Background: an optimization exercise with open tools, aiming at small area and a short achievable clock period. Do not read the settings as production practice.
RTL that was checked went through simulation tests only; none was proved equivalent to the original.
Some runs may be left out. An edit can pass the tests and still lose a function that they never use.
The RTL of runs 2 to 8 was laid out without a check of its function.

==> design.v <==
`timescale 1ns / 1ps
module Top_Module(
    input clk,
    input wire [31:0] Num1,
    input wire [31:0] Num2,
    output reg [31:0] out
);
    wire sign_out;
    wire [9:0] exp_out;
    wire [2:0] special_out;
    wire [47:0] mantissa_out;
    wire [22:0] mantissa_out_ulp;
    wire [1:0] exp_inc_ulp;
    wire [31:0] result_norm;
    reg sign_inter1,sign_inter2,sign_inter3,sign_inter4;
    reg [9:0] exp_inter1,exp_inter2,exp_inter3,exp_inter4;
    reg [2:0] special_inter1,special_inter2,special_inter3,special_inter4;
    signCalc sign_calc(.clk(clk), .sign1(Num1[31]), .sign2(Num2[31]), .out(sign_out));
    expAdd exp_calc(.clk(clk), .exp1(Num1[30:23]), .exp2(Num2[30:23]), .out(exp_out));
    specialCalc special_calc(.num1(Num1), .num2(Num2), .out(special_out));
    ManMult Man_Calc(.clk(clk), .man1(Num1[22:0]), .man2(Num2[22:0]), .out(mantissa_out));
    ULP ulp_calc(.clk(clk), .mantissa_in(mantissa_out), .mantissa_out(mantissa_out_ulp), .exp_inc(exp_inc_ulp));
    normalization norm(.sign_in(sign_inter4), .special_in(special_inter4), .mantissa_in(mantissa_out_ulp), .exp_inc(exp_inc_ulp), .exponent_in(exp_inter4), .result(result_norm));
    always @ (posedge clk)
    begin
    sign_inter1 <= sign_out;
    sign_inter2<=sign_inter1;
    sign_inter3<=sign_inter2;
    sign_inter4 <= sign_inter3;
    exp_inter1 <= exp_out;
    exp_inter2<=exp_inter1;
    exp_inter3<=exp_inter2;
    exp_inter4<=exp_inter3;
    special_inter1 <= special_out;
    special_inter2 <= special_inter1;
    special_inter3 <= special_inter2;
    special_inter4 <= special_inter3;
    end
    always @ (*)
    begin
        out = result_norm;
    end
endmodule
module signCalc(
    input wire sign1,
    input wire sign2,
    input clk,
    output reg out
);
    always @ (*)
        out = sign1 ^ sign2;
endmodule
module expAdd(
    input wire [7:0] exp1,
    input wire [7:0] exp2,
    input clk,
    output wire [9:0] out
);
    assign out = {2'b00, exp1} + {2'b00, exp2} - 10'd127;
endmodule
module specialCalc(
    input wire [31:0] num1,
    input wire [31:0] num2,
    output wire [2:0] out
);
    wire zero1 = (num1[30:23] == 8'h00);           
    wire zero2 = (num2[30:23] == 8'h00);
    wire inf1  = (num1[30:23] == 8'hFF) && (num1[22:0] == 23'd0);
    wire inf2  = (num2[30:23] == 8'hFF) && (num2[22:0] == 23'd0);
    wire nan1  = (num1[30:23] == 8'hFF) && (num1[22:0] != 23'd0);
    wire nan2  = (num2[30:23] == 8'hFF) && (num2[22:0] != 23'd0);
    wire is_nan = nan1 | nan2 | (inf1 & zero2) | (inf2 & zero1);
    assign out = {is_nan, ~is_nan & (inf1 | inf2), ~is_nan & (zero1 | zero2)};
endmodule
 module ManMult(
        input wire [22:0] man1,
        input wire [22:0] man2,
        input clk,
        output wire [47:0] out
    );
        wire [30:0] booth_out;
        wire [47:0] C;
        wire [23:0] man1_append, man2_append;
        wire [42:0] dsp_out;
        assign man1_append = {1'b1, man1};
        assign man2_append = {1'b1, man2};
        booth_multiplier booth_inst(
            .clk(clk),
            .A(man1_append),
            .B(man2_append[23:17]),
            .P(booth_out)
        );
        assign C = {booth_out, 17'd0};  
        wire[24:0] man1_dsp;
        wire[17:0] man2_dsp;
        assign man1_dsp = {1'b0,man1_append};   
        assign man2_dsp = {1'b0,man2_append[16:0]};
        dsp_macro_0 dsp_inst (
            .CLK(clk),
            .A(man1_dsp),
            .B(man2_dsp),
            .P(dsp_out)
        );
        assign out = {5'd0, dsp_out} + C;
    endmodule
module dsp_macro_0(
    input CLK,
    input [24:0] A,
    input [17:0] B,
    output reg [42:0] P
);
    reg [42:0] p1, p2, p3;
    always @(posedge CLK) begin
        p1 <= A * B;
        p2 <= p1;
        p3 <= p2;
        P  <= p3;
    end
endmodule
module normalization (
    input sign_in,
    input [2:0] special_in,          
    input [22:0] mantissa_in,        
    input [1:0] exp_inc,             
    input [9:0] exponent_in,         
    output reg [31:0] result
);
    reg [9:0] exponent_temp;
    always @(*) begin
        exponent_temp = exponent_in + {8'd0, exp_inc};
        if (special_in[2])
            result = 32'h7FC00000;
        else if (special_in[1])
            result = {sign_in, 8'hFF, 23'd0};
        else if (special_in[0])
            result = {sign_in, 31'd0};
        else if (!exponent_temp[9] && exponent_temp >= 10'd255)
            result = {sign_in, 8'hFF, 23'd0};           
        else if (exponent_temp[9] || exponent_temp == 10'd0)
            result = {sign_in, 31'd0};                  
        else
            result = {sign_in, exponent_temp[7:0], mantissa_in};
    end
endmodule
module ULP (
    input [47:0] mantissa_in,
    input clk,
    output wire [22:0] mantissa_out,
    output wire [1:0] exp_inc
);
    wire top = mantissa_in[47];
    wire [22:0] mantissa_truncated = top ? mantissa_in[46:24] : mantissa_in[45:23];
    wire guard_bit = top ? mantissa_in[23] : mantissa_in[22];
    wire sticky_bit = top ? |mantissa_in[22:0] : |mantissa_in[21:0];
    wire rounding_condition = guard_bit & (sticky_bit | mantissa_truncated[0]);
    wire [23:0] mantissa_rounded = {1'b0, mantissa_truncated} + {23'd0, rounding_condition};
    assign mantissa_out = mantissa_rounded[22:0];
    assign exp_inc = {1'b0, top} + {1'b0, mantissa_rounded[23]};
endmodule
module booth_multiplier(
        input [23:0] A,
        input [6:0] B,
        input clk,
        output reg [30:0] P
    );
        reg [30:0] partial_sum;
        reg [7:0] booth_reg;
        reg [30:0] inter1,inter2,inter3;
        integer i;
        always @(*) begin
            booth_reg = {B, 1'b0};
            partial_sum = 0;
            for (i = 0; i < 4; i = i + 1) begin
                case (booth_reg[2:0])
                    3'b000, 3'b111: partial_sum = partial_sum;
                    3'b001, 3'b010: partial_sum = partial_sum + ({7'd0, A} << (2 * i));
                    3'b011:          partial_sum = partial_sum + ({7'd0, A} << (2 * i + 1));
                    3'b100:          partial_sum = partial_sum - ({7'd0, A} << (2 * i + 1));
                    3'b101, 3'b110:  partial_sum = partial_sum - ({7'd0, A} << (2 * i));
                    default:         partial_sum = partial_sum;
                endcase
                booth_reg = booth_reg >> 2;
            end
        end
        always @(posedge clk)
        begin
        inter3 <= partial_sum;
        inter2<=inter3;
        inter1<=inter2;
        P<=inter1;
        end
    endmodule
==> run.sh <==
#!/bin/bash
# synth_recipe.tcl (not shown) runs the flow's synth.tcl, then flattens the netlist and writes it again
# the make line also repeats each setting of config.mk as NAME=value (left out here)
make -C /OpenROAD-flow-scripts/flow DESIGN_CONFIG=/design/flow/config.mk WORK_HOME=/design/flow/orfs CLKGATE_MAP_FILE= SYNTH_SCRIPT=/design/flow/synth_recipe.tcl finish
==> config.mk <==
export PLATFORM = sky130hd
export DESIGN_NAME = Top_Module
export DESIGN_NICKNAME = Top_Module
export VERILOG_FILES = /design/flow/design.v
export SDC_FILE = /design/flow/constraint.sdc
export NUM_CORES = 4
export LEC_CHECK = 0
export CAP_MARGIN = 20
export CORE_MARGIN = 2
export CORE_UTILIZATION = 40
export SLEW_MARGIN = 20
==> constraint.sdc <==
create_clock -name core_clock -period 11.0 [get_ports {clk}]
set_input_delay 2.2000 -clock core_clock [delete_from_list [all_inputs] [get_ports {clk}]]
set_output_delay 2.2000 -clock core_clock [all_outputs]
set_load 0.01 [all_outputs]
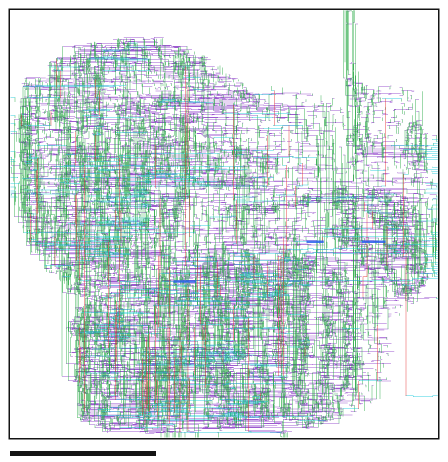
Figure 1: run 1, routed metal, one color a layer.
Scale bar: 100 um.
[metal 2] green | wire length: 44.3 mm
[metal 4] red | wire length: 3170 um
[metal 5] blue | wire length: 38.6 um
[metal 3] cyan | wire length: 7440 um
[metal 1] purple | wire length: 45.2 mm

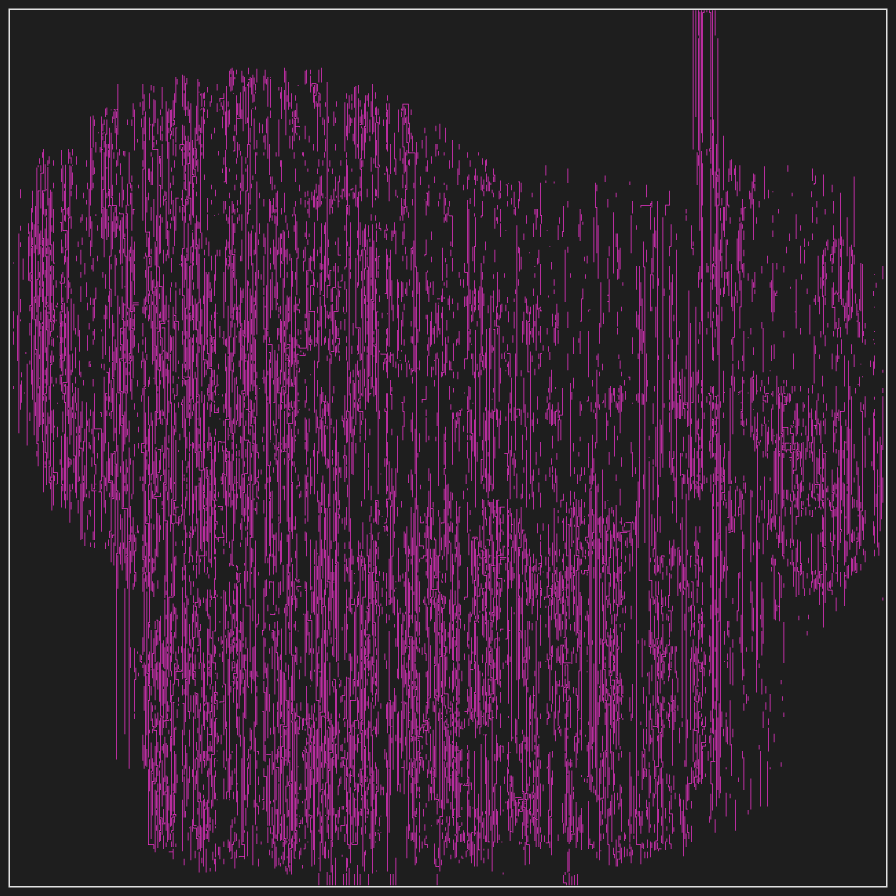
Figure 2: run 1, M2 wires.
longest straight run: 124 um
share of all routed wire: 44%
nets with wire on the layer: 3880
Routed WL: 100000 um
met2 Usage GRT: 0.370

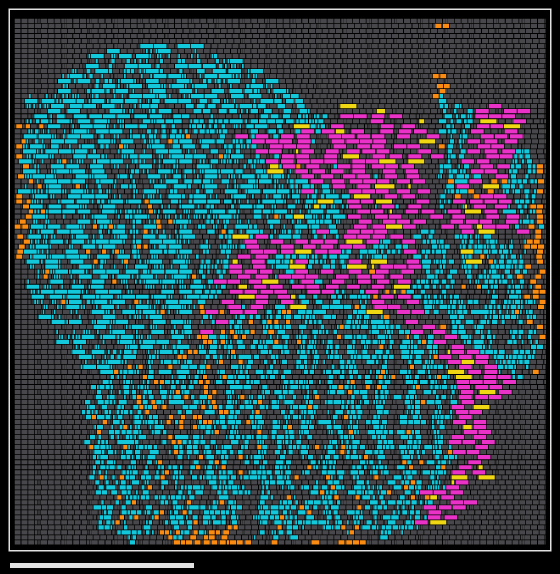
Figure 3: run 1, cell classes on the final placement.
Scale bar: 100 um. Fill, decap, tap and diode cells in gray.
[combinational and other logic] cyan | cells: 3342 | share of their area: 71%
[flops] magenta | cells: 344 | share of their area: 19%
[other buffers and delay cells] orange | cells: 316 | share of their area: 7.1%
[clock drivers and dummy loads] yellow | cells: 60 | share of their area: 3.1%

==> summary.txt, run 1 <==
- CTS buffer count: 34
- Maximum clock insertion buffer count: 3
- Share of post-route cells with drive strength above 1: 0.0899
- Post-CTS setup buffer count: 0
- Number of I/O pins: 97
- Outcome: timing/DRC/antenna clean
- Final setup fails: 0
- Biggest Area Class: multi-input gates
- Area grow syn2layout: 13.5%
- CP max stage cell: clkdlybuf4s50_1
- DR iter-0 viols: just over 2000
- Total grt overflow: 0
- Seq/total area: 0.182
- Hold_buf cts: 0
- Worst Reg2Reg Path Length in Cells: 0
- Net count, final: 4726
- Design area: between 30000 and 40000 um2
- Area occupied by multi-input gates: between 20000 and 25000 um2
- Placed inst area: 36700 um2
- Hold_sp: Man_Calc.dsp_inst.p2[8]
- Fin util: 0.460
- Worst Path Required: between 10 and 15 ns
- Fmax: between 90 and 100 MHz
- Clk_skew: 0.00600 ns
- HPWL after detailed placement: between 80000 and 90000 um
- Routed length on met3: 7440 um
- Adder and majority gate portion of the synthesized area: 0.312
- Vias: between 20000 and 30000
- Endpoints failing hold: 0
- H-Tree Depth: 2
- Setup TNS: 0 ns
- Synth Area in Compound Gates: 0.151
- FF-to-FF setup slack: roughly 11 ns
- Post-synth top area share: 0.206
- CP Buf/Inv Count: 4
- FFs w/ async S/R, synth: 0
- Period utilisation layout: 0.954
- Signal buffers: around 320
- Max-Cap Viols: 0
- Effective utilization at floorplan: 0.405
- CP arrival: between 10 and 15 ns
- Hold Crit Class: flip-flop to flip-flop
- Count of cell types in the netlist: around 110
- XOR/XNOR Fraction of Synth Area: 0.0889
- Num tapcells: about 1100
- Post-synthesis mux area share: 0.00596
- CTS tree: built
- Num rows: 105
- Clock-cell share of area: 0.0300
- WS Path Type: primary input to flip-flop
- Avg Cell Area, Syn: 8.69 um2
- Global-route wire length before repair: about 150000 um
- Met1 Usage GRT: 0.325
- Slew margin rel.: 0.311
- CLK BUF: 43
- Simple-gate share of the synthesized area: 0.168
- Initial antenna violation count: 12
- FF-to-FF Start: Man_Calc.dsp_inst.p3[40]
- Number of global-route vias before repair: approximately 27000
- Wire per inst: between 15 and 20 um
- Gr busiest metal: met2
- Setup repair after global routing missed its margin: false
- Final Worst Setup Slack: between 0.5 and 0.6 ns
- CP Launch Point: Num1[0]
- Final antenna-violating net count: 0
- First-pass DRT Iterations: 5
- Worst Setup EP: Man_Calc.booth_inst.inter3[30]
- Hold EP: Man_Calc.dsp_inst.p3[8]
- Post-synth top cells: nand2_1 (487), inv_1 (425), dfxtp_1 (344), fa_1 (338), ha_1 (285)
- Post-Syn Nets: 4531
- R2r endpoint: Man_Calc.dsp_inst.P[40]
- # placed instances: ~5100
- Dominant synthesized flop cell: dfxtp_1
- Chip Height: slightly below 300 um
- Critical Path Fanout Max: 4
- Met2 routed WL: about 44000 um
- Inverter count: around 430
- Pre-CTS WS: -0.00694 ns
- Post-synthesis sequential area ratio: 0.206
- Multi-input combinational cell count: between 2000 and 3000
- CTS resizes: 0
- N_diodes: 1
## Run 2: large edit since run 1, in outline
design.v: 192 -> 998 lines; modules unchanged: 0
  Top_Module: edited, 42 -> 990 lines
  fa: new, 4 lines
  ha: new, 4 lines
  removed: signCalc, expAdd, specialCalc, ManMult, dsp_macro_0, normalization, ULP, booth_multiplier
==> module fa as of run 2 <==
module fa(input a, input b, input c, output s, output co);
    assign s = a ^ b ^ c;
    assign co = (a & b) | (a & c) | (b & c);
endmodule
==> module ha as of run 2 <==
module ha(input a, input b, output s, output co);
    assign s = a ^ b;
    assign co = a & b;
endmodule
--- a/config.mk
+++ b/config.mk
@@ -10,2 +10,4 @@
 export CORE_UTILIZATION = 40
 export SLEW_MARGIN = 20
+export SYNTH_HIERARCHICAL = 1
+export SYNTH_MINIMUM_KEEP_SIZE = 0
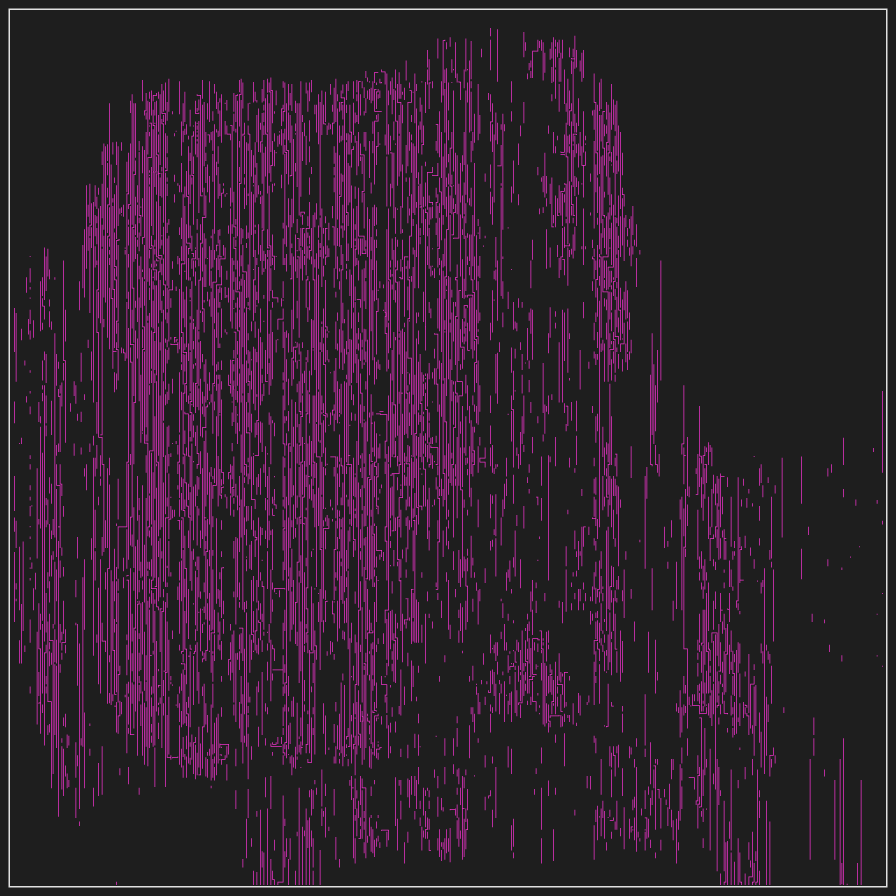
Figure 4: run 2, M2 wires.
nets with wire on the layer: 1950
wire length on this layer: 26.0 mm
main direction: vertical
longest straight run: 77.2 um
Routed WL: 58200 um
Vias: 15400
met2 Usage GRT: 0.347

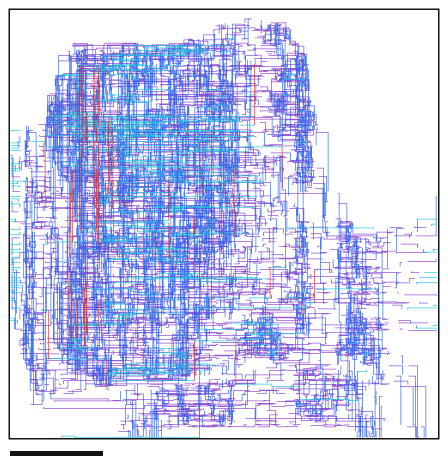
Figure 5: run 2, routed metal, one color a layer.
Scale bar: 50 um.
[metal 3] cyan | wire length: 5730 um
[metal 2] blue | wire length: 26.0 mm
[metal 4] red | wire length: 1630 um
[metal 1] purple | wire length: 24.8 mm
wire per inst: 21.8 um
GRT Resource Usage Total: 0.220

==> run 2 against run 1 <==
  * Final cell count shrank 48%
  * Area after synthesis shrank 39%
  * Largest cell class unchanged
  * Worst setup slack improved by 5.0 ns
  * Die area fell by 39%
  * Synthesized cell count fell by 49%
  * First-iteration DRC count is 33% lower
  * Clock skew increased by 0.019 ns
==> summary.txt, run 2 <==
- DR iter-0 viols: 1357 (was 2035)
- Simple-gate share of the synthesized area: 0.0714 (was 0.168)
- Maximum clock insertion buffer count: 3 (unchanged)
- Post-CTS setup buffer count: 0 (unchanged)
- Cell depth of the worst setup path: 17 (was 41)
- FF-to-FF Start: p3[25] (was Man_Calc.dsp_inst.p3[40])
- Hold_buf cts: 0 (unchanged)
- Register Area: 4850 um2 (was 6890 um2)
- Global-route wire length before repair: 91800 um (was 155000 um)
- Hold EP: x3[4] (was Man_Calc.dsp_inst.p3[8])
- Signal buffers: 147 (was 316)
- Post-synth top area share: 0.262 (was 0.206)
- R2r endpoint: out[19] (was Man_Calc.dsp_inst.P[40])
- CTS tree: built (unchanged)
- Period utilisation layout: 0.501 (was 0.954)
- Fmax: 182 MHz (was 95.3 MHz)
- Die area: 52600 um2 (was 85800 um2)
- CTS buffer count: 26 (was 34)
- First-pass DRT Iterations: 6 (was 5)
- FFs w/ async S/R, synth: 0 (unchanged)
- CP arrival: 5.99 ns (was 10.89 ns)
- Final Hold Slack: 0.322 ns (was 0.321 ns)
- Synth Area in Compound Gates: 0.170 (was 0.151)
- Inverter count: 76 (was 431)
- Setup TNS: 0 ns (unchanged)
- Num tapcells: 672 (was 1070)
- Initial antenna violation count: 1 (was 12)
- Post-route insts no fill: 2670 (was 5133)
- CP Cell Sequence: nand2_1, a21oi_1, and4bb_1, nand4_1, nor2_1, nor4bb_1, fa_1, ha_1, nand3_1, or2_1, xnor2_1, nor4_1, a31oi_1, nor2b_1, nor3_1, nand2_1, a2111oi_2
- CLK BUF: 29 (was 43)
- Clock-cell share of area: 0.0425 (was 0.0300)
- Number of global-route vias before repair: 16300 (was 27000)
- # placed instances: 2624 (was 5071)
- Fraction of area in multi-input gates: 0.637 (was 0.641)
- Worst Reg2Reg Path Length in Cells: 17 (was 0)
- Number of I/O pins: 97 (unchanged)
- Hold Crit Class: flip-flop to flip-flop (unchanged)
- Count of cell types in the netlist: 76 (was 108)
- Fin util: 0.456 (was 0.460)
- CP Launch Type: flip-flop (was primary input)
- Post-synthesis mux area share: 0.00721 (was 0.00596)
- N_diodes: 0 (was 1)
- Worst Path Required: 11.48 ns (was 11.40 ns)
- CP max stage cell: dfxtp_2 (was clkdlybuf4s50_1)
- Total grt overflow: 0 (unchanged)
- XOR/XNOR Fraction of Synth Area: 0.154 (was 0.0889)
- CTS resizes: 0 (unchanged)
- Fillers: 4677 (was 8002)
- Pre-CTS WS: 5.44 ns (was -0.00694 ns)
- Adder and majority gate portion of the synthesized area: 0.315 (was 0.312)
- Number of synthesized flops with an enable pin: 0 (unchanged)
- Avg Cell Area, Syn: 10.3 um2 (was 8.69 um2)
- Final non-clock buffer share: 0.0588 (was 0.0688)
- Routability cong.: 0.880 (was 0.979)
- Hold_sp: x2[4] (was Man_Calc.dsp_inst.p2[8])
- Area grow syn2layout: 12.6% (was 13.5%)
- Design area: 22900 um2 (was 37900 um2)
- Max-Cap Viols: 0 (unchanged)
- Chip Height: 229 um (was 293 um)
- Setup repair after global routing missed its margin: false (unchanged)
- Post-synthesis sequential area ratio: 0.238 (was 0.206)
- Worst Setup EP: out[19] (was Man_Calc.booth_inst.inter3[30])
- CP top delay family: simple AND/OR/NAND/NOR gates (was compound AO/OA/AOI/OAI gates)
- Biggest Area Class: multi-input gates (unchanged)
- Core ar.: 50200 um2 (was 82400 um2)
- H-Tree Depth: 1 (was 2)
- CP Launch Point: p3[25] (was Num1[0])
- Multi-input combinational cell count: 1487 (was 2911)
- Share of post-route cells with drive strength above 1: 0.0626 (was 0.0899)
- Dominant synthesized flop cell: dfxtp_1 (unchanged)
- Num rows: 82 (was 105)
- CP Buf/Inv Count: 0 (was 4)
- Cell Area, Synth: 20300 um2 (was 33400 um2)
- Seq/total area: 0.212 (was 0.182)
- Post-Syn Nets: 2381 (was 4531)
- Seq Cell Count: 242 (was 344)
- Outcome: timing/DRC/antenna clean (unchanged)
- FF-to-FF setup slack: 5.49 ns (was 10.51 ns)
- Final Worst Setup Slack: 5.49 ns (was 0.509 ns)
- Most common cell on crit path: nand2_1 (was ha_1)
- Endpoints failing hold: 0 (unchanged)
- Via-to-Cell Ratio: 5.75 (was 5.41)
- Max reg flops: 48
- Net count, final: 2397 (was 4726)
- WS Path Type: flip-flop to flip-flop (was primary input to flip-flop)
- Critical Path Fanout Max: 57 (was 4)
- Gr busiest metal: met2 (unchanged)
- Met1 Usage GRT: 0.297 (was 0.325)
- Final setup fails: 0 (unchanged)
- Effective utilization at floorplan: 0.405 (about the same)
- Final antenna-violating net count: 0 (unchanged)
- Placed inst area: 21900 um2 (was 36700 um2)
- Slew margin rel.: 0.216 (was 0.311)
- Slew Viols, Final: 0 (unchanged)
- Post-synth top cells: xnor2_1 (316), a22oi_1 (266), fa_1 (266), dfxtp_1 (242), clkbuf_1 (128) (was nand2_1 (487), inv_1 (425), dfxtp_1 (344), fa_1 (338), ha_1 (285))
- Area occupied by multi-input gates: 14600 um2 (was 24300 um2)
- HPWL after detailed placement: 38600 um (was 80900 um)
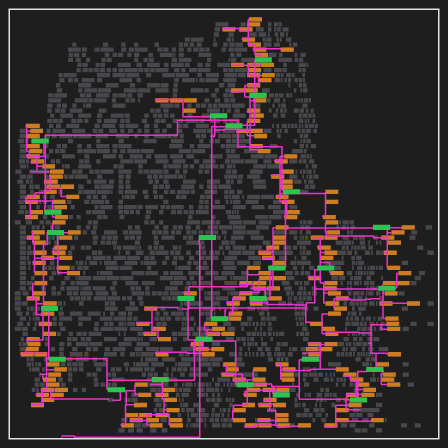
Figure 6: run 2, clock distribution.
[flip-flops] orange | count: 242
[clock drivers] green | count: 26
[clock wires] magenta | length: 3150 um
flops lie: spread over the die
routed clock nets: 27
clk_skew: 0.0252 ns

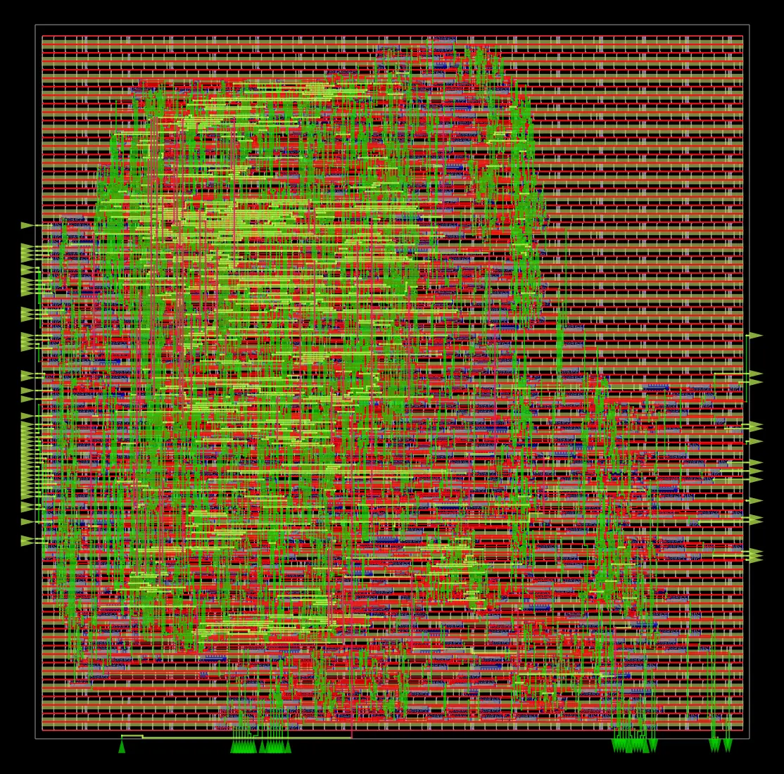
Figure 7: run 2, the routed nets.
routed length on met3: 5730 um
Post-Route M1 WL: 24800 um
met2 routed WL: 26000 um
Max Used Layer: met4

--- run 3 (diff from run 2) ---
--- a/config.mk
+++ b/config.mk
@@ -5,6 +5,7 @@
 export SDC_FILE = /design/flow/constraint.sdc
 export NUM_CORES = 4
 export LEC_CHECK = 0
+export ABC_CLOCK_PERIOD_IN_PS = 2500
 export CAP_MARGIN = 20
 export CORE_MARGIN = 2
 export CORE_UTILIZATION = 40
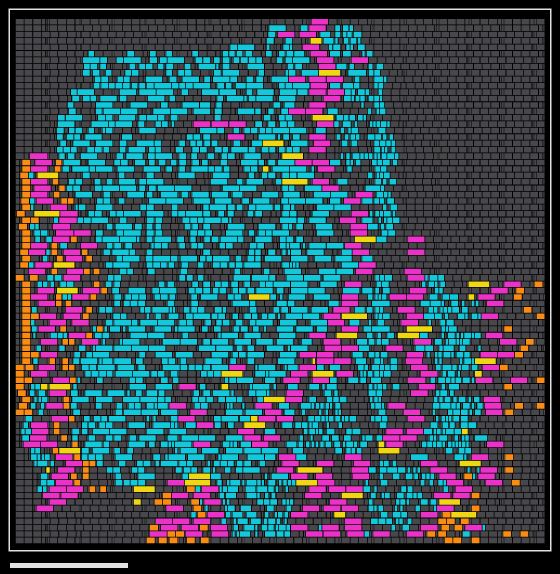
Figure 8: run 3, cell classes on the final placement.
Scale bar: 50 um. Fill, decap, tap and diode cells in gray.
[other buffers and delay cells] orange | cells: 147 | share of their area: 6.1%
[clock drivers and dummy loads] yellow | cells: 46 | share of their area: 4.4%
[combinational and other logic] cyan | cells: 1563 | share of their area: 67%
[flops] magenta | cells: 242 | share of their area: 22%

==> run 3 against run 2 <==
  * Register-to-register slack is essentially flat
  * Hold slack stayed put
  * Maximum frequency did not move
  * Die area unchanged
==> summary.txt, run 3 <==
- Count of cell types in the netlist: 76 (unchanged)
- Area grow syn2layout: 12.6% (unchanged)
- Register Area: 4850 um2 (unchanged)
- Synth Area in Compound Gates: 0.170 (unchanged)
- GRT Resource Usage Total: 0.220 (unchanged)
- H-Tree Depth: 1 (unchanged)
- Critical Path Fanout Max: 57 (unchanged)
- Number of global-route vias before repair: 16300 (unchanged)
- Post-Syn Nets: 2381 (unchanged)
- Most common cell on crit path: nand2_1 (unchanged)
- Final Hold Slack: 0.322 ns (unchanged)
- FF-to-FF setup slack: 5.49 ns (about the same)
- Via-to-Cell Ratio: 5.75 (unchanged)
- Total grt overflow: 0 (unchanged)
- Num rows: 82 (unchanged)
- Post-synth top cells: xnor2_1 (316), a22oi_1 (266), fa_1 (266), dfxtp_1 (242), clkbuf_1 (128) (unchanged)
- Final non-clock buffer share: 0.0588 (unchanged)
- Cell Area, Synth: 20300 um2 (unchanged)
- Adder and majority gate portion of the synthesized area: 0.315 (unchanged)
- DR iter-0 viols: 1357 (unchanged)
- Worst Path Required: 11.48 ns (about the same)
- Clk_skew: 0.0252 ns (unchanged)
- Area occupied by multi-input gates: 14600 um2 (unchanged)
- Routed length on met3: 5730 um (unchanged)
- CP top delay family: simple AND/OR/NAND/NOR gates (unchanged)
- WS Path Type: flip-flop to flip-flop (unchanged)
- Slew margin rel.: 0.216 (unchanged)
- CP Launch Type: flip-flop (unchanged)
- Post-synthesis sequential area ratio: 0.238 (unchanged)
- Post-CTS setup buffer count: 0 (unchanged)
- Wire per inst: 21.8 um (unchanged)
- Setup repair after global routing missed its margin: false (unchanged)
- Routability cong.: 0.880 (unchanged)
- Endpoints failing hold: 0 (unchanged)
- Routed WL: 58200 um (unchanged)
- Initial antenna violation count: 1 (unchanged)
- Outcome: timing/DRC/antenna clean (unchanged)
- Number of I/O pins: 97 (unchanged)
- Worst Setup EP: out[19] (unchanged)
- Hold_buf cts: 0 (unchanged)
- CTS resizes: 0 (unchanged)
- First-pass DRT Iterations: 6 (unchanged)
- Setup TNS: 0 ns (unchanged)
- CP Launch Point: p3[25] (unchanged)
- CLK BUF: 29 (unchanged)
- N_diodes: 0 (unchanged)
- Hold EP: x3[4] (unchanged)
- Gr busiest metal: met2 (unchanged)
- Placed inst area: 21900 um2 (unchanged)
--- run 4 (diff from run 3) ---
==> flow/run.sh (new file) <==
#!/bin/bash
# standard layout, full log kept in this folder
bash standard.sh > standard.log 2>&1
==> standard.sh (new file) <==
#!/bin/bash
# synth_recipe.tcl (not shown) runs the flow's synth.tcl, then flattens the netlist and writes it again
# the make line also repeats each setting of config.mk as NAME=value (left out here)
make -C /OpenROAD-flow-scripts/flow DESIGN_CONFIG=/design/flow/config.mk WORK_HOME=/design/flow/orfs CLKGATE_MAP_FILE= SYNTH_SCRIPT=/design/flow/synth_recipe.tcl "${@:-finish}"
--- a/config.mk
+++ b/config.mk
@@ -5,7 +5,6 @@
 export SDC_FILE = /design/flow/constraint.sdc
 export NUM_CORES = 4
 export LEC_CHECK = 0
-export ABC_CLOCK_PERIOD_IN_PS = 2500
 export CAP_MARGIN = 20
 export CORE_MARGIN = 2
 export CORE_UTILIZATION = 40
removed: run.sh
==> run 4 against run 3 <==
  * Via count stayed put
  * Largest cell class unchanged
  * Synthesized cell count stayed put
  * Maximum frequency stayed put
  * Utilization stayed put
  * Critical path depth stayed put
  * Still clean
  * Flip-flop and latch count stayed put
  * First-iteration DRC count stayed put
  * Hold slack stayed put
  * Cell area stayed put
  * Register-to-register slack hardly changed
  * Area after synthesis stayed put
==> summary.txt, run 4 <==
- Area grow syn2layout: 12.6% (unchanged)
- Multi-input combinational cell count: 1487 (unchanged)
- Chip Height: 229 um (unchanged)
- H-Tree Depth: 1 (unchanged)
- Final Worst Setup Slack: 5.49 ns (unchanged)
- Die area: 52600 um2 (unchanged)
- Max-Cap Viols: 0 (unchanged)
- First-pass DRT Iterations: 6 (unchanged)
- Fin util: 0.456 (unchanged)
- Worst Setup EP: out[19] (unchanged)
- Number of synthesized flops with an enable pin: 0 (unchanged)
- Post-Syn Nets: 2381 (unchanged)
- CTS resizes: 0 (unchanged)
- CP top delay family: simple AND/OR/NAND/NOR gates (unchanged)
- Fmax: 182 MHz (unchanged)
- Setup TNS: 0 ns (unchanged)
- Post-synth top area share: 0.262 (unchanged)
- Synth Area in Compound Gates: 0.170 (unchanged)
- Post-synth top cells: xnor2_1 (316), a22oi_1 (266), fa_1 (266), dfxtp_1 (242), clkbuf_1 (128) (unchanged)
- Global-route wire length before repair: 91800 um (unchanged)
- Final Hold Slack: 0.322 ns (unchanged)
- R2r endpoint: out[19] (unchanged)
- Hold_sp: x2[4] (unchanged)
- Avg Cell Area, Syn: 10.3 um2 (unchanged)
- DR iter-0 viols: 1357 (unchanged)
- Post-Route M1 WL: 24800 um (unchanged)
- Cell depth of the worst setup path: 17 (unchanged)
- Fillers: 4677 (unchanged)
- CP Launch Type: flip-flop (unchanged)
- Num rows: 82 (unchanged)
- Seq Cell Count: 242 (unchanged)
- Post-route insts no fill: 2670 (unchanged)
- Post-CTS setup buffer count: 0 (unchanged)
- Num tapcells: 672 (unchanged)
- Dominant synthesized flop cell: dfxtp_1 (unchanged)
- Net count, final: 2397 (unchanged)
- Area occupied by multi-input gates: 14600 um2 (unchanged)
- Count of cell types in the netlist: 76 (unchanged)
- Clk_skew: 0.0252 ns (unchanged)
- Max Used Layer: met4 (unchanged)
- Final antenna-violating net count: 0 (unchanged)
- Met2 Usage GRT: 0.347 (unchanged)
- Register Area: 4850 um2 (unchanged)
- Seq/total area: 0.212 (unchanged)
- GRT Resource Usage Total: 0.220 (unchanged)
- Pre-CTS WS: 5.44 ns (unchanged)
- Vias: 15400 (unchanged)
- Placed inst area: 21900 um2 (unchanged)
- Most common cell on crit path: nand2_1 (unchanged)
- CP Buf/Inv Count: 0 (unchanged)
- Outcome: timing/DRC/antenna clean (unchanged)
- Share of post-route cells with drive strength above 1: 0.0626 (unchanged)
- Hold EP: x3[4] (unchanged)
- Hold Crit Class: flip-flop to flip-flop (unchanged)
- Final non-clock buffer share: 0.0588 (unchanged)
- CP arrival: 5.99 ns (about the same)
- CP Launch Point: p3[25] (unchanged)
- XOR/XNOR Fraction of Synth Area: 0.154 (unchanged)
- Worst Path Required: 11.48 ns (about the same)
- Post-synthesis sequential area ratio: 0.238 (unchanged)
- Cell Area, Synth: 20300 um2 (unchanged)
- Clock-cell share of area: 0.0425 (unchanged)
- Number of I/O pins: 97 (unchanged)
- Post-synthesis mux area share: 0.00721 (unchanged)
- WS Path Type: flip-flop to flip-flop (unchanged)
- Endpoints failing hold: 0 (unchanged)
- CTS buffer count: 26 (unchanged)
- # placed instances: 2624 (unchanged)
- Slew Viols, Final: 0 (unchanged)
- Biggest Area Class: multi-input gates (unchanged)
- Total grt overflow: 0 (unchanged)
- Wire per inst: 21.8 um (unchanged)
- Slew margin rel.: 0.216 (unchanged)
- Inverter count: 76 (unchanged)
- Hold_buf cts: 0 (unchanged)
- Effective utilization at floorplan: 0.405 (unchanged)
- FF-to-FF Start: p3[25] (unchanged)
- Initial antenna violation count: 1 (unchanged)
- Gr busiest metal: met2 (unchanged)
- HPWL after detailed placement: 38600 um (unchanged)
- Routed WL: 58200 um (unchanged)
- Met1 Usage GRT: 0.297 (unchanged)
- Setup repair after global routing missed its margin: false (unchanged)
--- run 5 (diff from run 4) ---
==> flow/run.sh (replaced) <==
#!/bin/bash
# Standard layout with port buffers of a faster cell and timing repair aimed
# below the clock period (a tighter repair target; constraints unchanged).
M=${SETUP_MARGIN:-7.5}
bash standard.sh SETUP_SLACK_MARGIN=$M "BUFFER_PORTS_ARGS=-buffer_cell sky130_fd_sc_hd__buf_2" finish > standard.log 2>&1
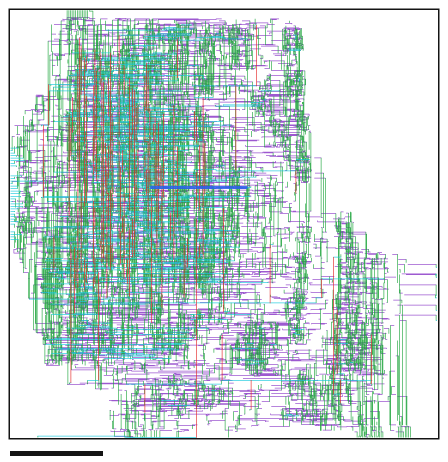
Figure 9: run 5, routed metal, one color a layer.
Scale bar: 50 um.
[metal 2] green | wire length: 30.0 mm
[metal 3] cyan | wire length: 7060 um
[metal 4] red | wire length: 3520 um
[metal 1] purple | wire length: 27.1 mm
[metal 5] blue | wire length: 50.6 um
Routed WL: 67700 um
wire per inst: 24.0 um
Vias: 16700
GRT Resource Usage Total: 0.248

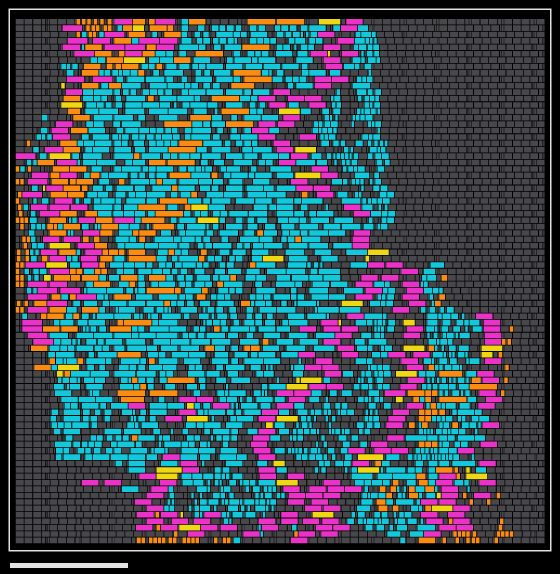
Figure 10: run 5, cell classes on the final placement.
Scale bar: 50 um. Fill, decap, tap and diode cells in gray.
[other buffers and delay cells] orange | cells: 295 | share of their area: 14%
[flops] magenta | cells: 242 | share of their area: 19%
[combinational and other logic] cyan | cells: 1567 | share of their area: 64%
[clock drivers and dummy loads] yellow | cells: 49 | share of their area: 3.6%

==> run 5 against run 4 <==
  * Highest routed layer is now met5
  * Critical path type unchanged
  * Critical path depth decreased by 9
  * Utilization up 7.6 points
  * Sequential share of layout area fell by 2.6 points
  * Non-clock buffer count rose by 148
==> summary.txt, run 5 <==
- Synth Instances: 1964 (unchanged)
- CP Cell Sequence: a22oi_2, xnor2_1, fa_2, fa_2, fa_2, fa_2, fa_2, fa_2 (was nand2_1, a21oi_1, and4bb_1, nand4_1, nor2_1, nor4bb_1, fa_1, ha_1, nand3_1, or2_1, xnor2_1, nor4_1, a31oi_1, nor2b_1, nor3_1, nand2_1, a2111oi_2)
- Chip Height: 229 um (unchanged)
- Endpoints failing hold: 0 (unchanged)
- CTS buffer count: 27 (was 26)
- Hold_sp: x2[8] (was x2[4])
- Fillers: 4135 (was 4677)
- Avg Cell Area, Syn: 10.3 um2 (unchanged)
- Final Hold Slack: 0.326 ns (was 0.322 ns)
- Met1 Usage GRT: 0.327 (was 0.297)
- Slew margin rel.: 0.482 (was 0.216)
- Simple-gate share of the synthesized area: 0.0714 (unchanged)
- Pre-CTS WS: 6.06 ns (was 5.44 ns)
- Signal buffers: 295 (was 147)
- Met2 Usage GRT: 0.385 (was 0.347)
- Post-synthesis sequential area ratio: 0.238 (unchanged)
- Max-Cap Viols: 0 (unchanged)
- Hold Crit Class: flip-flop to flip-flop (unchanged)
- Global-route wire length before repair: 101000 um (was 91800 um)
- Outcome: timing/DRC/antenna clean (unchanged)
- Multi-input combinational cell count: 1491 (was 1487)
- Count of cell types in the netlist: 76 (unchanged)
- Effective utilization at floorplan: 0.405 (unchanged)
- Fraction of area in multi-input gates: 0.605 (was 0.637)
- Share of post-route cells with drive strength above 1: 0.333 (was 0.0626)
- Critical Path Fanout Max: 14 (was 57)
- Core ar.: 50200 um2 (unchanged)
- Hold EP: x3[8] (was x3[4])
- Gr busiest metal: met2 (unchanged)
- Area occupied by multi-input gates: 16100 um2 (was 14600 um2)
- Via-to-Cell Ratio: 5.92 (was 5.75)
- Synth Area in Compound Gates: 0.170 (unchanged)
- Worst Path Required: 11.52 ns (was 11.48 ns)
- DR iter-0 viols: 1678 (was 1357)
- Most common cell on crit path: fa_2 (was nand2_1)
- Cell Area, Synth: 20300 um2 (unchanged)
- Inverter count: 76 (unchanged)
- Worst Reg2Reg Path Length in Cells: 8 (was 17)
- CP arrival: 4.42 ns (was 5.99 ns)
- Setup repair after global routing missed its margin: true (was false)
- Number of I/O pins: 97 (unchanged)
- Max reg flops: 48 (unchanged)
- # placed instances: 2624 (unchanged)
- CP max stage cell: fa_2 (was dfxtp_2)
- Fin util: 0.532 (was 0.456)
- Worst Setup EP: r0[23] (was out[19])
- Setup TNS: 0 ns (unchanged)
- Fmax: 256 MHz (was 182 MHz)
- Seq/total area: 0.186 (was 0.212)
- Seq Cell Count: 242 (unchanged)
- H-Tree Depth: 1 (unchanged)
- HPWL after detailed placement: 39100 um (was 38600 um)
- Initial antenna violation count: 1 (unchanged)
- XOR/XNOR Fraction of Synth Area: 0.154 (unchanged)
- Final Worst Setup Slack: 7.10 ns (was 5.49 ns)
- Clock-cell share of area: 0.0346 (was 0.0425)
- Hold_buf cts: 0 (unchanged)
- CTS resizes: 358 (was 0)
- Post-synthesis mux area share: 0.00721 (unchanged)
- Num rows: 82 (unchanged)
- Register Area: 4970 um2 (was 4850 um2)
- CLK BUF: 35 (was 29)
- Final setup fails: 0 (unchanged)
- Num tapcells: 672 (unchanged)
- Cell depth of the worst setup path: 8 (was 17)
- FF-to-FF Start: ma[21] (was p3[25])
- CP Launch Type: flip-flop (unchanged)
- First-pass DRT Iterations: 7 (was 6)
- Final antenna-violating net count: 0 (unchanged)
- Placed inst area: 21700 um2 (was 21900 um2)
- Routability cong.: 0.865 (was 0.880)
- CP top delay family: adder cells (was simple AND/OR/NAND/NOR gates)
- Post-route insts no fill: 2825 (was 2670)
- Post-synth top cells: xnor2_1 (316), a22oi_1 (266), fa_1 (266), dfxtp_1 (242), clkbuf_1 (128) (unchanged)
- Post-Syn Nets: 2381 (unchanged)
- N_diodes: 0 (unchanged)
- Adder and majority gate portion of the synthesized area: 0.315 (unchanged)
- Met3 usage: 0.0583 (was 0.0508)
- CTS tree: built (unchanged)
- Design area: 26700 um2 (was 22900 um2)
- CP Launch Point: ma[21] (was p3[25])
- R2r endpoint: r0[23] (was out[19])
- Area grow syn2layout: 31.4% (was 12.6%)
- Period utilisation layout: 0.354 (was 0.501)
- Count leader, synth: xnor2_1 (unchanged)
- WS Path Type: flip-flop to flip-flop (unchanged)
- Total grt overflow: 0 (unchanged)
- FF-to-FF setup slack: 7.10 ns (was 5.49 ns)
- Biggest Area Class: multi-input gates (unchanged)
- Post-CTS setup buffer count: 72 (was 0)
- Net count, final: 2550 (was 2397)
- FFs w/ async S/R, synth: 0 (unchanged)
- CP Buf/Inv Count: 0 (unchanged)
- Dominant synthesized flop cell: dfxtp_1 (unchanged)
- Number of synthesized flops with an enable pin: 0 (unchanged)
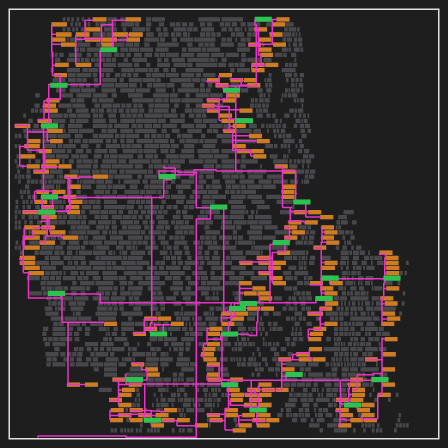
Figure 11: run 5, clock distribution.
[clock wires] magenta | length: 3190 um
[clock drivers] green | count: 27
[flip-flops] orange | count: 242
flops lie: spread over the die
clk_skew: 0.0173 ns

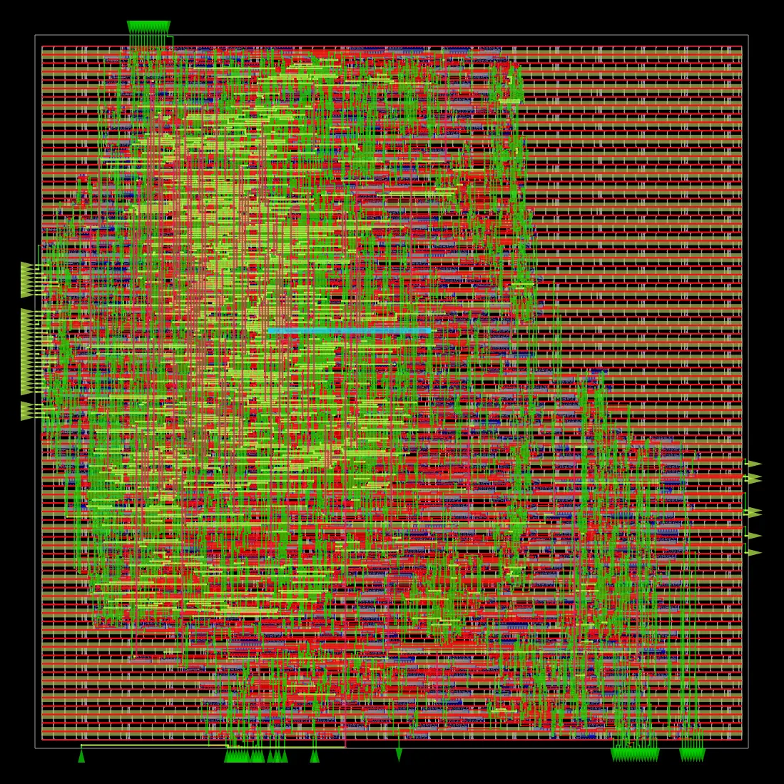
Figure 12: run 5, the routed nets.
met2 routed WL: 30000 um
Max Used Layer: met5
routed length on met3: 7060 um
Post-Route M1 WL: 27100 um

--- run 6: outline of the changes from run 5 ---
design.v: 998 -> 1015 lines; modules unchanged: 2
  Top_Module: edited, 990 -> 1007 lines
==> flow/run.sh (replaced) <==
#!/bin/bash
# Standard layout (standard.sh) with two changes to how it is made:
# port buffers use buf_2 instead of the default delay-cell choice, and timing
# repair aims for a setup slack of 7.7 ns instead of 0. The clock period and
# all constraints are unchanged. Full tool output goes to standard.log.
bash standard.sh SETUP_SLACK_MARGIN=7.7 "BUFFER_PORTS_ARGS=-buffer_cell sky130_fd_sc_hd__buf_2" finish > standard.log 2>&1
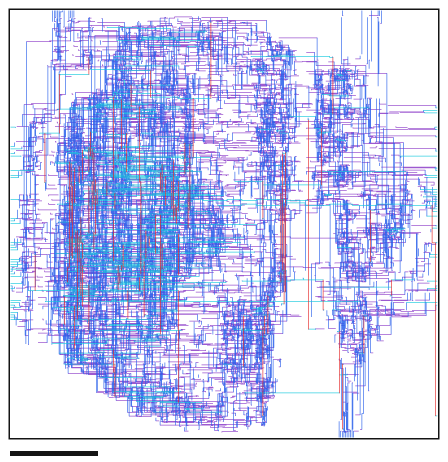
Figure 13: run 6, routed metal, one color a layer.
Scale bar: 50 um.
[metal 3] cyan | wire length: 6410 um
[metal 2] blue | wire length: 29.7 mm
[metal 4] red | wire length: 2340 um
[metal 1] purple | wire length: 28.1 mm
Vias: 17500
Routed WL: 66600 um
GRT Resource Usage Total: 0.224
wire per inst: 21.9 um

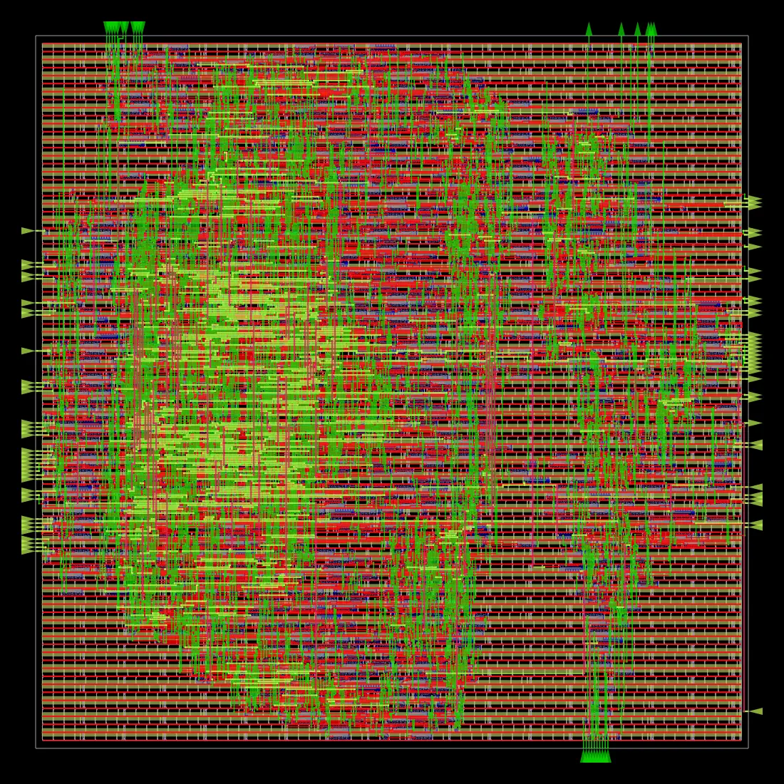
Figure 14: run 6, the routed nets.
routed length on met3: 6410 um
Post-Route M1 WL: 28100 um
met2 routed WL: 29700 um
Max Used Layer: met4

==> run 6 against run 5 <==
  * Cell area is 0.85% lower
  * Routed wire length shrank 1.6%
  * Synthesized cell count is 11% higher
  * Area after synthesis grew 12%
  * Critical path depth rose by 4
  * Non-clock buffer count decreased by 89
  * Die area up 11%
  * Maximum frequency up 8.1%
==> summary.txt, run 6 <==
- Fin util: 0.471 (was 0.532)
- Hold_buf cts: 0 (unchanged)
- Count of cell types in the netlist: 80 (was 76)
- Area grow syn2layout: 16.7% (was 31.4%)
- Chip Height: 242 um (was 229 um)
- Pre-CTS WS: 6.43 ns (was 6.06 ns)
- Period utilisation layout: 0.328 (was 0.354)
- Clk_skew: 0.0296 ns (was 0.0173 ns)
- Inverter count: 85 (was 76)
- Core ar.: 56200 um2 (was 50200 um2)
- Post-route insts no fill: 3038 (was 2825)
- Hold path cells: 0 (unchanged)
- Hold_sp: n2 (was x2[8])
- Slew margin rel.: 0.390 (was 0.482)
- CP Launch Type: flip-flop (unchanged)
- Worst Path Required: 11.43 ns (was 11.52 ns)
- Final Worst Setup Slack: 7.39 ns (was 7.10 ns)
- CP arrival: 4.04 ns (was 4.42 ns)
- Number of global-route vias before repair: 18700 (was 17200)
- Final Hold Slack: 0.323 ns (was 0.326 ns)
- Outcome: timing/DRC/antenna clean (unchanged)
- CTS buffer count: 39 (was 27)
- Post-synth top area share: 0.280 (was 0.262)
- Fillers: 5157 (was 4135)
- Multi-input combinational cell count: 1607 (was 1491)
- DRC Markers: 0 (unchanged)
- Simple-gate share of the synthesized area: 0.0803 (was 0.0714)
- Final setup fails: 0 (unchanged)
- N_diodes: 0 (unchanged)
- Num tapcells: 756 (was 672)
- Maximum clock insertion buffer count: 3 (unchanged)
- Setup TNS: 0 ns (unchanged)
- Post-synthesis mux area share: 0.00922 (was 0.00721)
- Net count, final: 2680 (was 2550)
- Post-synth top cells: dfxtp_1 (317), xnor2_1 (306), a22oi_1 (269), fa_1 (261), clkbuf_1 (133) (was xnor2_1 (316), a22oi_1 (266), fa_1 (266), dfxtp_1 (242), clkbuf_1 (128))
- Count leader, synth: dfxtp_1 (was xnor2_1)
- Area occupied by multi-input gates: 16200 um2 (was 16100 um2)
- Signal buffers: 206 (was 295)
- Worst Reg2Reg Path Length in Cells: 12 (was 8)
- Setup repair after global routing missed its margin: true (unchanged)
- Synth Area in Compound Gates: 0.166 (was 0.170)
- Endpoints failing hold: 0 (unchanged)
- Hold EP: n3 (was x3[8])
- Gr busiest metal: met2 (unchanged)
- Synth Instances: 2174 (was 1964)
- First-pass DRT Iterations: 6 (was 7)
- CLK BUF: 51 (was 35)
- Worst Setup EP: st3 (was r0[23])
- Biggest Area Class: multi-input gates (unchanged)
- CTS tree: built (unchanged)
- Seq/total area: 0.240 (was 0.186)
- Met1 Usage GRT: 0.293 (was 0.327)
- Hold Crit Class: flip-flop to flip-flop (unchanged)
- CP Cell Sequence: fa_1, fa_2, ha_4, or3_4, o22a_4, buf_6, a221oi_4, a21oi_2, xor2_1, nor4_2, nand4_1, or3_4 (was a22oi_2, xnor2_1, fa_2, fa_2, fa_2, fa_2, fa_2, fa_2)
- Cell Area, Synth: 22700 um2 (was 20300 um2)
- Initial antenna violation count: 0 (was 1)
- Post-CTS setup buffer count: 23 (was 72)
- CP Buf/Inv Count: 1 (was 0)
- CP max stage cell: fa_1 (was fa_2)
- FFs w/ async S/R, synth: 0 (unchanged)
- R2r endpoint: st3 (was r0[23])
- CP Launch Point: r0[5] (was ma[21])
- Critical Path Fanout Max: 3 (was 14)
- Met3 usage: 0.0572 (was 0.0583)
- Post-synthesis sequential area ratio: 0.280 (was 0.238)
- Global-route wire length before repair: 104000 um (was 101000 um)
- Clock Latency Late Sink: 0.57 ns (was 0.58 ns)
- Seq Cell Count: 317 (was 242)
- Most common cell on crit path: or3_4 (was fa_2)
- Fmax: 277 MHz (was 256 MHz)
- # placed instances: 2919 (was 2624)
- Number of synthesized flops with an enable pin: 0 (unchanged)
- Routability cong.: 0.837 (was 0.865)
- Total grt overflow: 0 (unchanged)
- Adder and majority gate portion of the synthesized area: 0.285 (was 0.315)
- HPWL after detailed placement: 42700 um (was 39100 um)
- Final antenna-violating net count: 0 (unchanged)
- Sink Count: 317 (was 242)
- Number of I/O pins: 97 (unchanged)
- Pin count of the biggest net entering global routing: 28 (was 29)
- Final non-clock buffer share: 0.0528 (was 0.132)
- Max-Cap Viols: 0 (unchanged)
- Design area: 26500 um2 (was 26700 um2)
- XOR/XNOR Fraction of Synth Area: 0.136 (was 0.154)
- Register Area: 6360 um2 (was 4970 um2)
- Fraction of area in multi-input gates: 0.611 (was 0.605)
- DR iter-0 viols: 1617 (was 1678)
- WS Path Type: flip-flop to flip-flop (unchanged)
- Num rows: 87 (was 82)
- Via-to-Cell Ratio: 5.77 (was 5.92)
- FF-to-FF setup slack: 7.39 ns (was 7.10 ns)
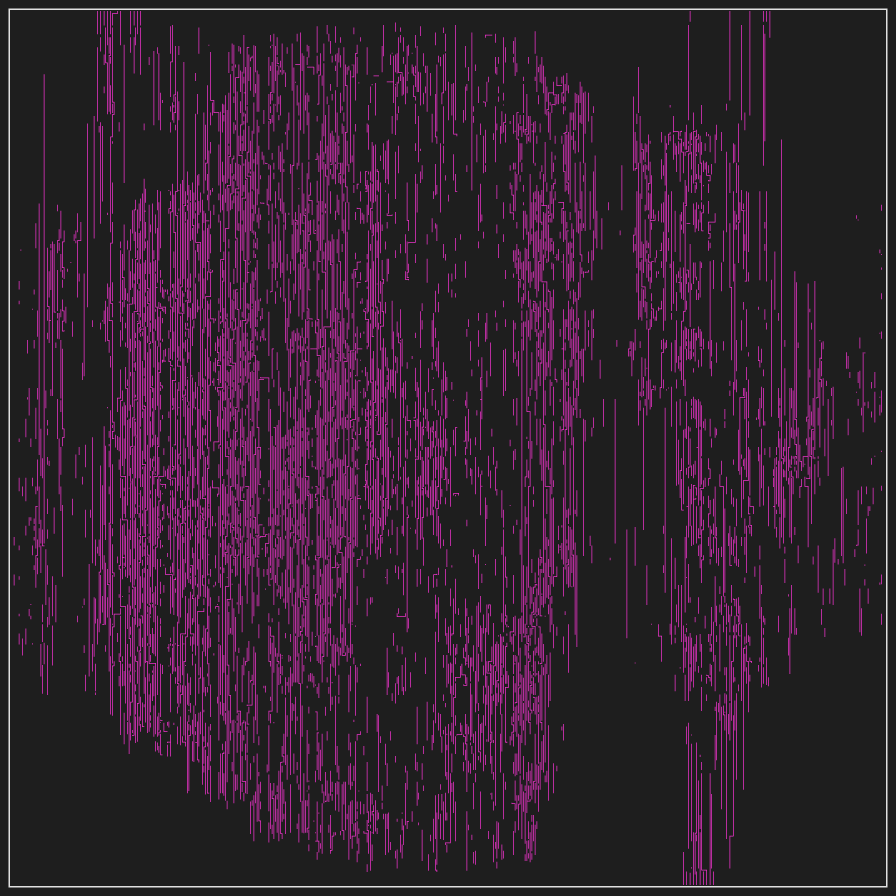
Figure 15: run 6, M2 wires.
share of all routed wire: 45%
longest straight run: 130 um
nets with wire on the layer: 2214
wire length on this layer: 29.7 mm
met2 Usage GRT: 0.353

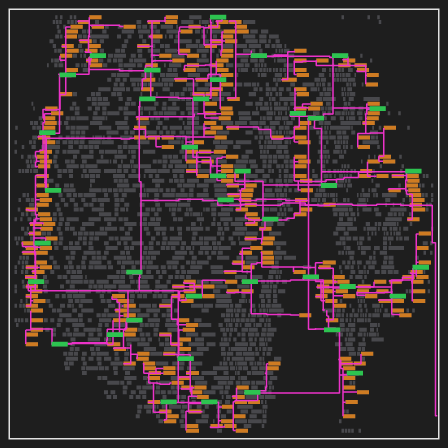
Figure 16: run 6, clock distribution.
[clock wires] magenta | length: 4440 um
[clock drivers] green | count: 39
[flip-flops] orange | count: 317
flops lie: spread over the die

--- run 7 (diff from run 6) ---
==> flow/run.sh (replaced) <==
#!/bin/bash
# Standard layout (standard.sh) with two changes to how it is made:
# port buffers use buf_2 instead of the default delay-cell choice, and timing
# repair aims for a setup slack of 0 ns instead of 0. The clock period and
# all constraints are unchanged. Full tool output goes to standard.log.
bash standard.sh SETUP_SLACK_MARGIN=0 "BUFFER_PORTS_ARGS=-buffer_cell sky130_fd_sc_hd__buf_2" finish > standard.log 2>&1
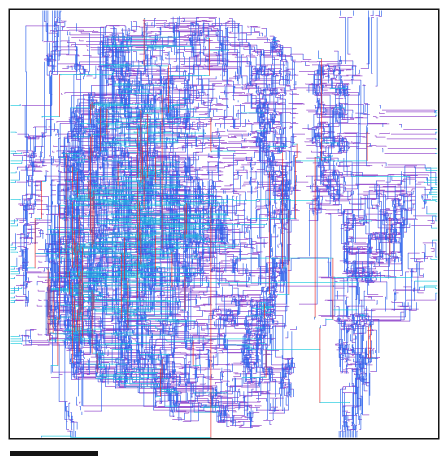
Figure 17: run 7, routed metal, one color a layer.
Scale bar: 50 um.
[metal 3] cyan | wire length: 6350 um
[metal 1] purple | wire length: 27.7 mm
[metal 4] red | wire length: 2260 um
[metal 2] blue | wire length: 28.8 mm
wire per inst: 21.9 um
Routed WL: 65100 um
GRT Resource Usage Total: 0.219
Vias: 17100

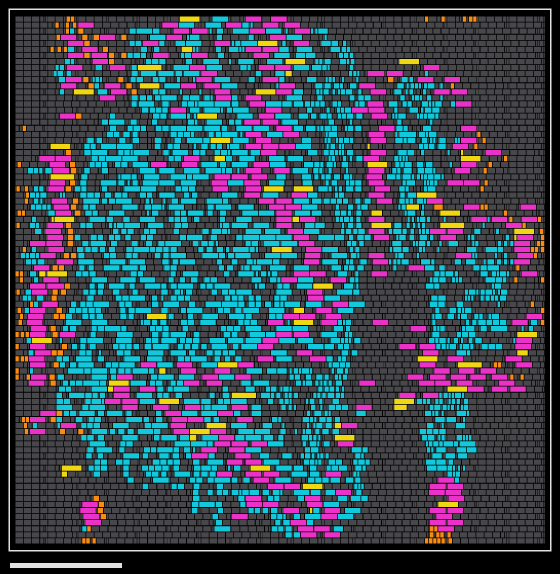
Figure 18: run 7, cell classes on the final placement.
Scale bar: 50 um. Fill, decap, tap and diode cells in gray.
[combinational and other logic] cyan | cells: 1690 | share of their area: 65%
[clock drivers and dummy loads] yellow | cells: 64 | share of their area: 5.4%
[flops] magenta | cells: 317 | share of their area: 26%
[other buffers and delay cells] orange | cells: 153 | share of their area: 3.8%
fin util: 0.448
Seq/total area: 0.252
Core ar.: 56200 um2

==> run 7 against run 6 <==
  * Non-clock buffer count shrank 53
  * Critical path depth is the same
  * Synthesized cell count is the same
  * First-iteration DRC count is essentially flat
  * Via count shrank 2.8%
  * Register-to-register slack lost 0.70 ns
  * Largest cell class unchanged
  * Highest routed layer unchanged
==> summary.txt, run 7 <==
- Fillers: 5264 (was 5157)
- Number of I/O pins: 97 (unchanged)
- Number of synthesized flops with an enable pin: 0 (unchanged)
- Seq Cell Count: 317 (unchanged)
- Fraction of area in multi-input gates: 0.609 (was 0.611)
- DR iter-0 viols: 1618 (was 1617)
- Hold_sp: x2[8] (was n2)
- Post-CTS setup buffer count: 0 (was 23)
- Maximum clock insertion buffer count: 3 (unchanged)
- Outcome: timing/DRC/antenna clean (unchanged)
- Period utilisation layout: 0.392 (was 0.328)
- Pre-CTS WS: 6.47 ns (was 6.43 ns)
- Synth Instances: 2174 (unchanged)
- Post-synthesis sequential area ratio: 0.280 (unchanged)
- Dominant synthesized flop cell: dfxtp_1 (unchanged)
- Final setup fails: 0 (unchanged)
- Post-Syn Nets: 2598 (unchanged)
- Endpoints failing hold: 0 (unchanged)
- CP arrival: 4.74 ns (was 4.04 ns)
- Final Worst Setup Slack: 6.69 ns (was 7.39 ns)
- Slew Viols, Final: 0 (unchanged)
- Critical Path Fanout Max: 6 (was 3)
- Biggest Area Class: multi-input gates (unchanged)
- Post-route insts no fill: 2980 (was 3038)
- Area grow syn2layout: 11.0% (was 16.7%)
- CP Launch Point: r0[9] (was r0[5])
- Die area: 58600 um2 (unchanged)
- Adder and majority gate portion of the synthesized area: 0.285 (unchanged)
- Share of post-route cells with drive strength above 1: 0.109 (was 0.183)
- Cell depth of the worst setup path: 12 (unchanged)
- Global-route wire length before repair: 101000 um (was 104000 um)
- Post-synth top area share: 0.280 (unchanged)
- Gr busiest metal: met2 (unchanged)
- Total grt overflow: 0 (unchanged)
- Pin count of the biggest net entering global routing: 55 (was 28)
- Setup repair after global routing missed its margin: false (was true)
- CP Launch Type: flip-flop (unchanged)
- H-Tree Depth: 2 (unchanged)
- Signal buffers: 153 (was 206)
- Final Hold Slack: 0.324 ns (was 0.323 ns)
- Max Used Layer: met4 (unchanged)
- CTS buffer count: 39 (unchanged)
- Chip Height: 242 um (unchanged)
- HPWL after detailed placement: 43100 um (was 42700 um)
- Simple-gate share of the synthesized area: 0.0803 (unchanged)
- Final antenna-violating net count: 0 (unchanged)
- Final non-clock buffer share: 0.0362 (was 0.0528)
- Register Area: 6350 um2 (was 6360 um2)
- Hold path cells: 0 (unchanged)
- Area occupied by multi-input gates: 15300 um2 (was 16200 um2)
- Hold EP: x3[8] (was n3)
- Hold_buf cts: 0 (unchanged)
- Worst Path Required: 11.43 ns (about the same)
- Cell Area, Synth: 22700 um2 (unchanged)
- Design area: 25200 um2 (was 26500 um2)
- Effective utilization at floorplan: 0.404 (unchanged)
- Num rows: 87 (unchanged)
- Met3 usage: 0.0552 (was 0.0572)
- Clock-cell share of area: 0.0522 (was 0.0483)
- Sink Count: 317 (unchanged)
- CP max stage cell: nor4b_1 (was fa_1)
- FFs w/ async S/R, synth: 0 (unchanged)
- Via-to-Cell Ratio: 5.72 (was 5.77)
- Fmax: 232 MHz (was 277 MHz)
- Post-synthesis mux area share: 0.00922 (unchanged)
- FF-to-FF Start: r0[9] (was r0[5])
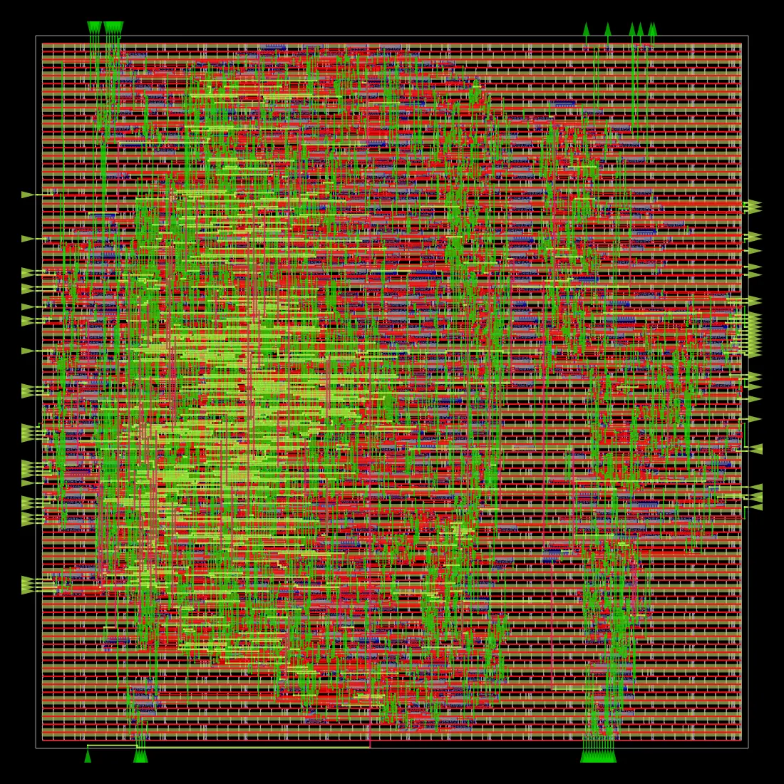
Figure 19: run 7, the routed nets.
routed length on met3: 6350 um
Post-Route M1 WL: 27700 um
met2 routed WL: 28800 um

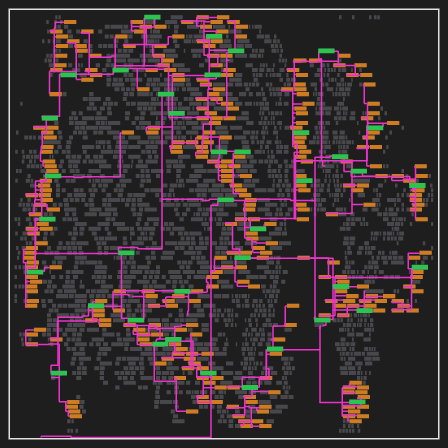
Figure 20: run 7, clock distribution.
[flip-flops] orange | count: 317
[clock wires] magenta | length: 4320 um
[clock drivers] green | count: 39
flops lie: spread over the die
routed clock nets: 40
clk_skew: 0.0318 ns
Clock Latency Late Sink: 0.57 ns

## Run 8: large edit since run 7, in outline
design.v: 1015 -> 1132 lines; modules unchanged: 2
  Top_Module: edited, 1007 -> 1124 lines
==> flow/run.sh (replaced) <==
#!/bin/bash
# Standard layout (standard.sh) with two changes to how it is made:
# port buffers use buf_2 instead of the default delay-cell choice, and timing
# repair aims for a setup slack of 7.7 ns instead of 0. The clock period and
# all constraints are unchanged. Full tool output goes to standard.log.
bash standard.sh SETUP_SLACK_MARGIN=7.7 "BUFFER_PORTS_ARGS=-buffer_cell sky130_fd_sc_hd__buf_2" finish > standard.log 2>&1
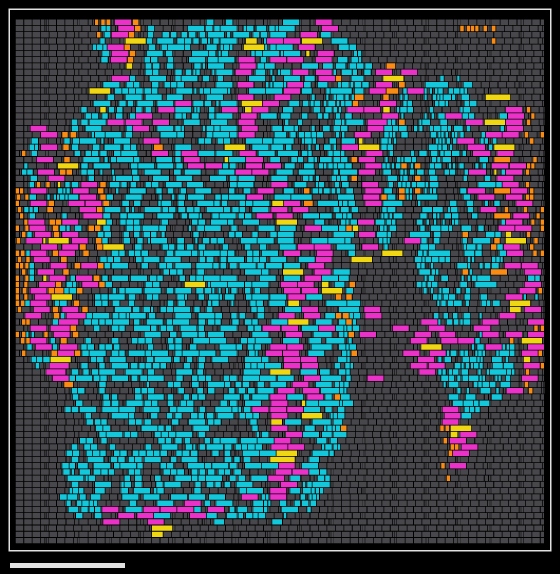
Figure 21: run 8, cell classes on the final placement.
Scale bar: 50 um. Fill, decap, tap and diode cells in gray.
[combinational and other logic] cyan | cells: 1594 | share of their area: 66%
[flops] magenta | cells: 279 | share of their area: 24%
[clock drivers and dummy loads] yellow | cells: 57 | share of their area: 4.4%
[other buffers and delay cells] orange | cells: 185 | share of their area: 5.2%
num rows: 84
design area: 24300 um2
fin util: 0.461
Core ar.: 52700 um2
Seq/total area: 0.232

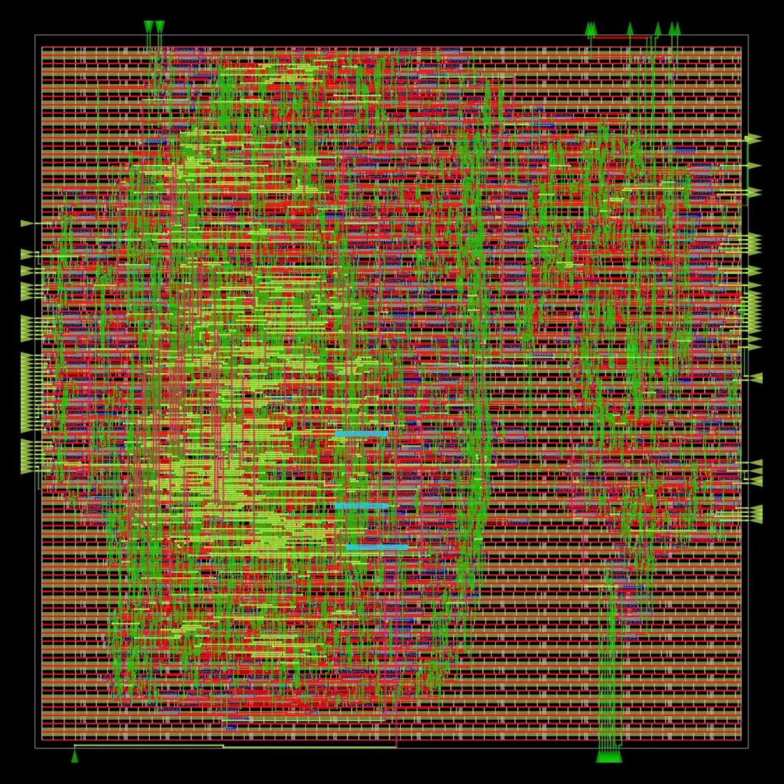
Figure 22: run 8, the routed nets.
Routed WL: 62700 um
GRT Resource Usage Total: 0.221
Max Used Layer: met5
routed length on met3: 5950 um
Post-Route M1 WL: 26000 um

==> run 8 against run 7 <==
  * Via count down 3.9%
  * Critical path depth decreased by 2
  * Flip-flop and latch count fell by 38
  * Still clean on timing, DRC and antenna
  * Maximum frequency is 28% higher
  * Hold slack better by 0.0021 ns
==> summary.txt, run 8 <==
- Fmax: 296 MHz (was 232 MHz)
- Area occupied by multi-input gates: 15200 um2 (was 15300 um2)
- Count of cell types in the netlist: 78 (was 80)
- Hold_buf cts: 0 (unchanged)
- Adder and majority gate portion of the synthesized area: 0.303 (was 0.285)
- Max-Cap Viols: 0 (unchanged)
- Post-synth top cells: xnor2_1 (316), dfxtp_1 (279), a22oi_1 (265), fa_1 (265), clkbuf_1 (136) (was dfxtp_1 (317), xnor2_1 (306), a22oi_1 (269), fa_1 (261), clkbuf_1 (133))
- Setup repair after global routing missed its margin: true (was false)
- Clock Latency Late Sink: 0.58 ns (was 0.57 ns)
- N_diodes: 0 (unchanged)
- Slew margin rel.: 0.377 (was 0.222)
- Fillers: 4855 (was 5264)
- Worst Setup EP: p3[24] (was p3[14])
- Met2 Usage GRT: 0.353 (was 0.347)
- First-pass DRT Iterations: 8 (was 6)
- Post-synthesis sequential area ratio: 0.261 (was 0.280)
- Number of global-route vias before repair: 17300 (was 18000)
- CP Cell Sequence: fa_1, fa_1, ha_4, nand3_2, or2_4, o31a_1, o31a_1, o311ai_4, o31a_1, xor2_1 (was fa_1, ha_1, fa_1, ha_1, nand2_1, o31ai_1, o21bai_1, nor4b_1, o21ai_0, a21o_1, o2bb2ai_1, xnor2_1)
- FF-to-FF setup slack: 7.62 ns (was 6.69 ns)
- Gr busiest metal: met2 (unchanged)
- CP arrival: 3.86 ns (was 4.74 ns)
- Register Area: 5630 um2 (was 6350 um2)
- Post-synthesis mux area share: 0.00825 (was 0.00922)
- Fraction of area in multi-input gates: 0.627 (was 0.609)
- FFs w/ async S/R, synth: 0 (unchanged)
- Avg Cell Area, Syn: 10.5 um2 (was 10.4 um2)
- Number of synthesized flops with an enable pin: 0 (unchanged)
- Final Hold Slack: 0.326 ns (was 0.324 ns)
- Synth Instances: 2045 (was 2174)
- Outcome: timing/DRC/antenna clean (unchanged)
- # placed instances: 2706 (was 2915)
- Met3 usage: 0.0565 (was 0.0552)
- Routability cong.: 0.865 (was 0.851)
- Worst Path Required: 11.48 ns (was 11.43 ns)
- Multi-input combinational cell count: 1514 (was 1605)
- Via-to-Cell Ratio: 5.85 (was 5.72)
- Most common cell on crit path: o31a_1
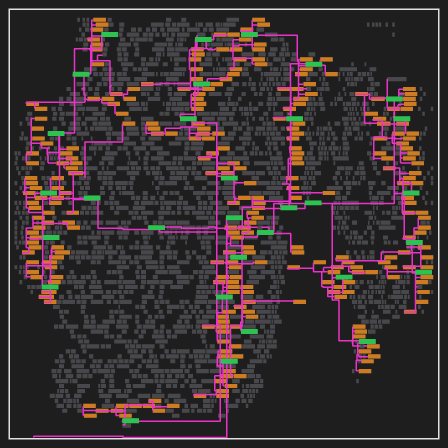
Figure 23: run 8, clock distribution.
[clock wires] magenta | length: 3680 um
[clock drivers] green | count: 31
[flip-flops] orange | count: 279
flops lie: spread over the die
routed clock nets: 32

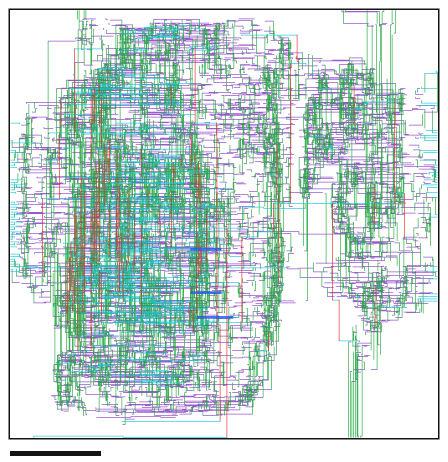
Figure 24: run 8, routed metal, one color a layer.
Scale bar: 50 um.
[metal 2] green | wire length: 28.2 mm
[metal 3] cyan | wire length: 5950 um
[metal 1] purple | wire length: 26.0 mm
[metal 4] red | wire length: 2520 um
[metal 5] blue | wire length: 49.7 um
wire per inst: 22.4 um
Vias: 16400

## port drivers added, routing unchanged
No port has a modelled driver above. Below, the same layouts with a new extraction and two added sets of constraints. Step 1 assumes that a clkbuf_16 drives the clock port and a buf_2 every other input. Step 2, shift: input delay + t, output delay - t, t = (earliest + latest rising clock arrival at the registers) / 2. This alone moves slack from input paths to output paths. Slacks: ideal ports / drivers / drivers and shift; pairs: ideal ports / drivers.
run	t, ns	setup slack, ns	worst setup path after step 2	clock arrival spread, ns	worst data-port slew with drivers (ns)
run 1	0.575	0.509 / 0.530 / -0.046	input to register	0.014 / 0.015	0.19
run 2	0.618	5.493 / 5.493 / 5.493	register to register	0.025 / 0.026	0.04
run 3	0.618	5.493 / 5.493 / 5.493	register to register	0.025 / 0.026	0.04
run 4	0.618	5.493 / 5.493 / 5.493	register to register	0.025 / 0.026	0.04
run 5	0.630	7.101 / 7.101 / 7.101	register to register	0.019 / 0.018	0.04
run 6	0.610	7.394 / 7.394 / 7.394	register to register	0.031 / 0.030	0.04
run 7	0.614	6.692 / 6.692 / 6.692	register to register	0.032 / 0.032	0.05
run 8	0.624	7.622 / 7.622 / 7.573	input to register	0.024 / 0.024	0.05
Met with ideal ports but missed after step 2: setup timing in run 1. For run 1, which loses most, drivers alone change the setup slack by +0.021 ns; drivers and shift together by -0.555 ns.
